Context: an optimization exercise on an open-source flow, tuned for small area and a short achievable clock period. The choices shown serve that exercise and are no tape-out recipe. At most, simulation tests tie the RTL to the original design; equivalence was not proved. Not every run is shown, and edits may drop behaviour that the tests do not exercise. Only the layout flow was run in runs 2, 3 and 5 to 9; the RTL was not checked for function there.

$ cat run.sh
#!/bin/bash
# synth_recipe.tcl (not shown) runs the flow's synth.tcl, then flattens the netlist and writes it again
# the make line also repeats each setting of config.mk as NAME=value (left out here)
make -C /OpenROAD-flow-scripts/flow DESIGN_CONFIG=/design/flow/config.mk WORK_HOME=/design/flow/orfs CLKGATE_MAP_FILE= SYNTH_SCRIPT=/design/flow/synth_recipe.tcl finish
$ cat config.mk
export PLATFORM = sky130hd
export DESIGN_NAME = ViterbiDecoder
export DESIGN_NICKNAME = ViterbiDecoder
export VERILOG_FILES = /design/flow/design.v
export SDC_FILE = /design/flow/constraint.sdc
export NUM_CORES = 4
export LEC_CHECK = 0
export CAP_MARGIN = 20
export CORE_MARGIN = 2
export CORE_UTILIZATION = 40
export SLEW_MARGIN = 20
$ cat constraint.sdc
create_clock -name core_clock -period 7.0 [get_ports {clock}]
set_input_delay 1.4000 -clock core_clock [delete_from_list [all_inputs] [get_ports {clock}]]
set_output_delay 1.4000 -clock core_clock [all_outputs]
set_load 0.01 [all_outputs]
$ cat design.v
module ACS #(parameter Q_BM = 6, parameter Q_SM = 10) (
    input  wire                   clock,
    input  wire                   reset,
    input  wire                   i_valid,
    input  wire                   i_init,
    input  wire signed [Q_BM-1:0] i_BM_0,
    input  wire signed [Q_BM-1:0] i_BM_1,
    input  wire        [Q_SM-1:0] i_SM_0,
    input  wire        [Q_SM-1:0] i_SM_1,
    output wire        [Q_SM-1:0] o_SM,
    output wire                   o_valid,
    output wire                   o_decision
);
    wire signed [Q_SM-1:0] sum0 = {{(Q_SM-Q_BM){i_BM_0[Q_BM-1]}}, i_BM_0} + i_SM_0;
    wire signed [Q_SM-1:0] sum1 = {{(Q_SM-Q_BM){i_BM_1[Q_BM-1]}}, i_BM_1} + i_SM_1;
    wire sel = sum0 > sum1;
    reg [Q_SM-1:0] regSM;
    reg            regValid;
    reg            regDec;
    always @(posedge clock) begin
        if (reset) begin
            regSM    <= {Q_SM{1'b0}};
            regValid <= 1'b0;
            regDec   <= 1'b0;
        end else begin
            if (i_init)
                regSM <= {Q_SM{1'b0}};
            else if (i_valid)
                regSM <= sel ? sum0 : sum1;
            regValid <= i_valid;
            if (i_valid)
                regDec <= !sel;
        end
    end
    assign o_valid    = regValid;
    assign o_decision = regDec;
    assign o_SM       = regSM;
endmodule
module BranchMetricUnit #(parameter Q_LLR = 4, parameter Q_BM = 6) (
    input  wire [2*Q_LLR-1:0] i_y,
    output wire [4*Q_BM-1:0]  o_BM
);
    wire signed [Q_BM-1:0] y0 = {{(Q_BM-Q_LLR){i_y[Q_LLR-1]}}, i_y[Q_LLR-1:0]};
    wire signed [Q_BM-1:0] y1 = {{(Q_BM-Q_LLR){i_y[2*Q_LLR-1]}}, i_y[2*Q_LLR-1:Q_LLR]};
    wire signed [Q_BM-1:0] n0 = -y0;
    wire signed [Q_BM-1:0] n1 = -y1;
    assign o_BM[0*Q_BM +: Q_BM] = y0 + y1;
    assign o_BM[1*Q_BM +: Q_BM] = n0 + y1;
    assign o_BM[2*Q_BM +: Q_BM] = y0 + n1;
    assign o_BM[3*Q_BM +: Q_BM] = n0 + n1;
endmodule
module StateMetricUnit #(
    parameter POLY0 = 6'o53,
    parameter POLY1 = 6'o75,
    parameter DEG = 5,
    parameter Q_BM = 6,
    parameter Q_SM = 10
) (
    input  wire                   clock,
    input  wire                   reset,
    input  wire                   i_valid,
    input  wire                   i_init,
    input  wire [4*Q_BM-1:0]      i_BM,
    output wire [(1<<DEG)-1:0]    o_decision,
    output wire                   o_valid
);
    localparam NS = 1 << DEG;
    localparam [Q_SM-1:0] HALF = 1 << (Q_SM-2);
    wire [Q_SM-1:0] sm    [0:NS-1];
    wire [NS-1:0]   smbit;
    wire [NS-1:0]   vvalid;
    genvar g;
    generate
        for (g = 0; g < NS; g = g + 1) begin : g_bit
            assign smbit[g] = sm[g][Q_SM-2];
        end
    endgenerate
    wire half_max = &smbit;
    generate
        for (g = 0; g < NS/2; g = g + 1) begin : g_acs
            localparam [DEG:0] C00 = 2*g;
            localparam [DEG:0] C01 = 2*g + 1;
            localparam [DEG:0] C10 = NS + 2*g;
            localparam [DEG:0] C11 = NS + 2*g + 1;
            localparam [1:0] Z00 = {^(C00 & POLY1), ^(C00 & POLY0)};
            localparam [1:0] Z01 = {^(C01 & POLY1), ^(C01 & POLY0)};
            localparam [1:0] Z10 = {^(C10 & POLY1), ^(C10 & POLY0)};
            localparam [1:0] Z11 = {^(C11 & POLY1), ^(C11 & POLY0)};
            wire [Q_SM-1:0] in0 = half_max ? sm[2*g]   - HALF : sm[2*g];
            wire [Q_SM-1:0] in1 = half_max ? sm[2*g+1] - HALF : sm[2*g+1];
            ACS #(.Q_BM(Q_BM), .Q_SM(Q_SM)) acs_lo (
                .clock(clock), .reset(reset),
                .i_valid(i_valid), .i_init(i_init),
                .i_BM_0(i_BM[Z00*Q_BM +: Q_BM]),
                .i_BM_1(i_BM[Z01*Q_BM +: Q_BM]),
                .i_SM_0(in0), .i_SM_1(in1),
                .o_SM(sm[g]), .o_valid(vvalid[g]), .o_decision(o_decision[g]));
            ACS #(.Q_BM(Q_BM), .Q_SM(Q_SM)) acs_hi (
                .clock(clock), .reset(reset),
                .i_valid(i_valid), .i_init(i_init),
                .i_BM_0(i_BM[Z10*Q_BM +: Q_BM]),
                .i_BM_1(i_BM[Z11*Q_BM +: Q_BM]),
                .i_SM_0(in0), .i_SM_1(in1),
                .o_SM(sm[g+NS/2]), .o_valid(vvalid[g+NS/2]), .o_decision(o_decision[g+NS/2]));
        end
    endgenerate
    assign o_valid = vvalid[0];
endmodule
module SurvivorPathStage #(parameter NS = 32) (
    input  wire          clock,
    input  wire          reset,
    input  wire          i_valid,
    input  wire [NS-1:0] i_data,
    input  wire [NS-1:0] i_decision,
    output wire [NS-1:0] o_data
);
    reg [NS-1:0] DataReg;
    genvar g;
    generate
        for (g = 0; g < NS/2; g = g + 1) begin : g_mux
            assign o_data[g]        = i_decision[g]        ? DataReg[2*g+1] : DataReg[2*g];
            assign o_data[g + NS/2] = i_decision[g + NS/2] ? DataReg[2*g+1] : DataReg[2*g];
        end
    endgenerate
    always @(posedge clock) begin
        if (reset)
            DataReg <= {NS{1'b0}};
        else if (i_valid)
            DataReg <= i_data;
    end
endmodule
module SurvivorPath #(parameter NS = 32, parameter SP_LENGTH = 48) (
    input  wire          clock,
    input  wire          reset,
    input  wire          i_valid,
    input  wire [NS-1:0] i_decision,
    output wire          o_data,
    output wire          o_valid
);
    wire [NS-1:0] s_data     = i_valid ? {{(NS/2){1'b1}}, {(NS/2){1'b0}}} : {NS{1'b0}};
    wire [NS-1:0] s_decision = i_valid ? i_decision : {NS{1'b0}};
    wire [NS-1:0] stage_out [0:SP_LENGTH-1];
    genvar g;
    generate
        for (g = 0; g < SP_LENGTH; g = g + 1) begin : g_stage
            SurvivorPathStage #(.NS(NS)) stage (
                .clock(clock), .reset(reset),
                .i_valid(i_valid),
                .i_data(g == 0 ? s_data : stage_out[g == 0 ? 0 : g-1]),
                .i_decision(s_decision),
                .o_data(stage_out[g]));
        end
    endgenerate
    assign o_data = stage_out[SP_LENGTH-1][0];
    reg [SP_LENGTH-1:0] shiftReg;
    always @(posedge clock) begin
        if (reset)
            shiftReg <= {SP_LENGTH{1'b0}};
        else if (i_valid)
            shiftReg <= {1'b1, shiftReg[SP_LENGTH-1:1]};
    end
    assign o_valid = i_valid & shiftReg[0];
endmodule
module ViterbiDecoder (
    input  wire       clock,
    input  wire       reset,
    input  wire       io_enq_valid,
    input  wire [7:0] io_enq_bits,
    output wire       io_deq_valid,
    output wire       io_deq_bits
);
    reg [6:0] cycleCounter;
    always @(posedge clock) begin
        if (reset)
            cycleCounter <= 7'd0;
        else if (io_enq_valid) begin
            if (cycleCounter == 7'd127)
                cycleCounter <= 7'd0;
            else
                cycleCounter <= cycleCounter + 7'd1;
        end
    end
    wire init = (cycleCounter == 7'd127);
    wire [23:0] bm;
    wire [31:0] decision;
    wire        smu_valid;
    BranchMetricUnit #(.Q_LLR(4), .Q_BM(6)) bmu (
        .i_y(io_enq_bits), .o_BM(bm));
    StateMetricUnit #(.POLY0(6'o53), .POLY1(6'o75), .DEG(5), .Q_BM(6), .Q_SM(10)) smu (
        .clock(clock), .reset(reset),
        .i_valid(io_enq_valid), .i_init(init),
        .i_BM(bm), .o_decision(decision), .o_valid(smu_valid));
    SurvivorPath #(.NS(32), .SP_LENGTH(48)) spu (
        .clock(clock), .reset(reset),
        .i_valid(smu_valid), .i_decision(decision),
        .o_data(io_deq_bits), .o_valid(io_deq_valid));
endmodule
### PDN straps and rails, run 1

Scale: 1 px per um. Pins as bars on the die edge. Tap cells in gray.
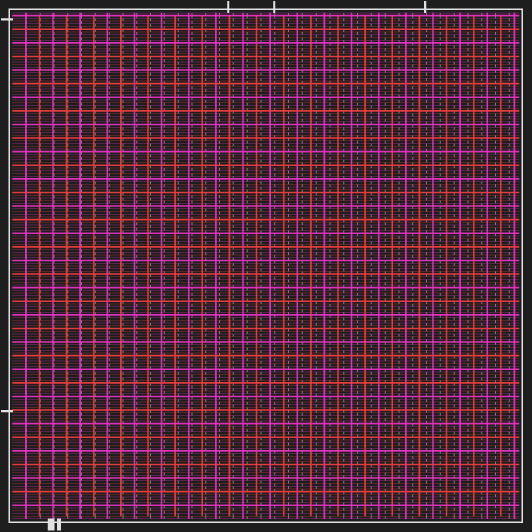
- magenta: VSS
- red: VDD
- met1 rails: 187
- met4 straps: 37
- met5 straps: 37
placeable core region: 256500 um2
Die Height: 511.6 um
width of the die: 511.6 um

### Placed standard cells, run 1

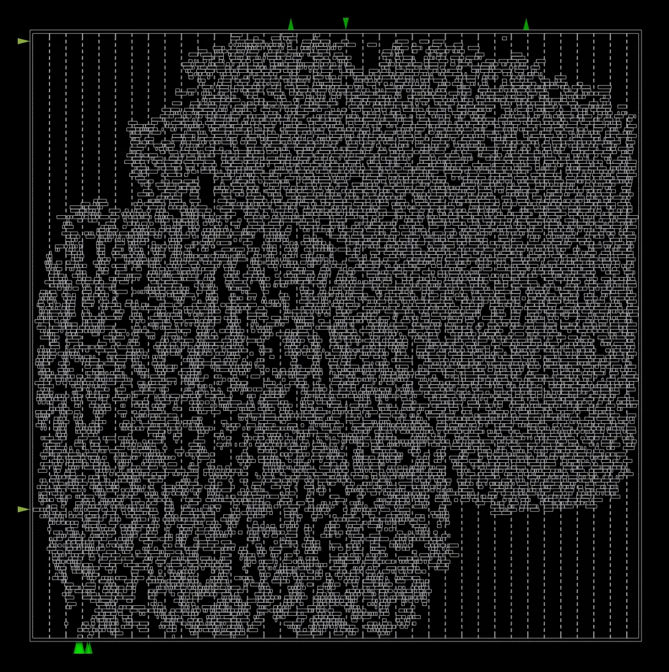
Layout fillers: 24.65k
number of rows in the core area: 186
final cell count without fillers: 15.31k
layout sequential cell count: 1718
number of well-tap cells placed: 3384

==> Flow_metrics.wiki, run 1 <==
{| class="wikitable"
! Metric !! Value
|-
| Max transition margin || 0.1610
|-
| R2r setup slk || approximately 1.1 ns
|-
| Max reg flops || about 1.3k
|-
| Reg with most FFs || spu.g_stage.stage.DataReg
|-
| Startpoint kind of the worst setup timing path || input pin
|-
| Total of flip-flops plus latches after synthesis || around 1.7k
|-
| Length of routed met2 wiring || between 150 and 200 mm
|-
| Via count || between 80k and 90k
|-
| Sequential standard cell area || between 30000 and 40000 um2
|-
| Weighted congestion at the end of routability-driven global placement || 0.9446
|-
| Top-count cell post-synth || sky130_fd_sc_hd__nor2_1
|-
| Ratio of cells with drive above 1 in the final layout || 0.1018
|-
| Leading cell types in the layout, fill and taps excluded || sky130_fd_sc_hd__nor2_1 (1910), sky130_fd_sc_hd__dfxtp_1 (1685), sky130_fd_sc_hd__mux2i_1 (1464), sky130_fd_sc_hd__a211oi_1 (1406), sky130_fd_sc_hd__ha_1 (874)
|-
| Post-synth cell types || 88
|-
| Cell with the largest stage delay on the worst path || sky130_fd_sc_hd__clkdlybuf4s50_1
|-
| Result of the run || finished clean
|-
| Number of buffers and inverters on the critical path || 5
|-
| Antenna violations before repair || 6
|-
| Wire length reported by the detailed router || ~330 mm
|-
| Placement Cell Area || 111200 um2
|-
| Synth top cells by count || sky130_fd_sc_hd__nor2_1 (1911), sky130_fd_sc_hd__dfxtp_1 (1718), sky130_fd_sc_hd__mux2i_1 (1464)
|-
| Global-route track usage on met3 || 0.02522
|-
| Final period util || 0.9174
|-
| Remaining antenna violation count || 0
|-
| # Post-CTS Setup Buffers || 0
|-
| Net count of the mapped netlist || 12.53k
|-
| Hold Crit Start || spu.g_stage[4].stage.DataReg[1]
|-
| Hold violation count in the final report || 0
|-
| Post-synthesis to final-layout area growth || 14.33%
|-
| Kind of end point of the critical path || flip-flop
|-
| Worst r2r src || smu.g_acs[12].acs_hi.regSM[8]
|-
| Met2 usage || 0.4179
|-
| Dominant synthesized flop cell || sky130_fd_sc_hd__dfxtp_1
|-
| Post-synthesis cell count || roughly 12k
|-
| Cell area after synthesis || ~100000 um2
|-
| Hold Buf Count CTS || 0
|-
| Final design area excluding fillers || ~120000 um2
|-
| Met1 Use GR || 0.3229
|-
| Non-clk buf share || 0.05605
|-
| Clock transition at the registers of the reported paths || ~0.06 ns
|-
| Worst setup margin || 0.5781 ns
|-
| Area used by multi-input combinational logic || between 60000 and 70000 um2
|-
| Antenna Cells || 4
|}
### Clock wires, drivers and flops, run 1

Scale: 1 px per um.
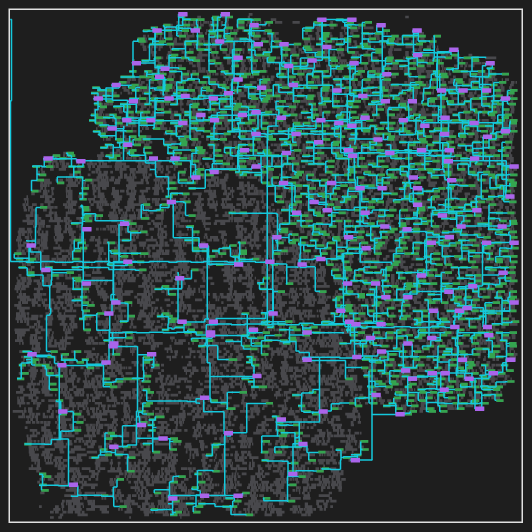
- purple: clock drivers (count 191)
- cyan: clock wires (length 23.8 mm)
- green: flip-flops (count 1718)
- flops lie: widely spread
- routed clock nets: 192
later-pin clock latency in the skew report: 0.87 ns
Worst Skew: 0.07979 ns

### M2 wires, run 1

Scale: 1 px per um.
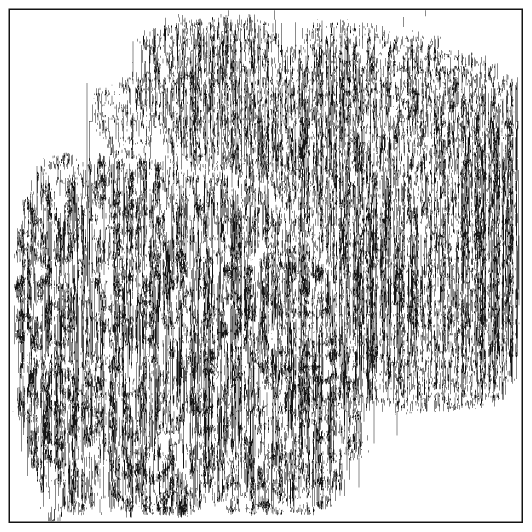

==> run 2: changes to the inputs <==
==> design.v (replaced) <==
module ViterbiDecoder (
    input  wire       clock,
    input  wire       reset,
    input  wire       io_enq_valid,
    input  wire [7:0] io_enq_bits,
    output wire       io_deq_valid,
    output wire       io_deq_bits
);
    localparam W = 9;
    function automatic par6(input [5:0] x);
        par6 = ^x;
    endfunction
    wire signed [4:0] y0 = {io_enq_bits[3], io_enq_bits[3:0]};
    wire signed [4:0] y1 = {io_enq_bits[7], io_enq_bits[7:4]};
    reg  [6:0]        frameCnt;
    reg               v1, i1;
    reg  signed [4:0] bmA, bmB;       
    always @(posedge clock) begin
        bmA <= y0 + y1;
        bmB <= y1 - y0;
        v1  <= io_enq_valid & ~reset;
        i1  <= reset | (&frameCnt);
        if (reset)
            frameCnt <= 7'd0;
        else if (io_enq_valid)
            frameCnt <= frameCnt + 7'd1;
    end
    reg  [W-1:0] sm [0:31];
    wire [31:0]  sel;
    genvar m;
    generate
        for (m = 0; m < 16; m = m + 1) begin : g_acs
            localparam [5:0] C = 2*m;
            localparam [1:0] L = {par6(C & 6'o75), par6(C & 6'o53)};
            wire signed [4:0] b  = (L == 2'd0 || L == 2'd3) ? bmA : bmB;
            wire signed [W-1:0] bx = {{(W-5){b[4]}}, b};
            wire signed [W-1:0] x  = (L == 2'd0 || L == 2'd1) ? bx : -bx;
            wire [W-1:0] m0 = sm[2*m];
            wire [W-1:0] m1 = sm[2*m+1];
            wire [W-1:0] t0lo = m0 + x;
            wire [W-1:0] t1lo = m1 - x;
            wire [W-1:0] t0hi = m0 - x;
            wire [W-1:0] t1hi = m1 + x;
            wire [W-1:0] vlo  = m1 - m0 - {x[W-2:0], 1'b0};
            wire [W-1:0] vhi  = m1 - m0 + {x[W-2:0], 1'b0};
            assign sel[m]      = vlo[W-1];
            assign sel[m + 16] = vhi[W-1];
            always @(posedge clock) begin
                if (i1) begin
                    sm[m]      <= {W{1'b0}};
                    sm[m + 16] <= {W{1'b0}};
                end else if (v1) begin
                    sm[m]      <= sel[m]      ? t0lo : t1lo;
                    sm[m + 16] <= sel[m + 16] ? t0hi : t1hi;
                end
            end
        end
    endgenerate
    reg  [31:0] sa, sb;
    reg         dvalid;
    wire        vnow = v1 & ~reset;
    always @(posedge clock) begin
        sa     <= {32{vnow}} &  sel;
        sb     <= {32{vnow}} & ~sel;
        dvalid <= vnow;
    end
    wire sh = ~dvalid;
    localparam NST = 48;
    reg  [31:0] r [5:NST-1];
    always @(posedge clock)
        r[5] <= sb | (r[5] & {32{sh}});
    genvar g, j;
    generate
        for (g = 6; g < NST; g = g + 1) begin : g_stage
            for (j = 0; j < 32; j = j + 1) begin : g_bit
                always @(posedge clock)
                    r[g][j] <= (r[g-1][2*(j%16)]   & sa[j])
                             | (r[g-1][2*(j%16)+1] & sb[j])
                             | (r[g][j]            & sh);
            end
        end
    endgenerate
    reg obit, ovalid;
    reg [5:0] nDec;
    always @(posedge clock) begin
        obit <= (r[NST-1][0] & sa[0]) | (r[NST-1][1] & sb[0]);
        if (reset) begin
            nDec   <= 6'd0;
            ovalid <= 1'b0;
        end else begin
            if (dvalid && nDec != 6'd48)
                nDec <= nDec + 6'd1;
            ovalid <= dvalid && nDec == 6'd48;
        end
    end
    assign io_deq_valid = ovalid;
    assign io_deq_bits  = obit;
endmodule
--- a/config.mk
+++ b/config.mk
@@ -8,4 +8,5 @@
 export CAP_MARGIN = 20
 export CORE_MARGIN = 2
 export CORE_UTILIZATION = 40
+export SETUP_SLACK_MARGIN = 4.0
 export SLEW_MARGIN = 20
### M2 wires, run 2

Scale: 1.5 px per um.
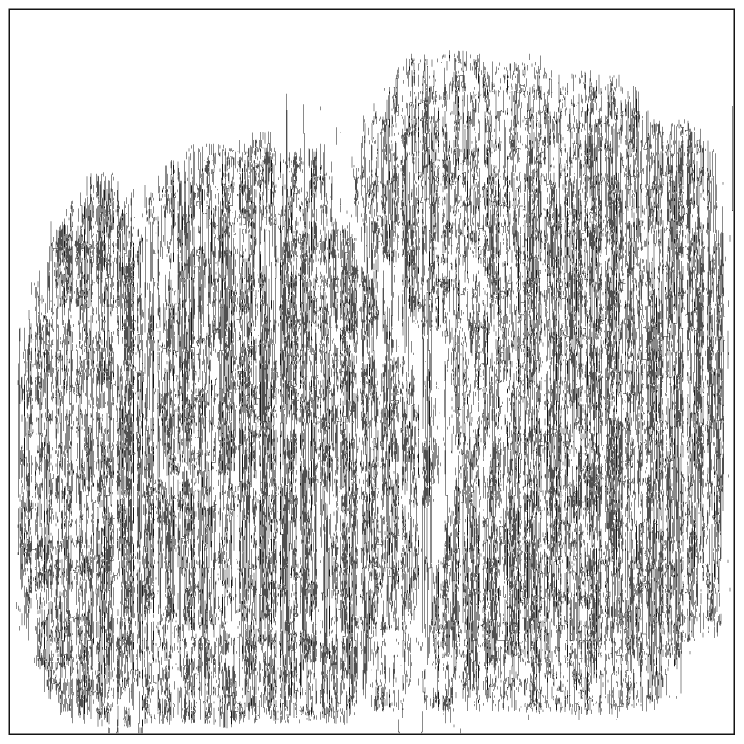
- longest straight run: 146 um
- main direction: vertical
- wire length on this layer: 158 mm
- share of all routed wire: 46%
met2 usage: 0.4646
wire length reported by the detailed router: 344.1 mm
via count: 80.59k

==> run 2 against run 1 <==
Critical path depth decreased by 9. Global-route usage increased by 3.8 points. Setup slack improved by 3.0 ns. Synthesized cell count decreased by 6.7%. Critical endpoint is now sm[26][0].
==> Flow_metrics.wiki, run 2 <==
{| class="wikitable"
! Metric !! Value
|-
| Area used by multi-input combinational logic || 55430 um2 (-15%)
|-
| Yosys top cell area share || 0.3624
|-
| Sequential standard cell area || 33520 um2 (-2.8%)
|-
| Number of ordinary inverters in the final layout || between 1.5k and 2k
|-
| Hold Crit Start || frameCnt[6]
|-
| Leading cell types in the layout, fill and taps excluded || sky130_fd_sc_hd__inv_1 (1611), sky130_fd_sc_hd__dfxtp_1 (1518), sky130_fd_sc_hd__o21ai_0 (1427), sky130_fd_sc_hd__a22oi_1 (1246), sky130_fd_sc_hd__ha_1 (752)
|-
| Cell types with the largest area share after synthesis || sky130_fd_sc_hd__dfxtp_1 (36%), sky130_fd_sc_hd__ha_1 (11%), sky130_fd_sc_hd__a22oi_1 (10%)
|-
| Antenna violations before repair || 10 (+4)
|-
| Result of the run || finished clean
|-
| Register share of the cell area || 0.3005
|-
| Area enclosed by the die boundary || 232700 um2
|-
| Setup Slack @ Placement || about 1.9 ns
|-
| Worst r2r src || sm[20][1]
|-
| Met1 Use GR || 0.3726 (+0.04965)
|-
| CTS tree || built
|-
| Post-route setup TNS || 0 ns
|-
| Largest registers || r x1278, sm x288
|-
| Synth Area in Simple Gates || 0.06686
|-
| WL met3 || around 23 mm
|-
| Post-synth cell types || 72 (-18%)
|-
| Post-layout minimum cycle time || 3.453 ns
|-
| Proportion of register bits with asynchronous set or reset after synthesis || 0
|-
| Worst setup margin || 3.547 ns (+2.969 ns)
|-
| Net count of the mapped netlist || 11.73k (-6.4%)
|-
| R2r setup slk || 3.55 ns (+2.44 ns)
|-
| Remaining antenna violation count || 0 (unchanged)
|-
| Cell area after synthesis || 91530 um2 (-11%)
|-
| # setup viols final || 0
|-
| Startpoint kind of the worst setup timing path || flip-flop
|-
| Number of cells on the worst hold path || 1
|-
| Synth Area in XOR/XNOR || 0.06132
|-
| Area fraction in compound gates after synthesis || 0.2632
|-
| Number of well-tap cells placed || 3009 (-11%)
|-
| Total of flip-flops plus latches after synthesis || 1657 (-3.6%)
|-
| Placeable core region || 227500 um2 (-11%)
|-
| Most used cell along the critical path || sky130_fd_sc_hd__o21bai_1
|-
| Number of buffers and inverters on the critical path || 4 (-1)
|-
| Max transition margin || 0.2406 (+0.07960)
|-
| Number of rows in the core area || 175 (-5.9%)
|-
| Max reg flops || 1278 (-2.4%)
|-
| Post-synthesis to final-layout area growth || 21.86%
|-
| Ratio of cells with drive above 1 in the final layout || 0.1615 (+0.05970)
|-
| Hold Buf Count CTS || 0 (unchanged)
|-
| # Post-CTS Setup Buffers || 296 (+296)
|-
| Clk root buf || sky130_fd_sc_hd__clkbuf_16
|-
| Placement Cell Area || 94970 um2 (-15%)
|-
| Length of routed met2 wiring || 158.4 mm (+1.5%)
|-
| Clock transition at the registers of the reported paths || 0.06 ns (about the same)
|-
| Origin of the worst setup path || sm[20][1]
|-
| Antenna Cells || 10 (+6)
|-
| Weighted congestion at the end of routability-driven global placement || 0.8967 (-5.1%)
|-
| Die Height || 482.4 um (-5.7%)
|-
| Later-pin clock latency in the skew report || 0.87 ns (about the same)
|-
| Arrival time worst endpoint || roughly 4.2 ns
|-
| Synth top cells by count || sky130_fd_sc_hd__inv_1 (1672), sky130_fd_sc_hd__dfxtp_1 (1657), sky130_fd_sc_hd__o21ai_0 (1593)
|-
| Width of the die || 482.4 um (-5.7%)
|-
| GR peak layer || met2
|-
| Dominant synthesized flop cell || sky130_fd_sc_hd__dfxtp_1
|-
| Post-synthesis cell count || 10.79k (-6.7%)
|-
| Cell with the largest stage delay on the worst path || sky130_fd_sc_hd__dfxtp_4
|-
| Number of design rule violations left after detail routing || 0
|-
| Average detailed-routed wire length per instance || between 20 and 25 um
|-
| Number of combinational gates with multiple inputs || around 7k
|-
| Required time of the critical path || ~7.7 ns
|-
| Cell-by-cell listing of the critical path || inv_4, ha_4, inv_2, o21bai_1, a21oi_2, o21bai_1, a21oi_2, o21bai_1, a21oi_1, xnor2_1, ha_1, nor2b_4, a221oi_4, xnor2_2, buf_4, buf_16, mux2i_4, a22o_1
|-
| Achievable frequency || ~0.29 GHz
|-
| Largest family of logic cells by synthesized area || compound AO/OA/AOI/OAI gates
|-
| Kind of end point of the critical path || flip-flop
|-
| Global-route track usage on met3 || 0.04102 (+0.01580)
|-
| Most common library cell in the layout ignoring fill and taps || sky130_fd_sc_hd__inv_1
|-
| Layout fillers || 21.32k (-14%)
|-
| Routed length on met1 || about 150 mm
|-
| Layout sequential cell count || 1657 (-3.6%)
|-
| Final cell count without fillers || 14.14k (-7.6%)
|-
| Hold violation count in the final report || 0 (unchanged)
|-
| Number of search-and-repair iterations in the first detailed-routing pass || 6
|-
| Top-count cell post-synth || sky130_fd_sc_hd__inv_1
|-
| Non-clk buf share || 0.05520 (-0.0008483)
|-
| Htree depth || 4
|-
| Final design area excluding fillers || 111500 um2 (-5.3%)
|-
| Share of cell area taken by muxes after synthesis || 0.02026
|-
| Number of warning messages in the yosys log || 3
|-
| # clk buffers || roughly 260
|-
| Final period util || 0.4933 (-0.4241)
|-
| Number of flops mapped to enable cells by yosys || 0
|-
| Global-route wire length before repair || 501.6 mm
|-
| Quantity of I/O buffers inserted on ports || 12
|-
| Reg with most FFs || r
|}
### Clock wires, drivers and flops, run 2

Scale: 1 px per um.
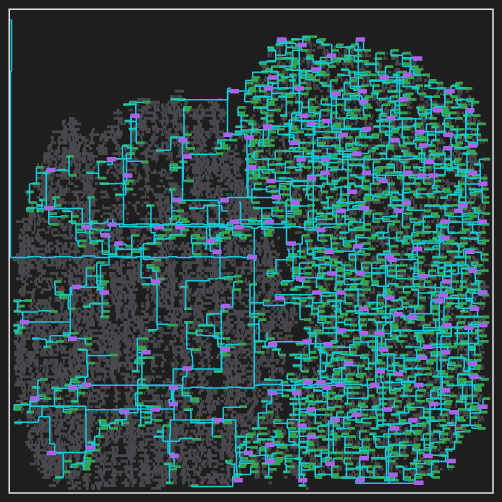
- cyan: clock wires (length 22.5 mm)
- purple: clock drivers (count 178)
- green: flip-flops (count 1657)
- routed clock nets: 179
- flops lie: widely spread
Worst Skew: 0.06799 ns

### PDN straps and rails, run 2

Scale: 1 px per um. Pins as bars on the die edge. Tap cells in gray.
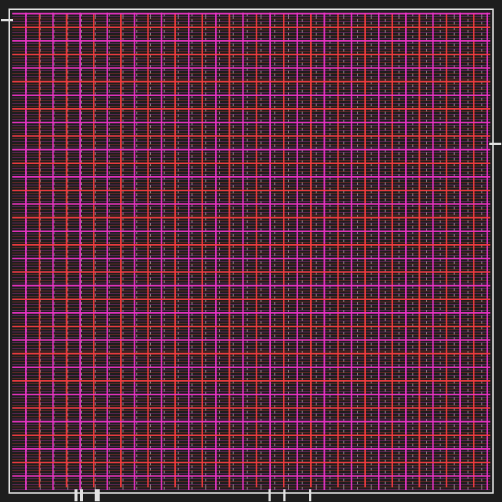

==> run 3: changes to the inputs <==
--- a/config.mk
+++ b/config.mk
@@ -7,6 +7,6 @@
 export LEC_CHECK = 0
 export CAP_MARGIN = 20
 export CORE_MARGIN = 2
-export CORE_UTILIZATION = 40
+export CORE_UTILIZATION = 60
 export SETUP_SLACK_MARGIN = 4.0
 export SLEW_MARGIN = 20
### PDN straps and rails, run 3

Scale: 1 px per um. Pins as bars on the die edge. Tap cells in gray.
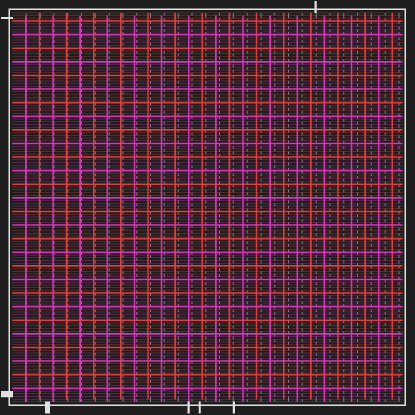
- red: VDD
- magenta: VSS
- met5 straps: 28
- rows: 143
- signal pins: 13
placeable core region: 151700 um2
width of the die: 394.6 um
Die Height: 394.6 um

==> run 3 against run 2 <==
Hold slack gained 0.022 ns. Maximum frequency fell by 8.9%. Sequential cell count is the same. Clock skew rose by 0.0026 ns. Wire length shrank 1.7%. Synthesized area unchanged. Global-route usage is 13 points higher. Synthesized cell count unchanged. Critical path depth is 7 lower. Critical path type unchanged. Die area decreased by 33%.
==> Flow_metrics.wiki, run 3 <==
{| class="wikitable"
! Metric !! Value
|-
| Length of routed met2 wiring || 153.3 mm (-3.3%)
|-
| Sequential standard cell area || 33550 um2 (+0.10%)
|-
| Layout sequential cell count || 1657 (unchanged)
|-
| Number of well-tap cells placed || 2030 (-33%)
|-
| CTS tree || built
|-
| Clock transition at the registers of the reported paths || 0.06 ns (about the same)
|-
| Hold Crit Start || r[47][1]
|-
| Achievable frequency || 0.2637 GHz (-8.9%)
|-
| Number of cells on the worst hold path || 2 (+1)
|-
| Worst Skew || 0.07061 ns (+0.002624 ns)
|-
| Cell area after synthesis || 91530 um2 (unchanged)
|-
| Post-layout minimum cycle time || 3.792 ns (+0.3392 ns)
|-
| Post-synthesis cell count || 10.79k (unchanged)
|-
| Worst r2r src || bmB[1]
|-
| Startpoint kind of the worst setup timing path || flip-flop
|-
| Number of ordinary inverters in the final layout || 1679 (+0.060%)
|-
| Result of the run || finished clean
|-
| Ratio of cells with drive above 1 in the final layout || 0.1663 (+0.004885)
|-
| Reg with most FFs || r
|-
| Antenna violations before repair || 4 (-6)
|-
| Synth Area in Simple Gates || 0.06686 (unchanged)
|-
| Total of flip-flops plus latches after synthesis || 1657 (unchanged)
|-
| Number of buffers and inverters on the critical path || 2 (-2)
|-
| Remaining antenna violation count || 0 (unchanged)
|-
| WL met3 || 28.86 mm (+24%)
|-
| Worst setup margin || 3.208 ns (-0.3392 ns)
|-
| GR peak layer || met2
|-
| Placement Cell Area || 93710 um2 (-1.3%)
|-
| Most common library cell in the layout ignoring fill and taps || sky130_fd_sc_hd__inv_1
|-
| Hold Buf Count CTS || 0 (unchanged)
|-
| Post-synth cell types || 72 (unchanged)
|-
| Kind of end point of the critical path || flip-flop
|-
| R2r setup slk || 3.21 ns (-0.34 ns)
|-
| Htree depth || 4 (unchanged)
|-
| Cell with the largest stage delay on the worst path || sky130_fd_sc_hd__o211ai_1
|-
| Number of flops mapped to enable cells by yosys || 0 (unchanged)
|}
### Placed standard cells, run 3

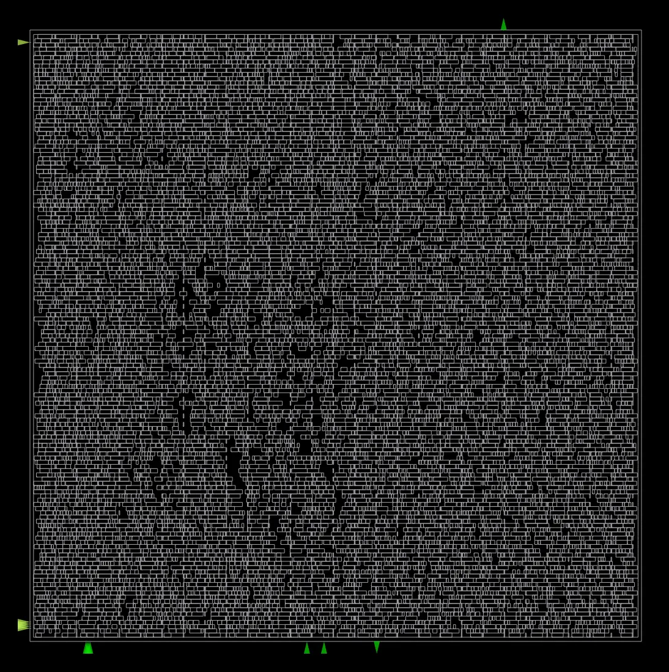
final cell count without fillers: 13.17k
Layout fillers: 11.52k
number of rows in the core area: 143
register share of the cell area: 0.3048
final core utilization: 0.7254

### Clock wires, drivers and flops, run 3

Scale: 1.5 px per um.
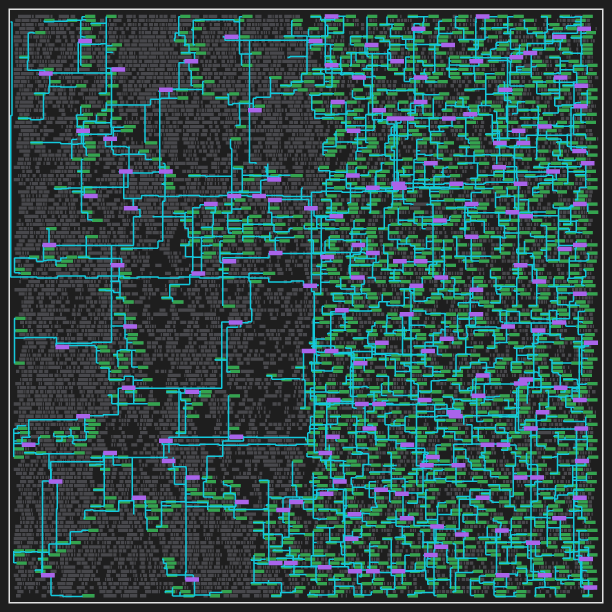

==> run 4: changes to the inputs <==
--- a/design.v
+++ b/design.v
@@ -27,6 +27,8 @@
     end
     reg  [W-1:0] sm [0:31];
     wire [31:0]  sel;
+    reg  [31:0]  dec;
+    reg          dvalid;
     genvar m;
     generate
         for (m = 0; m < 16; m = m + 1) begin : g_acs
@@ -56,19 +58,17 @@
             end
         end
     endgenerate
-    reg  [31:0] sa, sb;
-    reg         dvalid;
-    wire        vnow = v1 & ~reset;
     always @(posedge clock) begin
-        sa     <= {32{vnow}} &  sel;
-        sb     <= {32{vnow}} & ~sel;
-        dvalid <= vnow;
+        dec    <= ~sel;
+        dvalid <= v1 & ~reset;
     end
-    wire sh = ~dvalid;
     localparam NST = 48;
+    wire [31:0] sa = {32{dvalid}} & ~dec;    
+    wire [31:0] sb = {32{dvalid}} &  dec;    
+    wire        sh = ~dvalid;
     reg  [31:0] r [5:NST-1];
     always @(posedge clock)
-        r[5] <= sb | (r[5] & {32{sh}});
+        r[5] <= (dec & {32{dvalid}}) | (r[5] & {32{sh}});
     genvar g, j;
     generate
         for (g = 6; g < NST; g = g + 1) begin : g_stage
@@ -83,7 +83,7 @@
     reg obit, ovalid;
     reg [5:0] nDec;
     always @(posedge clock) begin
-        obit <= (r[NST-1][0] & sa[0]) | (r[NST-1][1] & sb[0]);
+        obit <= dec[0] ? r[NST-1][1] : r[NST-1][0];
         if (reset) begin
             nDec   <= 6'd0;
             ovalid <= 1'b0;
--- a/config.mk
+++ b/config.mk
@@ -7,6 +7,5 @@
 export LEC_CHECK = 0
 export CAP_MARGIN = 20
 export CORE_MARGIN = 2
-export CORE_UTILIZATION = 60
-export SETUP_SLACK_MARGIN = 4.0
+export CORE_UTILIZATION = 40
 export SLEW_MARGIN = 20
### Clock wires, drivers and flops, run 4

Scale: 1 px per um.
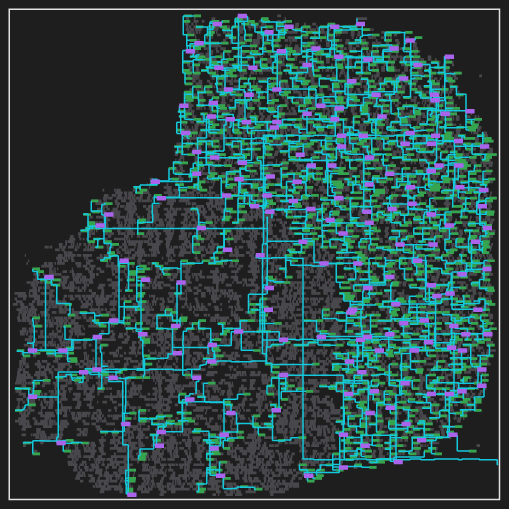
- green: flip-flops (count 1625)
- cyan: clock wires (length 21.8 mm)
- purple: clock drivers (count 180)
- routed clock nets: 181
Worst Skew: 0.07616 ns

### PDN straps and rails, run 4

Scale: 1 px per um. Pins as bars on the die edge. Tap cells in gray.
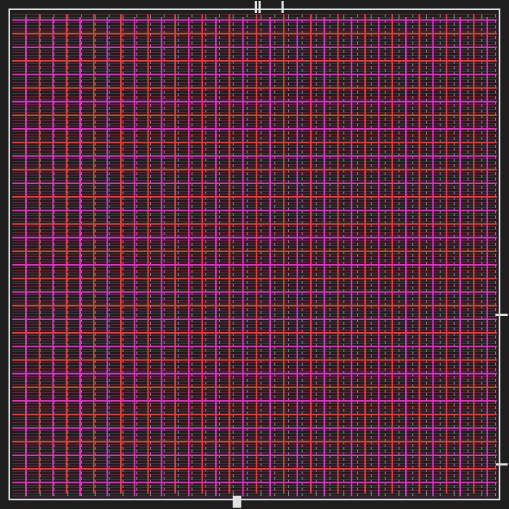
- red: VDD
- magenta: VSS
- met4 straps: 35
- rows: 177
width of the die: 488.8 um
Die Height: 488.8 um
placeable core region: 233200 um2

==> run 4 against run 3 <==
Still clean on timing, DRC and antenna. Die area up 53%. Clock-buffer cell count rose by 13. First-iteration DRC count fell by 44%. Register-to-register slack got worse by 1.0 ns. Global-route usage down 18 points. Utilization decreased by 28 points. Critical path type unchanged.
==> Flow_metrics.wiki, run 4 <==
{| class="wikitable"
! Metric !! Value
|-
| I/O pin total || 13
|-
| Remaining antenna violation count || 0 (unchanged)
|-
| Cell types with the largest area share after synthesis || sky130_fd_sc_hd__dfxtp_1 (34%), sky130_fd_sc_hd__mux2i_1 (15%), sky130_fd_sc_hd__ha_1 (11%)
|-
| Most common library cell in the layout ignoring fill and taps || sky130_fd_sc_hd__nor2_1
|-
| Hold Crit Start || frameCnt[6]
|-
| Synth Area in Simple Gates || 0.1122 (+0.04529)
|-
| Worst r2r src || bmB[0]
|-
| Final design area excluding fillers || about 100000 um2
|-
| Total of flip-flops plus latches after synthesis || 1625 (-1.9%)
|-
| Htree depth || 4 (unchanged)
|-
| Area enclosed by the die boundary || about 240000 um2
|-
| Startpoint kind of the worst setup timing path || flip-flop
|-
| Clock transition at the registers of the reported paths || 0.06 ns (about the same)
|-
| Layout fillers || 22.56k (+96%)
|-
| Largest class || multi-input gates
|-
| Worst r2r dst || sm[31][8]
|-
| Arrival time worst endpoint || around 5.5 ns
|-
| Post-synthesis cell count || 10.66k (-1.3%)
|-
| CTS tree || built
|-
| Number of rows in the core area || 177 (+24%)
|-
| Number of ordinary inverters in the final layout || 464 (-72%)
|-
| Achievable frequency || 0.2081 GHz (-21%)
|-
| Final cell count without fillers || 13.70k (+4.0%)
|-
| Antenna violations before repair || 5 (+1)
|-
| WL met3 || 12.78 mm (-56%)
|-
| Layout sequential cell count || 1625 (-1.9%)
|-
| R2r setup slk || 2.20 ns (-1.01 ns)
|-
| Reg with most FFs || r
|-
| GR peak layer || met2
|-
| Cell with the largest stage delay on the worst path || sky130_fd_sc_hd__ha_1
|-
| Number of search-and-repair iterations in the first detailed-routing pass || 8
|-
| Register share of the cell area || 0.3189 (+0.01406)
|-
| Length of routed met2 wiring || 130.4 mm (-15%)
|-
| Kind of end point of the critical path || flip-flop
|-
| Placement Cell Area || 97060 um2 (+3.6%)
|-
| Hold Buf Count CTS || 0 (unchanged)
|-
| Result of the run || finished clean
|-
| Number of buffers and inverters on the critical path || 4 (+2)
|-
| Worst setup margin || 2.195 ns (-1.012 ns)
|-
| Post-layout minimum cycle time || 4.805 ns (+1.012 ns)
|-
| Post-synth cell types || 80 (+11%)
|-
| Number of flops mapped to enable cells by yosys || 32 (+32)
|-
| Quantity of I/O buffers inserted on ports || 12
|-
| Sequential standard cell area || 32920 um2 (-1.9%)
|-
| Cell area after synthesis || 93990 um2 (+2.7%)
|-
| Ratio of cells with drive above 1 in the final layout || 0.05369 (-0.1126)
|}
### Ports around the boundary, run 4

Scale: 1 px per um. Pins as bars across the die edge, other pins in gray.
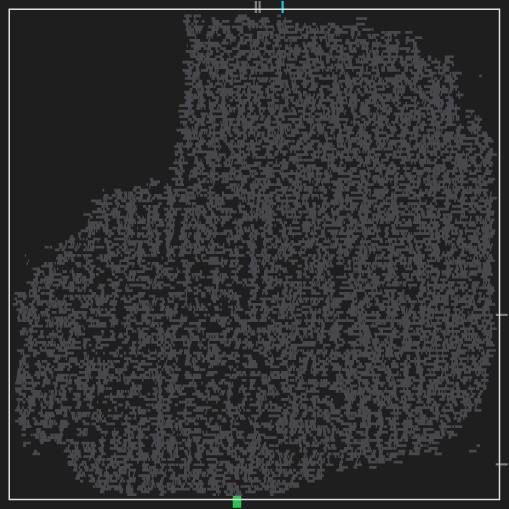

==> run 5: changes to the inputs <==
==> design.v (replaced) <==
module ViterbiDecoder (
    input  wire       clock,
    input  wire       reset,
    input  wire       io_enq_valid,
    input  wire [7:0] io_enq_bits,
    output wire       io_deq_valid,
    output wire       io_deq_bits
);
    localparam W = 8;
    function automatic par6(input [5:0] x);
        par6 = ^x;
    endfunction
    wire signed [5:0] y0 = {{2{io_enq_bits[3]}}, io_enq_bits[3:0]};
    wire signed [5:0] y1 = {{2{io_enq_bits[7]}}, io_enq_bits[7:4]};
    reg  [6:0]        frameCnt;
    reg               v1, i1;
    reg  signed [5:0] bm [0:3];       
    always @(posedge clock) begin
        bm[0] <=  y0 + y1;
        bm[1] <=  y1 - y0;
        bm[2] <=  y0 - y1;
        bm[3] <= -y0 - y1;
        v1  <= io_enq_valid & ~reset;
        i1  <= reset | (&frameCnt);
        if (reset)
            frameCnt <= 7'd0;
        else if (io_enq_valid)
            frameCnt <= frameCnt + 7'd1;
    end
    reg  [W-1:0] sm [0:31];
    wire [31:0]  sel;               
    genvar m;
    generate
        for (m = 0; m < 16; m = m + 1) begin : g_acs
            localparam [5:0] C = 2*m;
            localparam [1:0] L = {par6(C & 6'o75), par6(C & 6'o53)};
            wire signed [5:0] x  = bm[L];         
            wire signed [5:0] nx = bm[~L];
            wire [W-1:0] m0 = sm[2*m];
            wire [W-1:0] m1 = sm[2*m+1];
            wire signed [W-1:0] e = m1 - m0;
            assign sel[m]      = e < $signed({x,  1'b0});
            assign sel[m + 16] = e < $signed({nx, 1'b0});
            wire [W-1:0]      alo = sel[m] ? m0 : m1;
            wire signed [5:0] blo = sel[m] ? x : nx;
            wire [W-1:0]      ahi = sel[m+16] ? m0 : m1;
            wire signed [5:0] bhi = sel[m+16] ? nx : x;
            wire [W-1:0] nlo = alo + {{(W-6){blo[5]}}, blo};
            wire [W-1:0] nhi = ahi + {{(W-6){bhi[5]}}, bhi};
            always @(posedge clock) begin
                if (i1) begin
                    sm[m]      <= {W{1'b0}};
                    sm[m + 16] <= {W{1'b0}};
                end else if (v1) begin
                    sm[m]      <= nlo;
                    sm[m + 16] <= nhi;
                end
            end
        end
    endgenerate
    reg  [31:0] sa, sb;
    reg         dvalid;
    wire        vnow = v1 & ~reset;
    always @(posedge clock) begin
        sa     <= {32{vnow}} &  sel;
        sb     <= {32{vnow}} & ~sel;
        dvalid <= vnow;
    end
    wire sh = ~dvalid;
    localparam NST = 48;
    reg  [31:0] r [5:NST-1];
    always @(posedge clock)
        r[5] <= sb | (r[5] & {32{sh}});
    genvar g, j;
    generate
        for (g = 6; g < NST; g = g + 1) begin : g_stage
            for (j = 0; j < 32; j = j + 1) begin : g_bit
                always @(posedge clock)
                    r[g][j] <= (r[g-1][2*(j%16)]   & sa[j])
                             | (r[g-1][2*(j%16)+1] & sb[j])
                             | (r[g][j]            & sh);
            end
        end
    endgenerate
    reg obit, ovalid;
    reg [5:0] nDec;
    always @(posedge clock) begin
        obit <= (r[NST-1][0] & sa[0]) | (r[NST-1][1] & sb[0]);
        if (reset) begin
            nDec   <= 6'd0;
            ovalid <= 1'b0;
        end else begin
            if (dvalid && nDec != 6'd48)
                nDec <= nDec + 6'd1;
            ovalid <= dvalid && nDec == 6'd48;
        end
    end
    assign io_deq_valid = ovalid;
    assign io_deq_bits  = obit;
endmodule
--- a/config.mk
+++ b/config.mk
@@ -8,4 +8,5 @@
 export CAP_MARGIN = 20
 export CORE_MARGIN = 2
 export CORE_UTILIZATION = 40
+export SETUP_SLACK_MARGIN = 4.0
 export SLEW_MARGIN = 20
### Ports around the boundary, run 5

Scale: 1 px per um. Pins as bars across the die edge, other pins in gray.
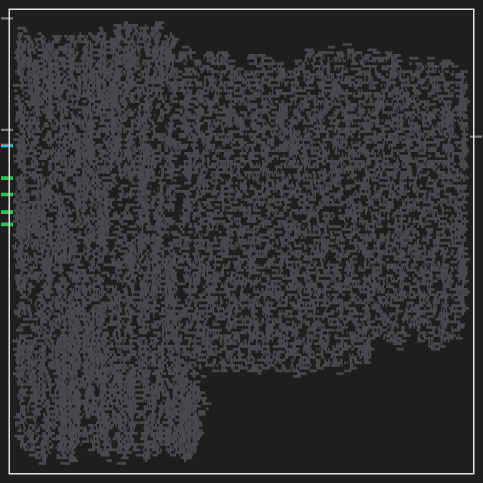
- cyan: io_deq_valid (pins 1; direction output; edge left)
- green: io_enq_bits (pins 8; direction input; edge left)
- all pins by edge: 12 left, 1 right
quantity of I/O buffers inserted on ports: 12
Die Height: 462.9 um
width of the die: 462.9 um

### M2 wires, run 5

Scale: 1.5 px per um.
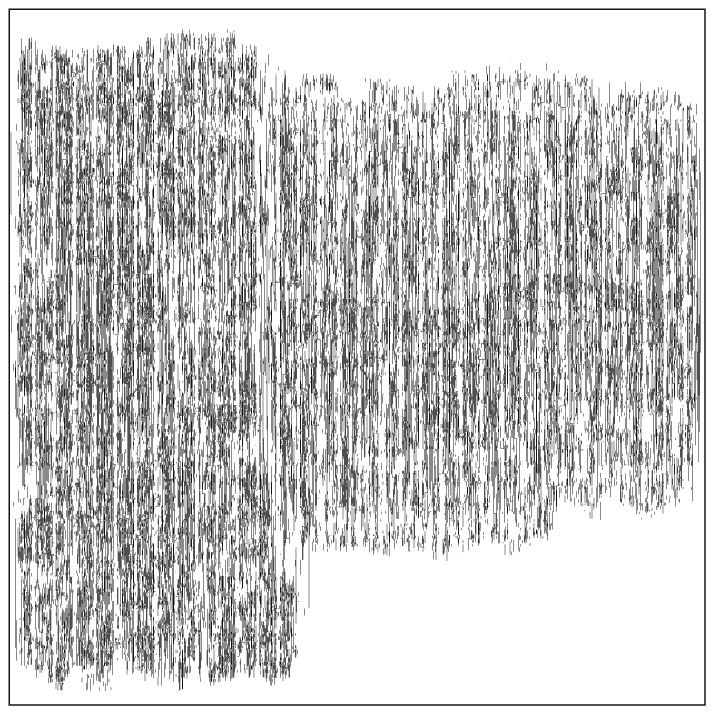
- longest straight run: 140 um
- nets with wire on the layer: 9032
- main direction: vertical
- share of all routed wire: 48%
via count: 76.58k
met2 usage: 0.4648
wire length reported by the detailed router: 304.1 mm

==> run 5 against run 4 <==
Setup slack worse by 0.16 ns. Register-to-register slack got worse by 0.16 ns. Die area is 10% lower. Largest cell class unchanged.
==> Flow_metrics.wiki, run 5 <==
{| class="wikitable"
! Metric !! Value
|-
| Post-synthesis to final-layout area growth || 25.59%
|-
| Post-synthesis cell count || 10.13k (-5.0%)
|-
| Final design area excluding fillers || 105800 um2 (+2.5%)
|-
| I/O pin total || 13 (unchanged)
|-
| Hold Crit Start || sb[16]
|-
| Final period util || 0.7094
|-
| Sequential standard cell area || 32960 um2 (+0.12%)
|-
| Met1 Use GR || 0.3004
|-
| GR peak layer || met2
|-
| Layout sequential cell count || 1634 (+0.55%)
|-
| Largest family of logic cells by synthesized area || compound AO/OA/AOI/OAI gates
|-
| Htree depth || 4 (unchanged)
|-
| Most common library cell in the layout ignoring fill and taps || sky130_fd_sc_hd__dfxtp_1
|-
| Cell area after synthesis || 84230 um2 (-10%)
|-
| CTS tree || built
|-
| WL met3 || 15.91 mm (+25%)
|-
| Cell family with most CP delay || compound AO/OA/AOI/OAI gates
|-
| Placed instance count || around 12k
|-
| Total of flip-flops plus latches after synthesis || 1634 (+0.55%)
|-
| Cell-by-cell listing of the critical path || nand2b_4, fa_2, a21o_1, a21oi_2, nor2b_1, o21ai_1, nand2_1, xor2_2, ha_1, and2_4, a221o_1, nor2_4, a21oi_4, mux2_4, ha_4, fa_2, a21o_1, a21o_1, a21oi_2, buf_4, buf_4, mux2i_1, xnor2_1, o31ai_1
|-
| Achievable frequency || 0.2014 GHz (-3.2%)
|-
| Remaining antenna violation count || 0 (unchanged)
|-
| Startpoint kind of the worst setup timing path || flip-flop
|-
| Length of routed met2 wiring || 147.4 mm (+13%)
|-
| Final cell count without fillers || 13.42k (-2.0%)
|-
| Kind of end point of the critical path || flip-flop
|-
| Number of ordinary inverters in the final layout || 1529 (+230%)
|-
| Area enclosed by the die boundary || 214300 um2 (-10%)
|-
| Antenna violations before repair || 11 (+6)
|-
| Number of search-and-repair iterations in the first detailed-routing pass || 8 (unchanged)
|-
| Largest class || multi-input gates
|-
| Non-clk buf share || 0.06633
|-
| Synth Area in Simple Gates || 0.07855 (-0.03360)
|-
| Number of resized instances in the post-cts repair step || ~940
|-
| Placement Cell Area || 88310 um2 (-9.0%)
|-
| Deepest clock path buffer count || 3
|-
| Layout fillers || 19.47k (-14%)
|-
| Reg with most FFs || r
|-
| R2r setup slk || 2.03 ns (-0.16 ns)
|-
| Cell types with the largest area share after synthesis || sky130_fd_sc_hd__dfxtp_1 (39%), sky130_fd_sc_hd__a22oi_1 (11%), sky130_fd_sc_hd__o21ai_0 (9.6%)
|-
| Arrival time worst endpoint || 5.62 ns (+0.13 ns)
|-
| Number of well-tap cells placed || about 2.8k
|-
| Worst r2r dst || sm[4][6]
|-
| Iter 0 DRT Violations || approximately 6.4k
|-
| Hold Buf Count CTS || 0 (unchanged)
|-
| Result of the run || finished clean
|-
| Cell with the largest stage delay on the worst path || sky130_fd_sc_hd__fa_2
|-
| Worst r2r src || sm[9][0]
|-
| Fraction of the yosys area taken by sequential cells || 0.3883
|-
| # clk buffers || between 200 and 300
|-
| Worst Skew || 0.05538 ns (-0.02078 ns)
|-
| Routed length on met1 || between 100 and 150 mm
|-
| Clock transition at the registers of the reported paths || 0.06 ns (about the same)
|-
| Antenna Cells || 6
|-
| Worst setup margin || 2.034 ns (-0.1610 ns)
|-
| Number of rows in the core area || 168 (-5.1%)
|-
| Register share of the cell area || 0.3116 (-0.007263)
|-
| RSZ-0062 raised after global routing || true
|-
| Number of buffers and inverters on the critical path || 2 (-2)
|-
| Slew @ Worst Pin || 1.136 ns
|-
| Number of buffers inserted during clock tree synthesis || 176
|-
| Dpl hpwl || 195.9 mm
|-
| Ratio of cells with drive above 1 in the final layout || 0.2230 (+0.1693)
|-
| Placeable core region || 209400 um2 (-10%)
|-
| Post-synth cell types || 81 (+1.3%)
|-
| Number of flops mapped to enable cells by yosys || 0 (-100%)
|-
| Synth top cells by count || sky130_fd_sc_hd__dfxtp_1 (1634), sky130_fd_sc_hd__o21ai_0 (1619), sky130_fd_sc_hd__inv_1 (1526)
|-
| Post-layout minimum cycle time || 4.966 ns (+0.1610 ns)
|}
### Placed standard cells, run 5

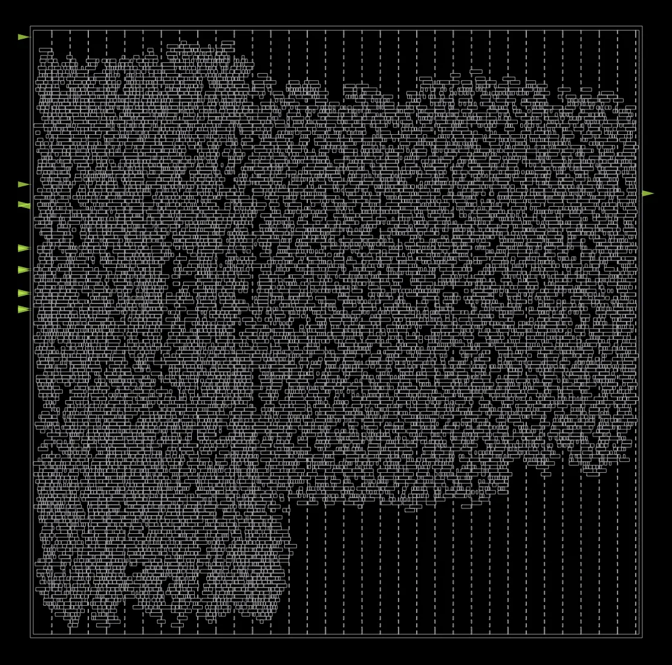

==> run 6: changes to the inputs <==
--- a/design.v
+++ b/design.v
@@ -41,12 +41,10 @@
             wire signed [W-1:0] e = m1 - m0;
             assign sel[m]      = e < $signed({x,  1'b0});
             assign sel[m + 16] = e < $signed({nx, 1'b0});
-            wire [W-1:0]      alo = sel[m] ? m0 : m1;
-            wire signed [5:0] blo = sel[m] ? x : nx;
-            wire [W-1:0]      ahi = sel[m+16] ? m0 : m1;
-            wire signed [5:0] bhi = sel[m+16] ? nx : x;
-            wire [W-1:0] nlo = alo + {{(W-6){blo[5]}}, blo};
-            wire [W-1:0] nhi = ahi + {{(W-6){bhi[5]}}, bhi};
+            wire [W-1:0] sx  = {{(W-6){x[5]}},  x};
+            wire [W-1:0] snx = {{(W-6){nx[5]}}, nx};
+            wire [W-1:0] nlo = sel[m]      ? m0 + sx  : m1 + snx;
+            wire [W-1:0] nhi = sel[m + 16] ? m0 + snx : m1 + sx;
             always @(posedge clock) begin
                 if (i1) begin
                     sm[m]      <= {W{1'b0}};
### Placed standard cells, run 6

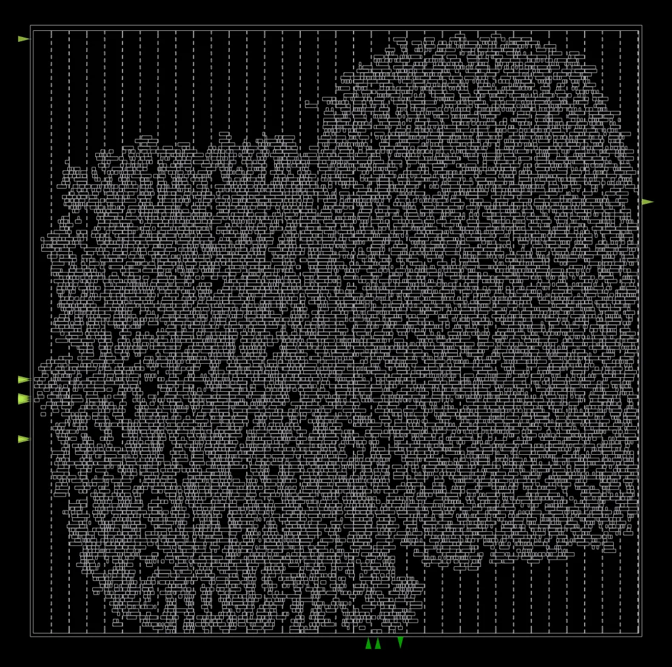
layout sequential cell count: 1634
final cell count without fillers: 13.77k
number of rows in the core area: 172
number of well-tap cells placed: 2958

### PDN straps and rails, run 6

Scale: 1 px per um. Pins as bars on the die edge. Tap cells in gray.
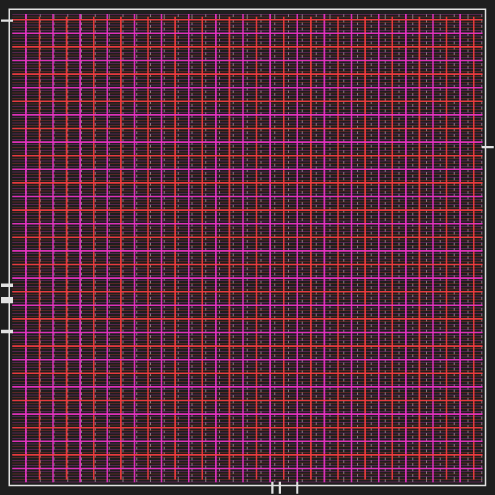
- red: VDD
- magenta: VSS
- tap cells: 2958
- met5 straps: 34
- signal pins: 13
placeable core region: 219900 um2
Die Height: 474.8 um

==> run 6 against run 5 <==
Clock-buffer cell count increased by 1. Via count increased by 5.3%. Sequential cell count unchanged. Critical path depth decreased by 10. Synthesized cell count increased by 3.1%. Non-clock buffer count decreased by 215. Register-to-register slack improved by 1.5 ns. Wire length increased by 7.5%.
==> Flow_metrics.wiki, run 6 <==
{| class="wikitable"
! Metric !! Value
|-
| Result of the run || finished clean
|-
| Kind of end point of the critical path || flip-flop
|-
| Deepest clock path buffer count || 3 (unchanged)
|-
| Hold Buf Count CTS || 0 (unchanged)
|-
| Htree depth || 4 (unchanged)
|-
| Yosys top cell area share || 0.3690
|-
| Endpoint of the worst hold path || r[43][25]
|-
| Number of buffers inserted during clock tree synthesis || 177 (+0.57%)
|-
| Antenna violations before repair || 4 (-7)
|-
| Met1 Use GR || 0.3709 (+0.07051)
|-
| Cell types with the largest area share after synthesis || sky130_fd_sc_hd__dfxtp_1 (37%), sky130_fd_sc_hd__a22oi_1 (11%), sky130_fd_sc_hd__ha_1 (10%)
|-
| Required time of the critical path || between 7 and 8 ns
|-
| Final period util || 0.4899 (-0.2195)
|-
| Final design area excluding fillers || 107400 um2 (+1.5%)
|-
| Non-clk buf share || 0.04990 (-0.01642)
|-
| Achievable frequency || 0.2916 GHz (+45%)
|-
| WL met3 || 21.34 mm (+34%)
|-
| Antenna Cells || 2 (-4)
|-
| Cell-by-cell listing of the critical path || inv_6, ha_4, a21o_1, a21o_1, a211oi_2, nor2_1, a311o_1, ha_4, nand4_1, o22a_4, buf_12, nand3b_1, mux2_2, a31oi_1
|-
| Fraction of the yosys area taken by sequential cells || 0.3690 (-0.01938)
|-
| Hold Crit Start || r[43][25]
|-
| Worst Skew || 0.05154 ns (-0.003843 ns)
|-
| Slew @ Worst Pin || 1.225 ns (+0.08868 ns)
|-
| Met2 usage || 0.4455 (-0.01932)
|-
| Post-layout minimum cycle time || 3.429 ns (-1.536 ns)
|-
| Initial core utilization || 0.4031
|-
| Dpl hpwl || 202.1 mm (+3.2%)
|-
| RSZ-0062 raised after global routing || true
|-
| Number of search-and-repair iterations in the first detailed-routing pass || 6 (-2)
|-
| Placed instance count || 12.98k (+4.4%)
|-
| Synth top cells by count || sky130_fd_sc_hd__dfxtp_1 (1634), sky130_fd_sc_hd__inv_1 (1607), sky130_fd_sc_hd__o21ai_0 (1467)
|-
| Largest family of logic cells by synthesized area || compound AO/OA/AOI/OAI gates
|-
| Largest net degree at the start of global routing || approximately 270
|-
| # setup viols final || 0
|-
| Average detailed-routed wire length per instance || 23.74 um
|-
| CTS tree || built
|-
| Quantity of I/O buffers inserted on ports || 12 (unchanged)
|-
| Iter 0 DRT Violations || 7462 (+17%)
|-
| Arrival time worst endpoint || 4.16 ns (-1.46 ns)
|-
| # clk buffers || 257 (+0.39%)
|-
| Remaining antenna violation count || 0 (unchanged)
|-
| Layout fillers || 20.71k (+6.4%)
|-
| Routed length on met1 || 140.8 mm (+23%)
|-
| Placement Cell Area || 92400 um2 (+4.6%)
|-
| Total of flip-flops plus latches after synthesis || 1634 (unchanged)
|-
| Worst setup margin || 3.571 ns (+1.536 ns)
|-
| Reg with most FFs || r
|-
| Global-route wire length before repair || 487.0 mm
|-
| Cell area after synthesis || 88660 um2 (+5.3%)
|-
| Length of routed met2 wiring || 146.8 mm (-0.41%)
|-
| R2r setup slk || 3.57 ns (+1.54 ns)
|-
| Largest class || multi-input gates
|-
| Worst r2r dst || sm[27][7]
|-
| Post-synthesis to final-layout area growth || 21.12%
|-
| Most common library cell in the layout ignoring fill and taps || sky130_fd_sc_hd__inv_1
|-
| Area enclosed by the die boundary || 225400 um2 (+5.2%)
|-
| Via count || 80.65k (+5.3%)
|-
| I/O pin total || 13 (unchanged)
|-
| Clock transition at the registers of the reported paths || 0.06 ns (about the same)
|-
| Sequential standard cell area || 33050 um2 (+0.25%)
|-
| Cell family with most CP delay || compound AO/OA/AOI/OAI gates
|-
| Number of ordinary inverters in the final layout || 1610 (+5.3%)
|-
| Number of buffers and inverters on the critical path || 2 (unchanged)
|-
| Area fraction in compound gates after synthesis || 0.2850
|-
| Register share of the cell area || 0.3078 (-0.003851)
|-
| Number of flops mapped to enable cells by yosys || 0 (unchanged)
|-
| Worst r2r src || sm[22][1]
|-
| Clk root buf || sky130_fd_sc_hd__clkbuf_16
|-
| Cell with the largest stage delay on the worst path || sky130_fd_sc_hd__a311o_1
|-
| Startpoint kind of the worst setup timing path || flip-flop
|-
| Width of the die || 474.8 um (+2.6%)
|-
| Synth Area in Simple Gates || 0.07567 (-0.002876)
|-
| GR peak layer || met2
|-
| Ratio of cells with drive above 1 in the final layout || 0.1557 (-0.06728)
|-
| Post-synth cell types || 67 (-17%)
|-
| Number of resized instances in the post-cts repair step || 738 (-21%)
|-
| Post-synthesis cell count || 10.44k (+3.1%)
|-
| Wire length reported by the detailed router || 326.9 mm (+7.5%)
|}
### Ports around the boundary, run 6

Scale: 1 px per um. Pins as bars across the die edge, other pins in gray.
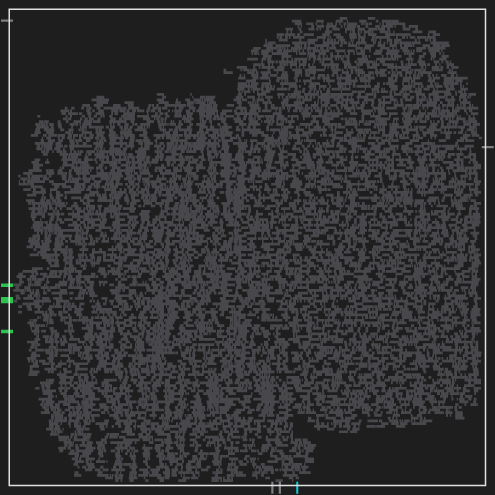

==> run 7: changes to the inputs <==
--- a/config.mk
+++ b/config.mk
@@ -8,5 +8,5 @@
 export CAP_MARGIN = 20
 export CORE_MARGIN = 2
 export CORE_UTILIZATION = 40
-export SETUP_SLACK_MARGIN = 4.0
+export SETUP_SLACK_MARGIN = 4.5
 export SLEW_MARGIN = 20
### Ports around the boundary, run 7

Scale: 1 px per um. Pins as bars across the die edge, other pins in gray.
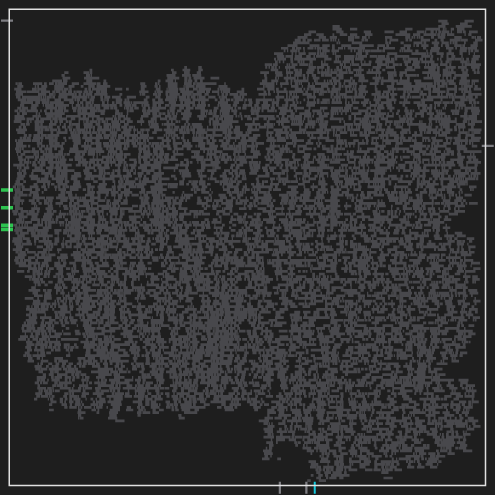
- cyan: io_deq_valid (pins 1; direction output; edge bottom)
- green: io_enq_bits (pins 8; direction input; edge left)
- all pins by edge: 9 left, 3 bottom, 1 right
width of the die: 474.8 um

==> run 7 against run 6 <==
Design area rose by 0.52%. Clock skew rose by 0.0032 ns. Register-to-register slack got worse by 0.08 ns. Sequential cell count did not move. Final cell count rose by 0.12%. Clock-buffer cell count fell by 12. Synthesized area did not move. Hold slack got worse by 0.0025 ns.
==> Flow_metrics.wiki, run 7 <==
{| class="wikitable"
! Metric !! Value
|-
| Result of the run || finished clean
|-
| Dpl hpwl || 212.8 mm (+5.3%)
|-
| Number of ordinary inverters in the final layout || 1610 (unchanged)
|-
| Cell types with the largest area share after synthesis || sky130_fd_sc_hd__dfxtp_1 (37%), sky130_fd_sc_hd__a22oi_1 (11%), sky130_fd_sc_hd__ha_1 (10%)
|-
| Initial core utilization || 0.4031 (unchanged)
|-
| Number of well-tap cells placed || 2958 (unchanged)
|-
| Layout sequential cell count || 1634 (unchanged)
|-
| Critical path peak fanout || 3
|-
| Area enclosed by the die boundary || 225400 um2 (unchanged)
|-
| Deepest clock path buffer count || 3 (unchanged)
|-
| Kind of end point of the critical path || flip-flop
|-
| WL met3 || 26.65 mm (+25%)
|-
| Worst Skew || 0.05476 ns (+0.003224 ns)
|-
| Area used by multi-input combinational logic || 53140 um2
|-
| RSZ-0062 raised after global routing || true
|-
| Sequential standard cell area || 33100 um2 (+0.16%)
|-
| Synth Area in Simple Gates || 0.07567 (unchanged)
|-
| Global-route track usage on met3 || 0.04806
|-
| Routed length on met1 || 139.7 mm (-0.78%)
|-
| Worst r2r dst || sm[21][6]
|-
| Length of routed met2 wiring || 156.0 mm (+6.3%)
|-
| # clk buffers || 245 (-4.7%)
|-
| Number of flops mapped to enable cells by yosys || 0 (unchanged)
|-
| Average detailed-routed wire length per instance || 25.17 um (+6.0%)
|-
| Post-synthesis to final-layout area growth || 21.76%
|-
| Post-synth cell types || 67 (unchanged)
|-
| Placement Cell Area || 92900 um2 (+0.55%)
|-
| Worst r2r src || sm[10][1]
|-
| I/O pin total || 13 (unchanged)
|-
| R2r setup slk || 3.49 ns (-0.08 ns)
|-
| # setup viols final || 0 (unchanged)
|-
| Quantity of I/O buffers inserted on ports || 12 (unchanged)
|-
| Remaining antenna violation count || 0 (unchanged)
|-
| Number of buffers inserted during clock tree synthesis || 177 (unchanged)
|-
| Iter 0 DRT Violations || 8293 (+11%)
|-
| Startpoint kind of the worst setup timing path || flip-flop
|-
| Cell area after synthesis || 88660 um2 (unchanged)
|-
| Area fraction in compound gates after synthesis || 0.2850 (unchanged)
|-
| Synth top cells by count || sky130_fd_sc_hd__dfxtp_1 (1634), sky130_fd_sc_hd__inv_1 (1607), sky130_fd_sc_hd__o21ai_0 (1467)
|-
| Antenna Cells || 2 (unchanged)
|-
| Number of search-and-repair iterations in the first detailed-routing pass || 8 (+2)
|-
| Most common library cell in the layout ignoring fill and taps || sky130_fd_sc_hd__inv_1
|-
| Clock transition at the registers of the reported paths || 0.06 ns (about the same)
|-
| Number of rows in the core area || 172 (unchanged)
|-
| Met1 Use GR || 0.3719 (+0.0009377)
|-
| CTS tree || built
|-
| Non-clk buf share || 0.05080 (+0.0008993)
|-
| Required time of the critical path || 7.69 ns (-0.04 ns)
|-
| Register share of the cell area || 0.3066 (-0.001104)
|-
| Total of flip-flops plus latches after synthesis || 1634 (unchanged)
|-
| Largest class || multi-input gates
|-
| Cell-by-cell listing of the critical path || inv_6, ha_4, a21o_1, a21o_1, a211oi_2, buf_4, o21a_1, a311o_1, ha_4, nand3b_1, a221oi_4, nor2_4, buf_6, or3_4, a311oi_1
|-
| Placeable core region || 219900 um2 (unchanged)
|-
| Cell with the largest stage delay on the worst path || sky130_fd_sc_hd__dfxtp_4
|-
| Number of resized instances in the post-cts repair step || 762 (+3.3%)
|-
| Reg with most FFs || r
|-
| Largest net degree at the start of global routing || 203 (-23%)
|-
| Post-layout minimum cycle time || 3.513 ns (+0.08384 ns)
|-
| Adder-cell area share of the yosys netlist || 0.1217
|-
| Fraction of the yosys area taken by sequential cells || 0.3690 (unchanged)
|-
| Yosys top cell area share || 0.3690 (unchanged)
|-
| Ratio of cells with drive above 1 in the final layout || 0.1611 (+0.005391)
|-
| Cell family with most CP delay || compound AO/OA/AOI/OAI gates
|-
| Hold Buf Count CTS || 0 (unchanged)
|-
| Htree depth || 4 (unchanged)
|-
| Number of buffers and inverters on the critical path || 3 (+1)
|-
| Post-synthesis cell count || 10.44k (unchanged)
|-
| Global-route wire length before repair || 506.6 mm (+4.0%)
|-
| Final period util || 0.5019 (+0.01198)
|-
| Worst setup margin || 3.487 ns (-0.08384 ns)
|-
| Largest family of logic cells by synthesized area || compound AO/OA/AOI/OAI gates
|-
| Arrival time worst endpoint || 4.21 ns (+0.05 ns)
|-
| Placed instance count || 12.98k (unchanged)
|-
| Hold Crit Start || r[43][19]
|-
| Final design area excluding fillers || 107900 um2 (+0.52%)
|}
### M2 wires, run 7

Scale: 1.5 px per um.
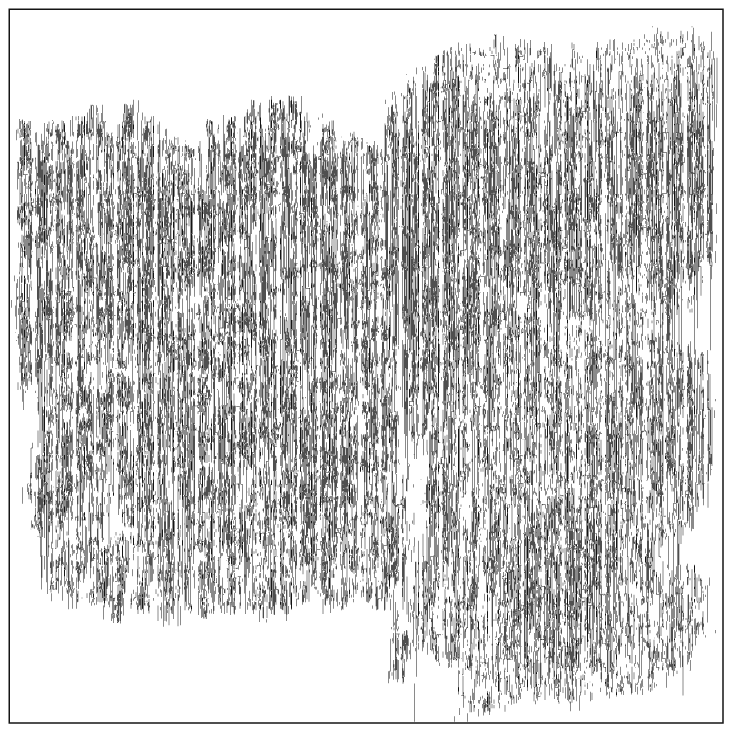
- share of all routed wire: 45%
- wire length on this layer: 156 mm
- longest straight run: 127 um
- nets with wire on the layer: 9395
- main direction: vertical
met2 usage: 0.4812
wire length reported by the detailed router: 346.9 mm
via count: 81.58k

### Placed standard cells, run 7

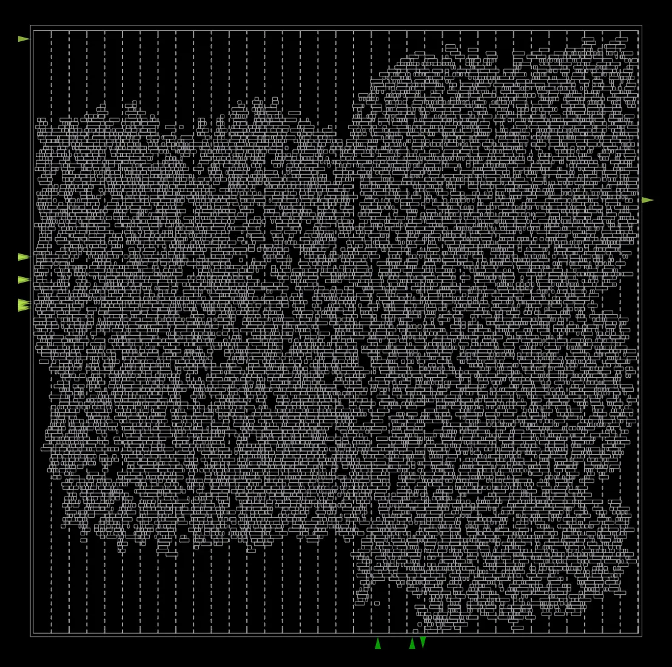

==> run 8: changes to the inputs <==
--- a/config.mk
+++ b/config.mk
@@ -8,5 +8,5 @@
 export CAP_MARGIN = 20
 export CORE_MARGIN = 2
 export CORE_UTILIZATION = 40
-export SETUP_SLACK_MARGIN = 4.5
+export SETUP_SLACK_MARGIN = 3.5
 export SLEW_MARGIN = 20
### Placed standard cells, run 8

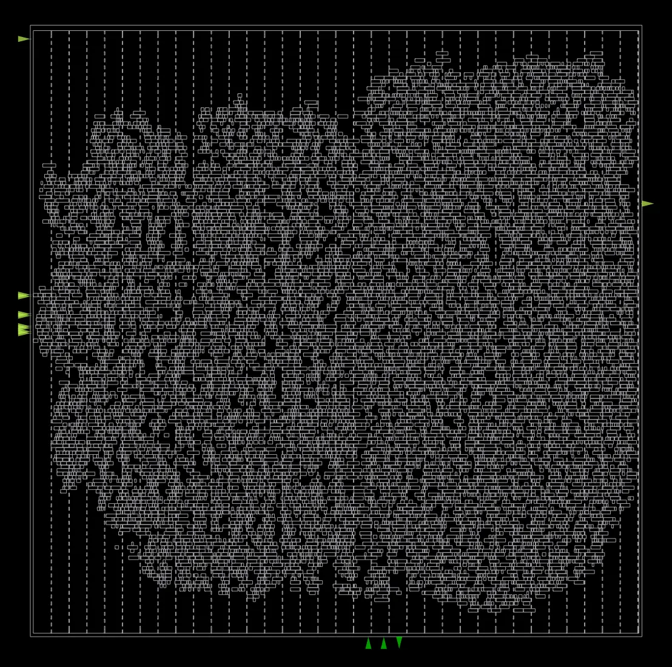
register share of the cell area: 0.3254
final core utilization: 0.4606

==> run 8 against run 7 <==
Final cell count decreased by 2.1%. Largest cell class unchanged. Non-clock buffer count decreased by 265. Die area unchanged. Still clean on timing, DRC and antenna. Hold slack about the same.
==> Flow_metrics.wiki, run 8 <==
{| class="wikitable"
! Metric !! Value
|-
| Number of combinational gates with multiple inputs || 6665
|-
| Reg with most FFs || r
|-
| Worst r2r src || sm[16][1]
|-
| Stages on the worst setup path || 17
|-
| Library cell occupying the most area in the post-synthesis netlist || sky130_fd_sc_hd__dfxtp_1
|-
| Worst setup margin || 3.539 ns (+0.05229 ns)
|-
| Slew @ Worst Pin || 1.360 ns
|-
| # setup viols final || 0 (unchanged)
|-
| Number of search-and-repair iterations in the first detailed-routing pass || 6 (-2)
|-
| Number of buffers and inverters on the critical path || 5 (+2)
|-
| Number of well-tap cells placed || 2958 (unchanged)
|-
| Length of routed met2 wiring || 147.2 mm (-5.6%)
|-
| Largest family of logic cells by synthesized area || compound AO/OA/AOI/OAI gates
|-
| Worst r2r dst || sm[8][1]
|-
| Post-synthesis to final-layout area growth || 14.25%
|-
| Iter 0 DRT Violations || 7712 (-7.0%)
|-
| Width of the die || 474.8 um (unchanged)
|-
| Non-clk buf share || 0.02709 (-0.02371)
|-
| Non-clock buffer count || 312
|-
| Number of buffers inserted during clock tree synthesis || 175 (-1.1%)
|-
| Ratio of cells with drive above 1 in the final layout || 0.09650 (-0.06462)
|-
| Share of cell area taken by muxes after synthesis || 0.01883
|-
| Top-count cell post-synth || sky130_fd_sc_hd__dfxtp_1
|-
| Startpoint kind of the worst setup timing path || flip-flop
|-
| Synth top cells by count || sky130_fd_sc_hd__dfxtp_1 (1634), sky130_fd_sc_hd__inv_1 (1607), sky130_fd_sc_hd__o21ai_0 (1467)
|-
| Required time of the critical path || 7.66 ns (-0.03 ns)
|-
| Routed length on met1 || 133.8 mm (-4.3%)
|-
| Area used by multi-input combinational logic || 49720 um2 (-6.4%)
|-
| Global-route wire length before repair || 474.3 mm (-6.4%)
|-
| Largest net degree at the start of global routing || 271 (+33%)
|-
| Final period util || 0.4944 (-0.007470)
|-
| Hold Crit Start || r[46][1]
|-
| Cell area after synthesis || 88660 um2 (unchanged)
|-
| Area enclosed by the die boundary || 225400 um2 (unchanged)
|-
| Placeable core region || 219900 um2 (unchanged)
|-
| Largest registers || r x1278, sm x256
|-
| Final design area excluding fillers || 101300 um2 (-6.2%)
|-
| RSZ-0062 raised after global routing || true
|-
| Adder-cell area share of the yosys netlist || 0.1217 (unchanged)
|-
| Htree depth || 4 (unchanged)
|-
| Post-synth cell types || 67 (unchanged)
|-
| Sequential standard cell area || 32960 um2 (-0.44%)
|-
| Number of resized instances in the post-cts repair step || 197 (-74%)
|-
| Total of flip-flops plus latches after synthesis || 1634 (unchanged)
|-
| Area fraction in compound gates after synthesis || 0.2850 (unchanged)
|-
| Deepest clock path buffer count || 3 (unchanged)
|-
| CTS tree || built
|-
| Maximum capacitance violations || 0
|-
| Remaining antenna violation count || 0 (unchanged)
|-
| Hold Buf Count CTS || 0 (unchanged)
|-
| Hold violation count in the final report || 0
|-
| Num Clock Sinks || about 1.6k
|-
| Placed instance count || 12.98k (-0.046%)
|-
| Leading cell types in the layout, fill and taps excluded || sky130_fd_sc_hd__inv_1 (1577), sky130_fd_sc_hd__dfxtp_1 (1514), sky130_fd_sc_hd__o21ai_0 (1445), sky130_fd_sc_hd__a22oi_1 (1252), sky130_fd_sc_hd__ha_1 (693)
|-
| Worst Skew || 0.07957 ns (+0.02481 ns)
|-
| Final-report max-slew violation count || 0
|-
| WL met3 || 22.80 mm (-14%)
|-
| Net count of the mapped netlist || 11.26k
|-
| Number of flops mapped to enable cells by yosys || 0 (unchanged)
|-
| Critical path peak fanout || 4 (+1)
|-
| Cell with the largest stage delay on the worst path || sky130_fd_sc_hd__dfxtp_4
|-
| Clock transition at the registers of the reported paths || 0.06 ns (about the same)
|-
| Yosys top cell area share || 0.3690 (unchanged)
|-
| Arrival time worst endpoint || 4.12 ns (-0.09 ns)
|-
| GRT overflow || 0
|-
| Fraction of the yosys area taken by sequential cells || 0.3690 (unchanged)
|-
| Cell-by-cell listing of the critical path || inv_8, ha_4, a21o_1, a21o_1, a211oi_2, buf_4, o21a_1, a311o_1, buf_4, ha_4, nand3b_1, a221oi_4, buf_4, o21ai_1, o311ai_2, buf_4, a21oi_1
|-
| Result of the run || finished clean
|-
| Placement Cell Area || 91450 um2 (-1.6%)
|-
| # clk buffers || 262 (+6.9%)
|-
| Post-synthesis cell count || 10.44k (unchanged)
|-
| Initial core utilization || 0.4031 (unchanged)
|-
| Proportion of register bits with asynchronous set or reset after synthesis || 0
|-
| Die Height || approximately 470 um
|-
| Most used cell along the critical path || sky130_fd_sc_hd__buf_4
|-
| Largest class || multi-input gates
|-
| Cell family with most CP delay || compound AO/OA/AOI/OAI gates
|-
| Synth Area in Simple Gates || 0.07567 (unchanged)
|-
| Number of rows in the core area || 172 (unchanged)
|-
| All-Layer GR Usage || 0.2734
|-
| Quantity of I/O buffers inserted on ports || 12 (unchanged)
|-
| Cell types with the largest area share after synthesis || sky130_fd_sc_hd__dfxtp_1 (37%), sky130_fd_sc_hd__a22oi_1 (11%), sky130_fd_sc_hd__ha_1 (10%)
|-
| Number of design rule violations left after detail routing || 0
|-
| Number of ordinary inverters in the final layout || 1607 (-0.19%)
|-
| I/O pin total || 13 (unchanged)
|-
| Global-route track usage on met3 || 0.03695 (-0.01111)
|-
| R2r setup slk || 3.54 ns (+0.05 ns)
|-
| Most common library cell in the layout ignoring fill and taps || sky130_fd_sc_hd__inv_1
|-
| Met1 Use GR || 0.3526 (-0.01928)
|-
| Layout sequential cell count || 1634 (unchanged)
|-
| Kind of end point of the critical path || flip-flop
|-
| Post-layout minimum cycle time || 3.461 ns (-0.05229 ns)
|-
| Later-pin clock latency in the skew report || roughly 0.88 ns
|-
| Number of cells on the worst hold path || 2
|-
| Antenna Cells || 2 (unchanged)
|-
| Dpl hpwl || 202.5 mm (-4.8%)
|-
| Average detailed-routed wire length per instance || 23.75 um (-5.6%)
|}
### M2 wires, run 8

Scale: 1.5 px per um.
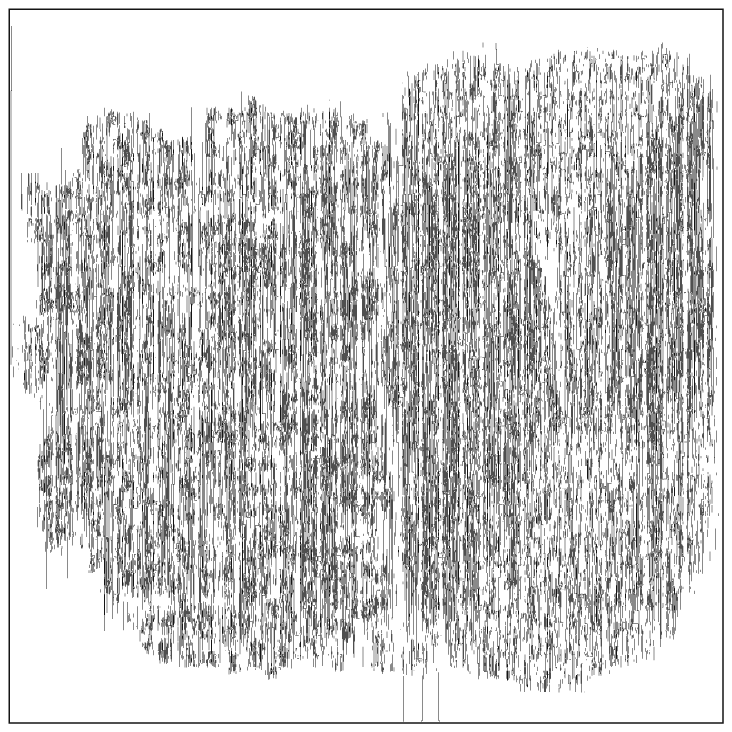
- longest straight run: 183 um
- nets with wire on the layer: 9074
- main direction: vertical
- share of all routed wire: 46%
- wire length on this layer: 147 mm
met2 usage: 0.4522
wire length reported by the detailed router: 320.6 mm
via count: 78.98k

### Clock wires, drivers and flops, run 8

Scale: 1 px per um.
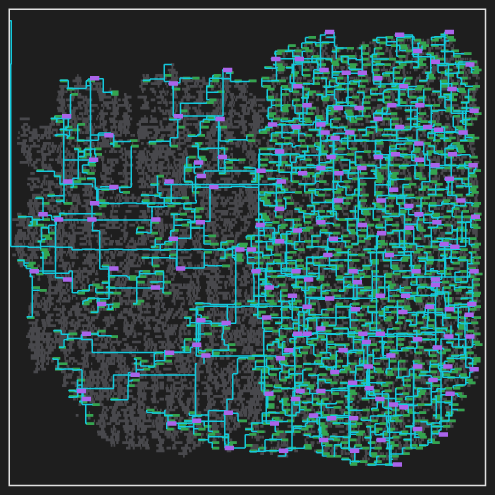

==> run 9: changes to the inputs <==
--- a/config.mk
+++ b/config.mk
@@ -8,5 +8,7 @@
 export CAP_MARGIN = 20
 export CORE_MARGIN = 2
 export CORE_UTILIZATION = 40
+export CTS_CLUSTER_DIAMETER = 100
+export CTS_CLUSTER_SIZE = 30
 export SETUP_SLACK_MARGIN = 3.5
 export SLEW_MARGIN = 20
### Clock wires, drivers and flops, run 9

Scale: 1 px per um.
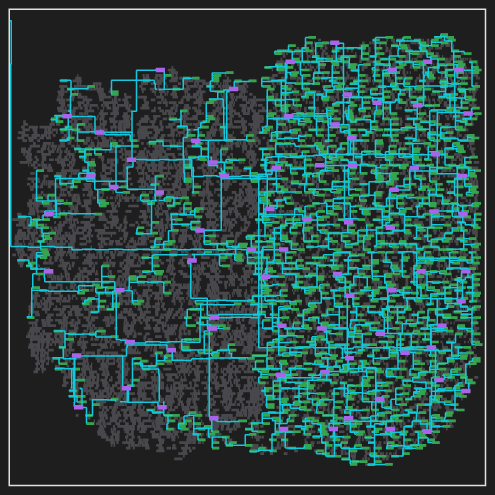
- cyan: clock wires (length 19600 um)
- purple: clock drivers (count 76)
- green: flip-flops (count 1634)
- routed clock nets: 77
later-pin clock latency in the skew report: 0.81 ns

==> run 9 against run 8 <==
Still clean. Non-clock buffer count rose by 2. Wire length fell by 1.1%. Via count fell by 0.86%. Clock-buffer cell count fell by 182. Setup slack improved by 0.022 ns.
==> Flow_metrics.wiki, run 9 <==
{| class="wikitable"
! Metric !! Value
|-
| Top-count cell post-synth || sky130_fd_sc_hd__dfxtp_1
|-
| I/O pin total || 13 (unchanged)
|-
| Die Height || 474.8 um (unchanged)
|-
| Wire length reported by the detailed router || 317.1 mm (-1.1%)
|-
| Remaining antenna violation count || 0 (unchanged)
|-
| Met2 usage || 0.4468 (-0.005330)
|-
| Cell with the largest stage delay on the worst path || sky130_fd_sc_hd__or3_4
|-
| Iter 0 DRT Violations || 7577 (-1.8%)
|-
| Final-report max-slew violation count || 0 (unchanged)
|-
| Leading cell types in the layout, fill and taps excluded || sky130_fd_sc_hd__inv_1 (1579), sky130_fd_sc_hd__dfxtp_1 (1512), sky130_fd_sc_hd__o21ai_0 (1448), sky130_fd_sc_hd__a22oi_1 (1252), sky130_fd_sc_hd__ha_1 (695)
|-
| # clk buffers || 80 (-69%)
|-
| Length of routed met2 wiring || 146.0 mm (-0.83%)
|-
| Placeable core region || 219900 um2 (unchanged)
|-
| Reg with most FFs || r
|-
| Initial core utilization || 0.4031 (unchanged)
|-
| Number of combinational gates with multiple inputs || 6668 (+0.045%)
|-
| Largest net degree at the start of global routing || 271 (unchanged)
|-
| Average detailed-routed wire length per instance || 23.86 um (+0.46%)
|-
| Critical path peak fanout || 4 (unchanged)
|-
| WL met3 || 21.26 mm (-6.7%)
|-
| Area enclosed by the die boundary || 225400 um2 (unchanged)
|-
| Post-synth cell types || 67 (unchanged)
|-
| GRT overflow || 0 (unchanged)
|-
| Clock transition at the registers of the reported paths || 0.11 ns (+0.05 ns)
|-
| Met1 Use GR || 0.3531 (+0.0005404)
|-
| Library cell occupying the most area in the post-synthesis netlist || sky130_fd_sc_hd__dfxtp_1
|-
| Synth Area in Simple Gates || 0.07567 (unchanged)
|-
| Dpl hpwl || 202.5 mm (unchanged)
|-
| Startpoint kind of the worst setup timing path || flip-flop
|-
| CTS tree || built
|-
| Routed length on met1 || 133.3 mm (-0.33%)
|-
| Largest family of logic cells by synthesized area || compound AO/OA/AOI/OAI gates
|-
| Cell area after synthesis || 88660 um2 (unchanged)
|-
| Share of cell area taken by muxes after synthesis || 0.01883 (unchanged)
|-
| Area used by multi-input combinational logic || 49690 um2 (about the same)
|-
| Layout sequential cell count || 1634 (unchanged)
|-
| Sequential standard cell area || 32970 um2 (about the same)
|-
| Placed instance count || 12.98k (unchanged)
|-
| Total of flip-flops plus latches after synthesis || 1634 (unchanged)
|-
| Post-synthesis to final-layout area growth || 9.923%
|-
| Global-route track usage on met3 || 0.03535 (-0.001603)
|-
| Ratio of cells with drive above 1 in the final layout || 0.08083 (-0.01567)
|-
| Maximum capacitance violations || 0 (unchanged)
|-
| Global-route wire length before repair || 471.1 mm (-0.68%)
|-
| Area fraction in compound gates after synthesis || 0.2850 (unchanged)
|-
| Arrival time worst endpoint || 4.13 ns (about the same)
|-
| Largest class || multi-input gates
|-
| Largest registers || r x1278, sm x256
|-
| Most common library cell in the layout ignoring fill and taps || sky130_fd_sc_hd__inv_1
|-
| Cell-by-cell listing of the critical path || inv_4, ha_1, a21o_1, a21o_1, a211oi_2, buf_4, o21a_1, a311o_1, ha_4, nor2_2, nand3b_1, a221oi_4, nor2_4, or3_4, a311oi_2
|-
| Deepest clock path buffer count || 3 (unchanged)
|-
| Required time of the critical path || 7.70 ns (+0.04 ns)
|-
| Final period util || 0.4912 (-0.003203)
|-
| All-Layer GR Usage || 0.2716 (-0.001895)
|-
| Number of resized instances in the post-cts repair step || 223 (+13%)
|-
| Final core utilization || 0.4431 (-0.01745)
|-
| Most used cell along the critical path || sky130_fd_sc_hd__a21o_1
|-
| Hold Buf Count CTS || 0 (unchanged)
|-
| Synth top cells by count || sky130_fd_sc_hd__dfxtp_1 (1634), sky130_fd_sc_hd__inv_1 (1607), sky130_fd_sc_hd__o21ai_0 (1467)
|-
| Hold violation count in the final report || 0 (unchanged)
|-
| Antenna Cells || 1 (-1)
|-
| Result of the run || finished clean
|-
| Number of well-tap cells placed || 2958 (unchanged)
|-
| Register share of the cell area || 0.3383 (+0.01292)
|-
| Net count of the mapped netlist || 11.26k (unchanged)
|-
| Number of design rule violations left after detail routing || 0 (unchanged)
|}
### Ports around the boundary, run 9

Scale: 1 px per um. Pins as bars across the die edge, other pins in gray.
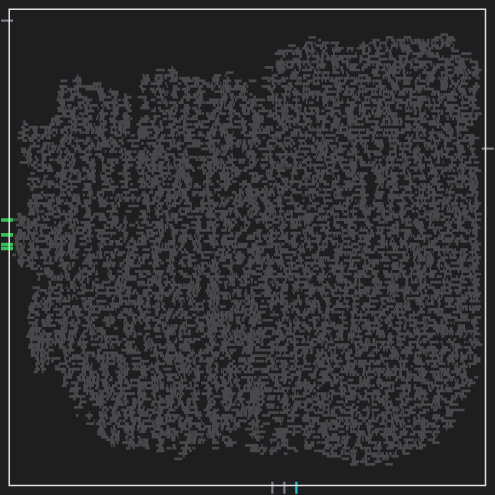
- cyan: io_deq_valid (pins 1; direction output; edge bottom)
- green: io_enq_bits (pins 8; direction input; edge left)

==> run 10: changes to the inputs <==
--- a/design.v
+++ b/design.v
@@ -39,8 +39,10 @@
             wire [W-1:0] m0 = sm[2*m];
             wire [W-1:0] m1 = sm[2*m+1];
             wire signed [W-1:0] e = m1 - m0;
-            assign sel[m]      = e < $signed({x,  1'b0});
-            assign sel[m + 16] = e < $signed({nx, 1'b0});
+            wire signed [6:0] cx  = {x,  1'b0};
+            wire signed [6:0] cnx = {nx, 1'b0};
+            assign sel[m]      = e < cx;
+            assign sel[m + 16] = e < cnx;
             wire [W-1:0] sx  = {{(W-6){x[5]}},  x};
             wire [W-1:0] snx = {{(W-6){nx[5]}}, nx};
             wire [W-1:0] nlo = sel[m]      ? m0 + sx  : m1 + snx;
--- a/config.mk
+++ b/config.mk
@@ -8,7 +8,5 @@
 export CAP_MARGIN = 20
 export CORE_MARGIN = 2
 export CORE_UTILIZATION = 40
-export CTS_CLUSTER_DIAMETER = 100
-export CTS_CLUSTER_SIZE = 30
 export SETUP_SLACK_MARGIN = 3.5
 export SLEW_MARGIN = 20
### Ports around the boundary, run 10

Scale: 1 px per um. Pins as bars across the die edge, other pins in gray.
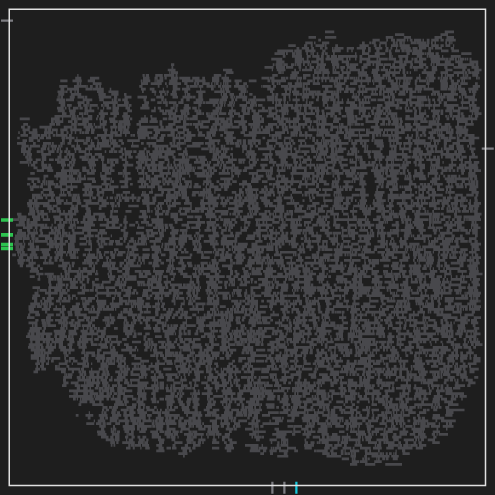
- green: io_enq_bits (pins 8; direction input; edge left)
- cyan: io_deq_valid (pins 1; direction output; edge bottom)

### PDN straps and rails, run 10

Scale: 1 px per um. Pins as bars on the die edge. Tap cells in gray.
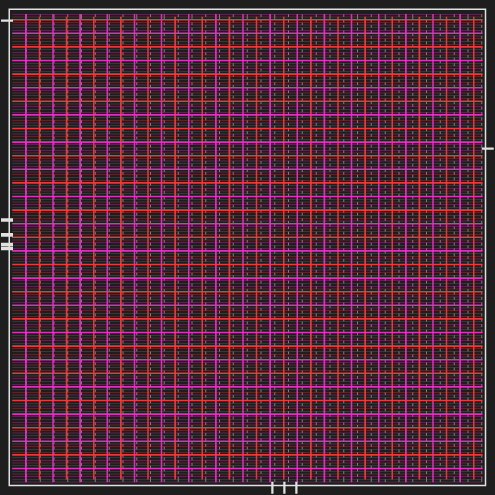
- red: VDD
- magenta: VSS
- signal pins: 13
- met1 rails: 173
- met5 straps: 34
- tap cells: 2958

==> run 10 against run 9 <==
Die area unchanged. Final cell count rose by 1.6%. Wire length grew 1.1%. Sequential share of layout area decreased by 1.3 points. Register-to-register slack worse by 0.02 ns. Critical path depth increased by 2. Utilization is 1.7 points higher. Non-clock buffer count shrank 2. Critical endpoint is now sm[8][1].
==> Flow_metrics.wiki, run 10 <==
{| class="wikitable"
! Metric !! Value
|-
| # clk buffers || 262 (+230%)
|-
| Total of flip-flops plus latches after synthesis || 1634 (unchanged)
|-
| Cell family with most CP delay || compound AO/OA/AOI/OAI gates
|-
| Critical path peak fanout || 4 (unchanged)
|-
| Final period util || 0.4944 (+0.003203)
|-
| Number of resized instances in the post-cts repair step || 197 (-12%)
|-
| Clock Network Area Fraction || 0.06001
|-
| Top-count cell post-synth || sky130_fd_sc_hd__dfxtp_1
|-
| Largest family of logic cells by synthesized area || compound AO/OA/AOI/OAI gates
|-
| Cell with the largest stage delay on the worst path || sky130_fd_sc_hd__dfxtp_4
|-
| Final core utilization || 0.4606 (+0.01745)
|-
| Later-pin clock latency in the skew report || 0.88 ns (+0.07 ns)
|-
| Routed length on met1 || 133.8 mm (+0.34%)
|-
| I/O pin total || 13 (unchanged)
|-
| Required time of the critical path || 7.66 ns (-0.04 ns)
|-
| Share of cell area taken by muxes after synthesis || 0.01883 (unchanged)
|-
| Sequential standard cell area || 32960 um2 (about the same)
|-
| Leading cell types in the layout, fill and taps excluded || sky130_fd_sc_hd__inv_1 (1577), sky130_fd_sc_hd__dfxtp_1 (1514), sky130_fd_sc_hd__o21ai_0 (1445), sky130_fd_sc_hd__a22oi_1 (1252), sky130_fd_sc_hd__ha_1 (693)
|-
| Wire length reported by the detailed router || 320.6 mm (+1.1%)
|-
| Max transition margin || 0.09311
|-
| Final-report max-slew violation count || 0 (unchanged)
|-
| Startpoint kind of the worst setup timing path || flip-flop
|-
| Remaining antenna violation count || 0 (unchanged)
|-
| Library cell occupying the most area in the post-synthesis netlist || sky130_fd_sc_hd__dfxtp_1
|-
| Post-route setup TNS || 0 ns
|-
| Deepest clock path buffer count || 3 (unchanged)
|-
| Area fraction in compound gates after synthesis || 0.2850 (unchanged)
|-
| Clock transition at the registers of the reported paths || 0.06 ns (-0.05 ns)
|-
| Result of the run || finished clean
|-
| Number of combinational gates with multiple inputs || 6665 (-0.045%)
|-
| GR peak layer || met2
|-
| Worst-case hold slack || roughly 0.45 ns
|-
| Cell-by-cell listing of the critical path || inv_8, ha_4, a21o_1, a21o_1, a211oi_2, buf_4, o21a_1, a311o_1, buf_4, ha_4, nand3b_1, a221oi_4, buf_4, o21ai_1, o311ai_2, buf_4, a21oi_1
|-
| Dpl hpwl || 202.5 mm (unchanged)
|-
| Arrival time worst endpoint || 4.12 ns (about the same)
|-
| Post-synth cell types || 67 (unchanged)
|-
| Global-route wire length before repair || 474.3 mm (+0.68%)
|-
| Number of warning messages in the yosys log || 4
|-
| Met2 usage || 0.4522 (+0.005330)
|-
| Area used by multi-input combinational logic || 49720 um2 (about the same)
|-
| Largest registers || r x1278, sm x256
|-
| Average detailed-routed wire length per instance || 23.75 um (-0.46%)
|-
| Synth Area in Simple Gates || 0.07567 (unchanged)
|-
| CTS tree || built
|-
| Reg with most FFs || r
|-
| Register share of the cell area || 0.3254 (-0.01292)
|-
| Number of well-tap cells placed || 2958 (unchanged)
|-
| WL met3 || 22.80 mm (+7.2%)
|-
| # Post-CTS Setup Buffers || 100
|-
| Hold Crit Start || r[46][1]
|-
| Largest class || multi-input gates
|-
| Die Height || 474.8 um (unchanged)
|-
| Cell area after synthesis || 88660 um2 (unchanged)
|-
| Ratio of cells with drive above 1 in the final layout || 0.09650 (+0.01567)
|-
| Most common library cell in the layout ignoring fill and taps || sky130_fd_sc_hd__inv_1
|-
| All-Layer GR Usage || 0.2734 (+0.001895)
|-
| Kind of end point of the critical path || flip-flop
|-
| Post-synthesis to final-layout area growth || 14.25%
|-
| Net count of the mapped netlist || 11.26k (unchanged)
|-
| Length of routed met2 wiring || 147.2 mm (+0.84%)
|-
| Placeable core region || 219900 um2 (unchanged)
|-
| Hold Buf Count CTS || 0 (unchanged)
|-
| Initial core utilization || 0.4031 (unchanged)
|-
| Endpoint of the worst hold path || r[46][1]
|-
| Synth Area in XOR/XNOR || 0.03872
|-
| Maximum capacitance violations || 0 (unchanged)
|-
| Number of design rule violations left after detail routing || 0 (unchanged)
|-
| Area enclosed by the die boundary || 225400 um2 (unchanged)
|-
| Share of cell area taken by multi-input logic gates || 0.4909
|-
| GRT overflow || 0 (unchanged)
|-
| Via count || approximately 80k
|-
| Placed instance count || 12.98k (unchanged)
|-
| Met1 Use GR || 0.3526 (-0.0005404)
|-
| Hold violation count in the final report || 0 (unchanged)
|-
| Antenna Cells || 2 (+1)
|-
| Most used cell along the critical path || sky130_fd_sc_hd__buf_4
|}
==> run 11: changes to the inputs <==
--- a/config.mk
+++ b/config.mk
@@ -8,5 +8,8 @@
 export CAP_MARGIN = 20
 export CORE_MARGIN = 2
 export CORE_UTILIZATION = 40
+export CTS_CLUSTER_DIAMETER = 100
+export CTS_CLUSTER_SIZE = 22
 export SETUP_SLACK_MARGIN = 3.5
 export SLEW_MARGIN = 20
+export TNS_END_PERCENT = 20
### Ports around the boundary, run 11

Scale: 1 px per um. Pins as bars across the die edge, other pins in gray.
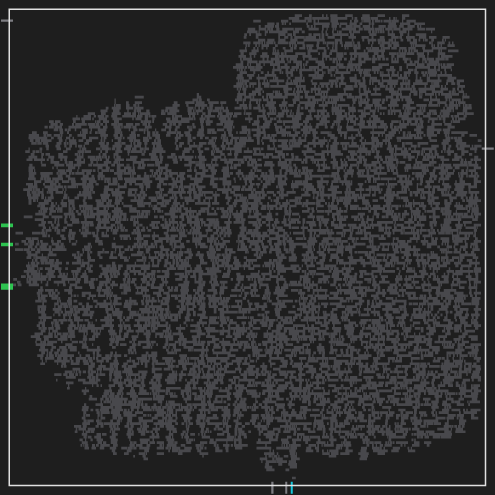
- cyan: io_deq_valid (pins 1; direction output; edge bottom)
- green: io_enq_bits (pins 8; direction input; edge left)

### Placed standard cells, run 11

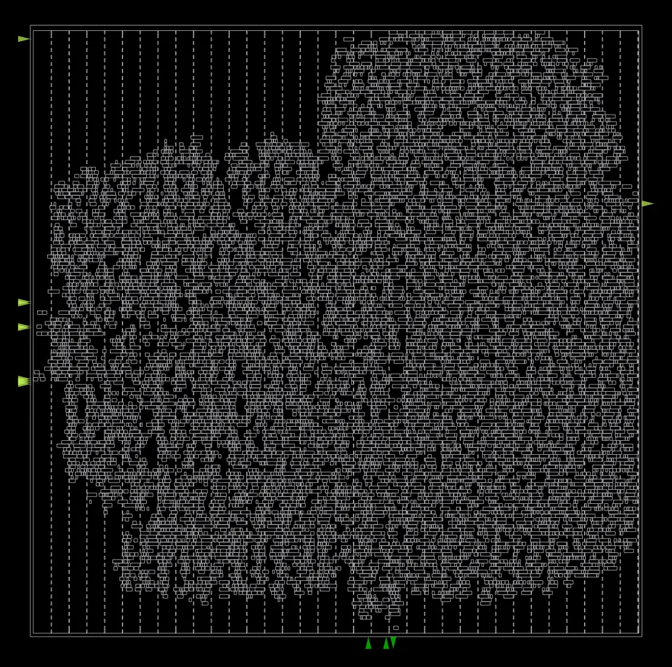
final core utilization: 0.4424
final cell count without fillers: 13.30k
register share of the cell area: 0.3377
Layout fillers: 21.80k

==> run 11 against run 10 <==
Non-clock buffer count down 2. Sequential cell count unchanged. Critical path depth down 3. Critical path type unchanged. Critical endpoint is now sm[27][7]. Largest cell class unchanged.
==> Flow_metrics.wiki, run 11 <==
{| class="wikitable"
! Metric !! Value
|-
| CTS tree || built
|-
| Die Height || 474.8 um (unchanged)
|-
| Met1 Use GR || 0.3702 (+0.01764)
|-
| WL met3 || 21.73 mm (-4.7%)
|-
| I/O pin total || 13 (unchanged)
|-
| Area used by multi-input combinational logic || 49420 um2 (-0.61%)
|-
| Met2 usage || 0.4192 (-0.03294)
|-
| Hold Buf Count CTS || 0 (unchanged)
|-
| Cell area after synthesis || 88660 um2 (unchanged)
|-
| # clk buffers || 97 (-63%)
|-
| All-Layer GR Usage || 0.2665 (-0.006984)
|-
| Synth Area in XOR/XNOR || 0.03872 (unchanged)
|-
| Clock transition at the registers of the reported paths || 0.10 ns (+0.04 ns)
|-
| Initial core utilization || 0.4031 (unchanged)
|-
| Kind of end point of the critical path || flip-flop
|-
| Largest registers || r x1278, sm x256
|-
| Required time of the critical path || 7.70 ns (+0.04 ns)
|-
| Remaining antenna violation count || 0 (unchanged)
|-
| Hold Crit Start || r[47][1]
|-
| Cell with the largest stage delay on the worst path || sky130_fd_sc_hd__dfxtp_1
|-
| Post-route setup TNS || 0 ns (unchanged)
|-
| Largest class || multi-input gates
|-
| Post-synthesis cell count || ~10k
|-
| Largest family of logic cells by synthesized area || compound AO/OA/AOI/OAI gates
|-
| Sequential standard cell area || 32860 um2 (-0.28%)
|-
| Max transition margin || 0.1542 (+0.06114)
|-
| Number of well-tap cells placed || 2958 (unchanged)
|-
| Placeable core region || 219900 um2 (unchanged)
|-
| Ratio of cells with drive above 1 in the final layout || 0.07340 (-0.02310)
|-
| Antenna Cells || 4 (+2)
|-
| Number of resized instances in the post-cts repair step || 170 (-14%)
|-
| Wire length reported by the detailed router || 312.1 mm (-2.6%)
|-
| Reg with most FFs || r
|-
| # Post-CTS Setup Buffers || 59 (-41%)
|-
| Placed instance count || 13.00k (+0.13%)
|-
| Startpoint kind of the worst setup timing path || flip-flop
|-
| GRT overflow || 0 (unchanged)
|-
| Critical path peak fanout || 5 (+1)
|-
| Number of search-and-repair iterations in the first detailed-routing pass || 6
|-
| Final-report max-slew violation count || 0 (unchanged)
|-
| Area enclosed by the die boundary || 225400 um2 (unchanged)
|-
| Number of design rule violations left after detail routing || 0 (unchanged)
|-
| Area fraction in compound gates after synthesis || 0.2850 (unchanged)
|-
| Global-route wire length before repair || 463.1 mm (-2.4%)
|-
| Final period util || 0.5102 (+0.01579)
|-
| Post-synth cell types || 67 (unchanged)
|-
| Leading cell types in the layout, fill and taps excluded || sky130_fd_sc_hd__inv_1 (1583), sky130_fd_sc_hd__dfxtp_1 (1559), sky130_fd_sc_hd__o21ai_0 (1448), sky130_fd_sc_hd__a22oi_1 (1253), sky130_fd_sc_hd__ha_1 (695)
|-
| Deepest clock path buffer count || 3 (unchanged)
|-
| Number of combinational gates with multiple inputs || 6669 (+0.060%)
|-
| Endpoint of the worst hold path || r[47][1]
|-
| Arrival time worst endpoint || 4.27 ns (+0.15 ns)
|-
| Synth Area in Simple Gates || 0.07567 (unchanged)
|-
| Number of warning messages in the yosys log || 4 (unchanged)
|-
| Hold violation count in the final report || 0 (unchanged)
|-
| Later-pin clock latency in the skew report || 0.79 ns (-0.09 ns)
|-
| Cell family with most CP delay || compound AO/OA/AOI/OAI gates
|-
| Result of the run || finished clean
|-
| Maximum capacitance violations || 0 (unchanged)
|-
| Final design area excluding fillers || 97300 um2
|-
| Via count || 77.64k (-1.7%)
|-
| Share of cell area taken by muxes after synthesis || 0.01883 (unchanged)
|-
| Average detailed-routed wire length per instance || 23.46 um (-1.2%)
|-
| Clock Network Area Fraction || 0.02770 (-0.03231)
|-
| Most common library cell in the layout ignoring fill and taps || sky130_fd_sc_hd__inv_1
|-
| Share of cell area taken by multi-input logic gates || 0.5079 (+0.01702)
|-
| GR peak layer || met2
|-
| Post-synthesis to final-layout area growth || 9.750%
|-
| Cell-by-cell listing of the critical path || ha_1, a21o_1, a211oi_2, buf_4, o21a_1, a311o_1, ha_4, inv_1, a2111oi_4, buf_4, o22a_4, or3_1, mux2_2, a31oi_1
|-
| Dominant synthesized flop cell || sky130_fd_sc_hd__dfxtp_1
|-
| Library cell occupying the most area in the post-synthesis netlist || sky130_fd_sc_hd__dfxtp_1
|-
| Routed length on met1 || 139.3 mm (+4.1%)
|-
| Critical path class || flip-flop to flip-flop
|-
| Iter 0 DRT Violations || between 8k and 9k
|-
| Worst-case hold slack || 0.4572 ns (+0.005543 ns)
|-
| Width of the die || 474.8 um
|-
| Length of routed met2 wiring || 138.0 mm (-6.3%)
|-
| Number of ordinary inverters in the final layout || 1607
|-
| Net count of the mapped netlist || 11.26k (unchanged)
|-
| Non-clock buffer count || between 300 and 400
|-
| Most used cell along the critical path || sky130_fd_sc_hd__buf_4
|-
| Vias in the first global route || 73.80k
|-
| Worst Skew || 0.04996 ns
|-
| Placement Cell Area || roughly 90000 um2
|-
| Dpl hpwl || 202.8 mm (+0.14%)
|-
| Top-count cell post-synth || sky130_fd_sc_hd__dfxtp_1
|-
| Total of flip-flops plus latches after synthesis || 1634 (unchanged)
|}
### Clock wires, drivers and flops, run 11

Scale: 1 px per um.
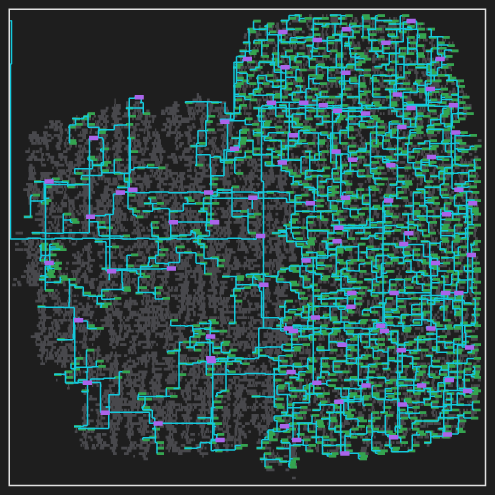

==> run 12: changes to the inputs <==
--- a/config.mk
+++ b/config.mk
@@ -12,4 +12,3 @@
 export CTS_CLUSTER_SIZE = 22
 export SETUP_SLACK_MARGIN = 3.5
 export SLEW_MARGIN = 20
-export TNS_END_PERCENT = 20
### Clock wires, drivers and flops, run 12

Scale: 1 px per um.
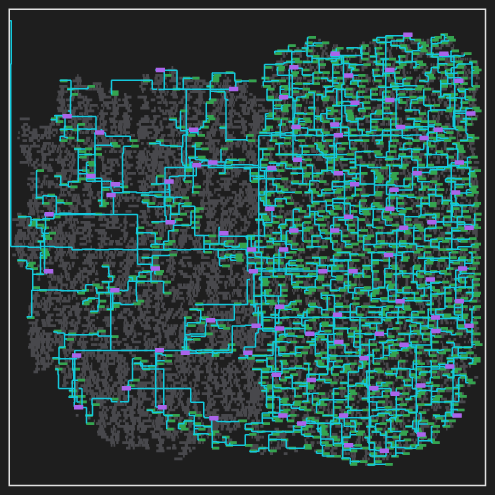
- green: flip-flops (count 1634)
- cyan: clock wires (length 20000 um)
- purple: clock drivers (count 94)
- routed clock nets: 95
later-pin clock latency in the skew report: 0.82 ns
Worst Skew: 0.06232 ns

### M2 wires, run 12

Scale: 1.5 px per um.
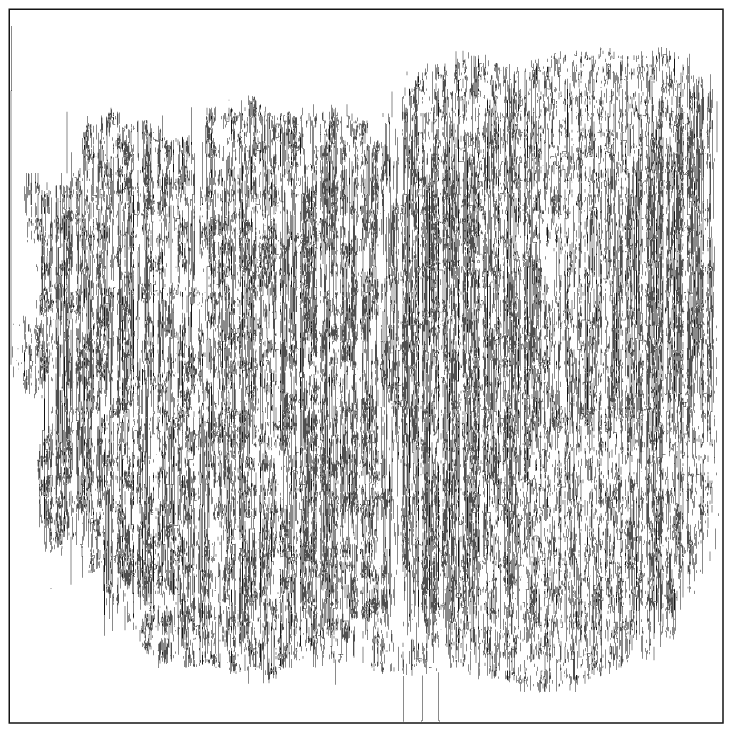
- longest straight run: 183 um
- share of all routed wire: 46%
- main direction: vertical
wire length reported by the detailed router: 318.3 mm
met2 usage: 0.4498
via count: 78.46k

==> run 12 against run 11 <==
Non-clock buffer count is 7 higher. Global-route usage rose by 0.57 points. Sequential cell count stayed put. Sequential share of layout area fell by 0.13 points. Via count up 1.1%. Synthesized area stayed put. Clock skew rose by 0.012 ns. First-iteration DRC count shrank 0.90%. Setup slack gained 0.099 ns. Hold slack lost 0.0033 ns. Critical endpoint is now sm[22][6]. Largest cell class unchanged. Highest routed layer unchanged.
==> Flow_metrics.wiki, run 12 <==
{| class="wikitable"
! Metric !! Value
|-
| Result of the run || finished clean
|-
| Post-synth cell types || 67 (unchanged)
|-
| Endpoint of the worst hold path || r[45][2]
|-
| Number of resized instances in the post-cts repair step || 222 (+31%)
|-
| Die Height || 474.8 um (unchanged)
|-
| Cell family with most CP delay || compound AO/OA/AOI/OAI gates
|-
| Deepest clock path buffer count || 3 (unchanged)
|-
| Final cell count without fillers || 13.32k (+0.098%)
|-
| Required time of the critical path || 7.72 ns (+0.02 ns)
|-
| Number of ordinary inverters in the final layout || 1607 (unchanged)
|-
| Net count of the mapped netlist || 11.26k (unchanged)
|-
| Ratio of cells with drive above 1 in the final layout || 0.08344 (+0.01004)
|-
| Iter 0 DRT Violations || 7948 (-0.90%)
|-
| Largest family of logic cells by synthesized area || compound AO/OA/AOI/OAI gates
|-
| Reg with most FFs || r
|-
| Arrival time worst endpoint || 4.19 ns (-0.08 ns)
|-
| Number of search-and-repair iterations in the first detailed-routing pass || 8 (+2)
|-
| Remaining antenna violation count || 0 (unchanged)
|-
| Antenna Cells || 3 (-1)
|-
| Critical path class || flip-flop to flip-flop
|-
| Hold Crit Start || r[45][2]
|-
| Hold Buf Count CTS || 0 (unchanged)
|-
| Area enclosed by the die boundary || 225400 um2 (unchanged)
|-
| Dominant synthesized flop cell || sky130_fd_sc_hd__dfxtp_1
|-
| Number of combinational gates with multiple inputs || 6669 (unchanged)
|-
| Critical path peak fanout || 5 (unchanged)
|-
| Clock transition at the registers of the reported paths || 0.10 ns (about the same)
|-
| Placement Cell Area || 91450 um2 (about the same)
|-
| Width of the die || 474.8 um (unchanged)
|-
| I/O pin total || 13 (unchanged)
|-
| Placed instance count || 12.98k (-0.13%)
|-
| Clock Network Area Fraction || 0.02883 (+0.001134)
|-
| Average detailed-routed wire length per instance || 23.91 um (+1.9%)
|-
| Number of design rule violations left after detail routing || 0 (unchanged)
|-
| Dpl hpwl || 202.5 mm (-0.14%)
|-
| Register share of the cell area || 0.3364 (-0.001348)
|-
| Cell with the largest stage delay on the worst path || sky130_fd_sc_hd__or3_1
|-
| Share of cell area taken by multi-input logic gates || 0.5075 (about the same)
|-
| Worst-case hold slack || 0.4539 ns (-0.003349 ns)
|-
| Cell-by-cell listing of the critical path || inv_4, ha_1, a21o_1, a21o_1, a211oi_2, buf_4, o21a_1, a311o_1, ha_4, nor2_2, nand3b_1, a221oi_4, nor2_4, or3_1, a311oi_1
|-
| Total of flip-flops plus latches after synthesis || 1634 (unchanged)
|-
| All-Layer GR Usage || 0.2721 (+0.005656)
|-
| Final core utilization || 0.4457 (+0.003310)
|-
| Layout fillers || 21.58k (-0.99%)
|-
| Most used cell along the critical path || sky130_fd_sc_hd__a21o_1
|-
| Post-route setup TNS || 0 ns (unchanged)
|-
| Met1 Use GR || 0.3515 (-0.01873)
|-
| Routed length on met1 || 133.6 mm (-4.1%)
|-
| Vias in the first global route || 75.36k (+2.1%)
|-
| Final period util || 0.4961 (-0.01409)
|-
| CTS tree || built
|-
| Synth Area in Simple Gates || 0.07567 (unchanged)
|-
| Library cell occupying the most area in the post-synthesis netlist || sky130_fd_sc_hd__dfxtp_1
|-
| Maximum capacitance violations || 0 (unchanged)
|-
| # clk buffers || 101 (+4.1%)
|-
| Initial core utilization || 0.4031 (unchanged)
|-
| Post-synthesis cell count || 10.44k (unchanged)
|-
| Number of well-tap cells placed || 2958 (unchanged)
|-
| Top-count cell post-synth || sky130_fd_sc_hd__dfxtp_1
|-
| Length of routed met2 wiring || 147.2 mm (+6.7%)
|-
| Post-synthesis to final-layout area growth || 10.57%
|-
| Sequential standard cell area || 32980 um2 (+0.35%)
|-
| Non-clock buffer count || 317 (+2.3%)
|-
| Cell area after synthesis || 88660 um2 (unchanged)
|-
| Area fraction in compound gates after synthesis || 0.2850 (unchanged)
|-
| GR peak layer || met2
|-
| Final design area excluding fillers || 98030 um2 (+0.75%)
|-
| Synth Area in XOR/XNOR || 0.03872 (unchanged)
|-
| Most common library cell in the layout ignoring fill and taps || sky130_fd_sc_hd__inv_1
|-
| Leading cell types in the layout, fill and taps excluded || sky130_fd_sc_hd__inv_1 (1580), sky130_fd_sc_hd__dfxtp_1 (1506), sky130_fd_sc_hd__o21ai_0 (1444), sky130_fd_sc_hd__a22oi_1 (1252), sky130_fd_sc_hd__ha_1 (695)
|-
| Startpoint kind of the worst setup timing path || flip-flop
|-
| Max transition margin || 0.2103 (+0.05606)
|}

## Gallery

Placed standard cells.
Plate I
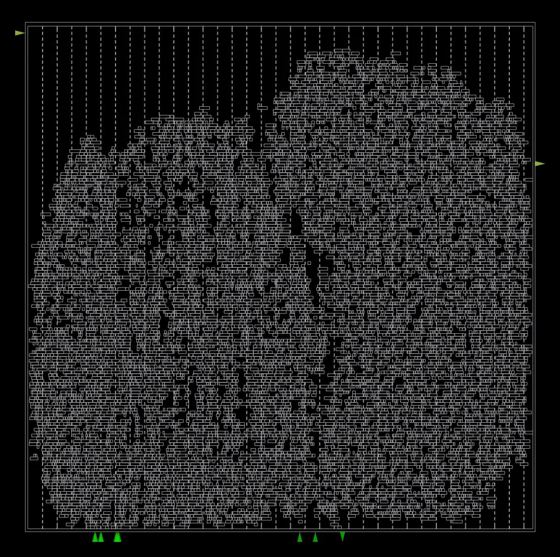
Plate II
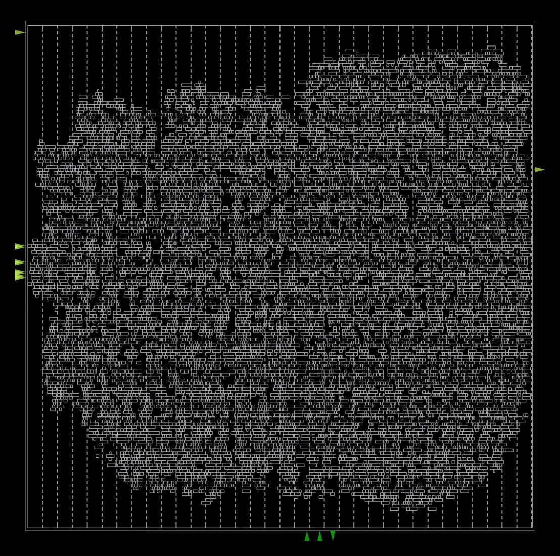
Plate III
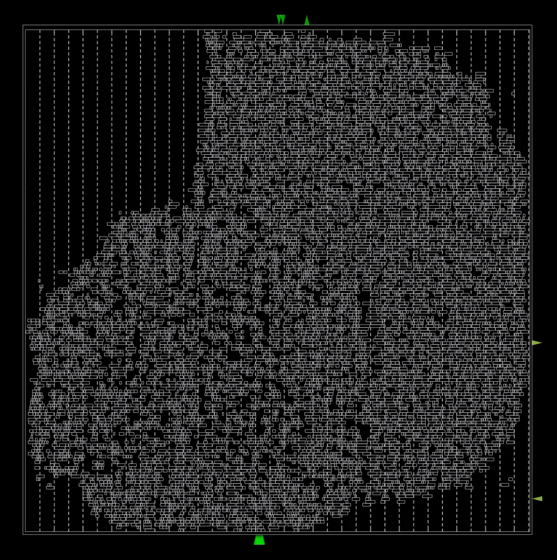
Plate II comes from run 9.
Plate I comes from run 2.
Plate III comes from run 4.


==> gallery <==
Ports around the boundary.
Scale: 1 px per um. Pins as bars across the die edge, other pins in gray.
shot_01.png
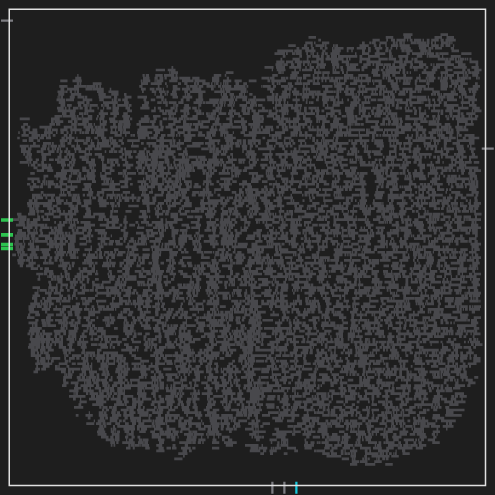
shot_02.png
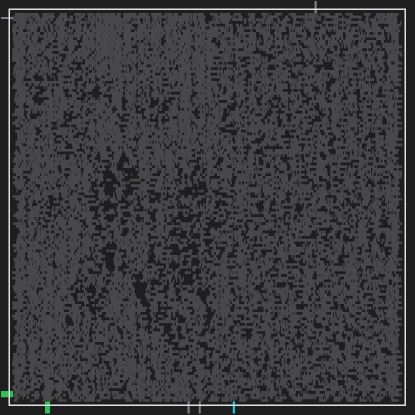
shot_03.png
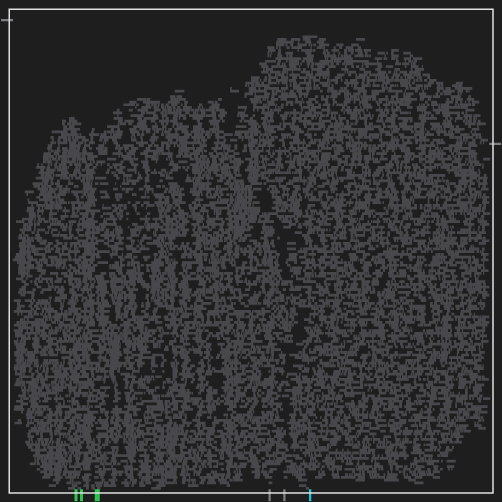
shot_04.png
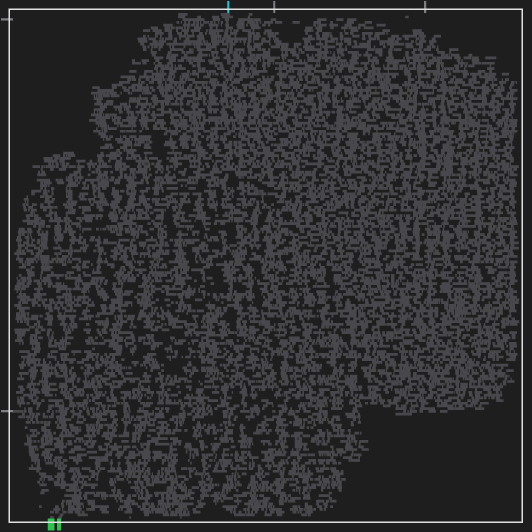
- shot_04.png = run 1
- shot_01.png = run 12
- shot_03.png = run 2
- shot_02.png = run 3
- smallest die: shot_02.png

## what the ideal ports hide
How much do the figures lean on ideal ports? The routed layouts below were timed once more, with nothing changed but the port constraints. Step 1 sets driving cells, clkbuf_16 on the clock port and buf_2 on the other inputs (assumed; they add their load-dependent delay and slew). Step 2 moves the port delays by t, midway between the first and last clock arrival at a register: inputs arrive t later, outputs are due t later. That takes back most of the time a late clock gives input paths. a / b / c = ideal / step 1 / step 2; a / b = the first two.
| run | t (ns) | setup WS [ns] | latest minus earliest clock arrival (ns) | worst register clock-pin slew, ns | worst slew at a driven data input, ns |
|---|---|---|---|---|---|
| run 1 | 0.921 | 0.578 / 0.649 / -0.272 | 0.091 / 0.090 | 0.07 / 0.07 | 0.05 |
| run 2 | 0.926 | 3.547 / 3.547 / 3.303 | 0.078 / 0.078 | 0.07 / 0.07 | 0.03 |
| run 3 | 0.871 | 3.208 / 3.208 / 3.155 | 0.078 / 0.078 | 0.07 / 0.07 | 0.04 |
| run 4 | 0.926 | 2.195 / 2.195 / 2.195 | 0.080 / 0.081 | 0.07 / 0.07 | 0.16 |
| run 5 | 0.921 | 2.034 / 2.034 / 2.034 | 0.057 / 0.057 | 0.07 / 0.07 | 0.03 |
| run 6 | 0.934 | 3.571 / 3.571 / 3.346 | 0.052 / 0.053 | 0.07 / 0.07 | 0.04 |
| run 7 | 0.924 | 3.487 / 3.487 / 3.431 | 0.063 / 0.064 | 0.07 / 0.07 | 0.04 |
| run 8 | 0.927 | 3.539 / 3.539 / 3.177 | 0.079 / 0.080 | 0.07 / 0.07 | 0.04 |
| run 9 | 0.859 | 3.562 / 3.562 / 3.174 | 0.061 / 0.061 | 0.12 / 0.12 | 0.04 |
| run 10 | 0.927 | 3.539 / 3.539 / 3.177 | 0.079 / 0.080 | 0.07 / 0.07 | 0.04 |
| run 11 | 0.858 | 3.429 / 3.429 / 2.689 | 0.056 / 0.056 | 0.10 / 0.10 | 0.03 |
| run 12 | 0.877 | 3.527 / 3.527 / 3.190 | 0.064 / 0.064 | 0.10 / 0.10 | 0.04 |
With both steps, setup timing fails in run 1, where it was met with ideal ports. For run 1, which loses most, drivers alone change the setup slack by +0.071 ns; drivers and shift together by -0.850 ns.
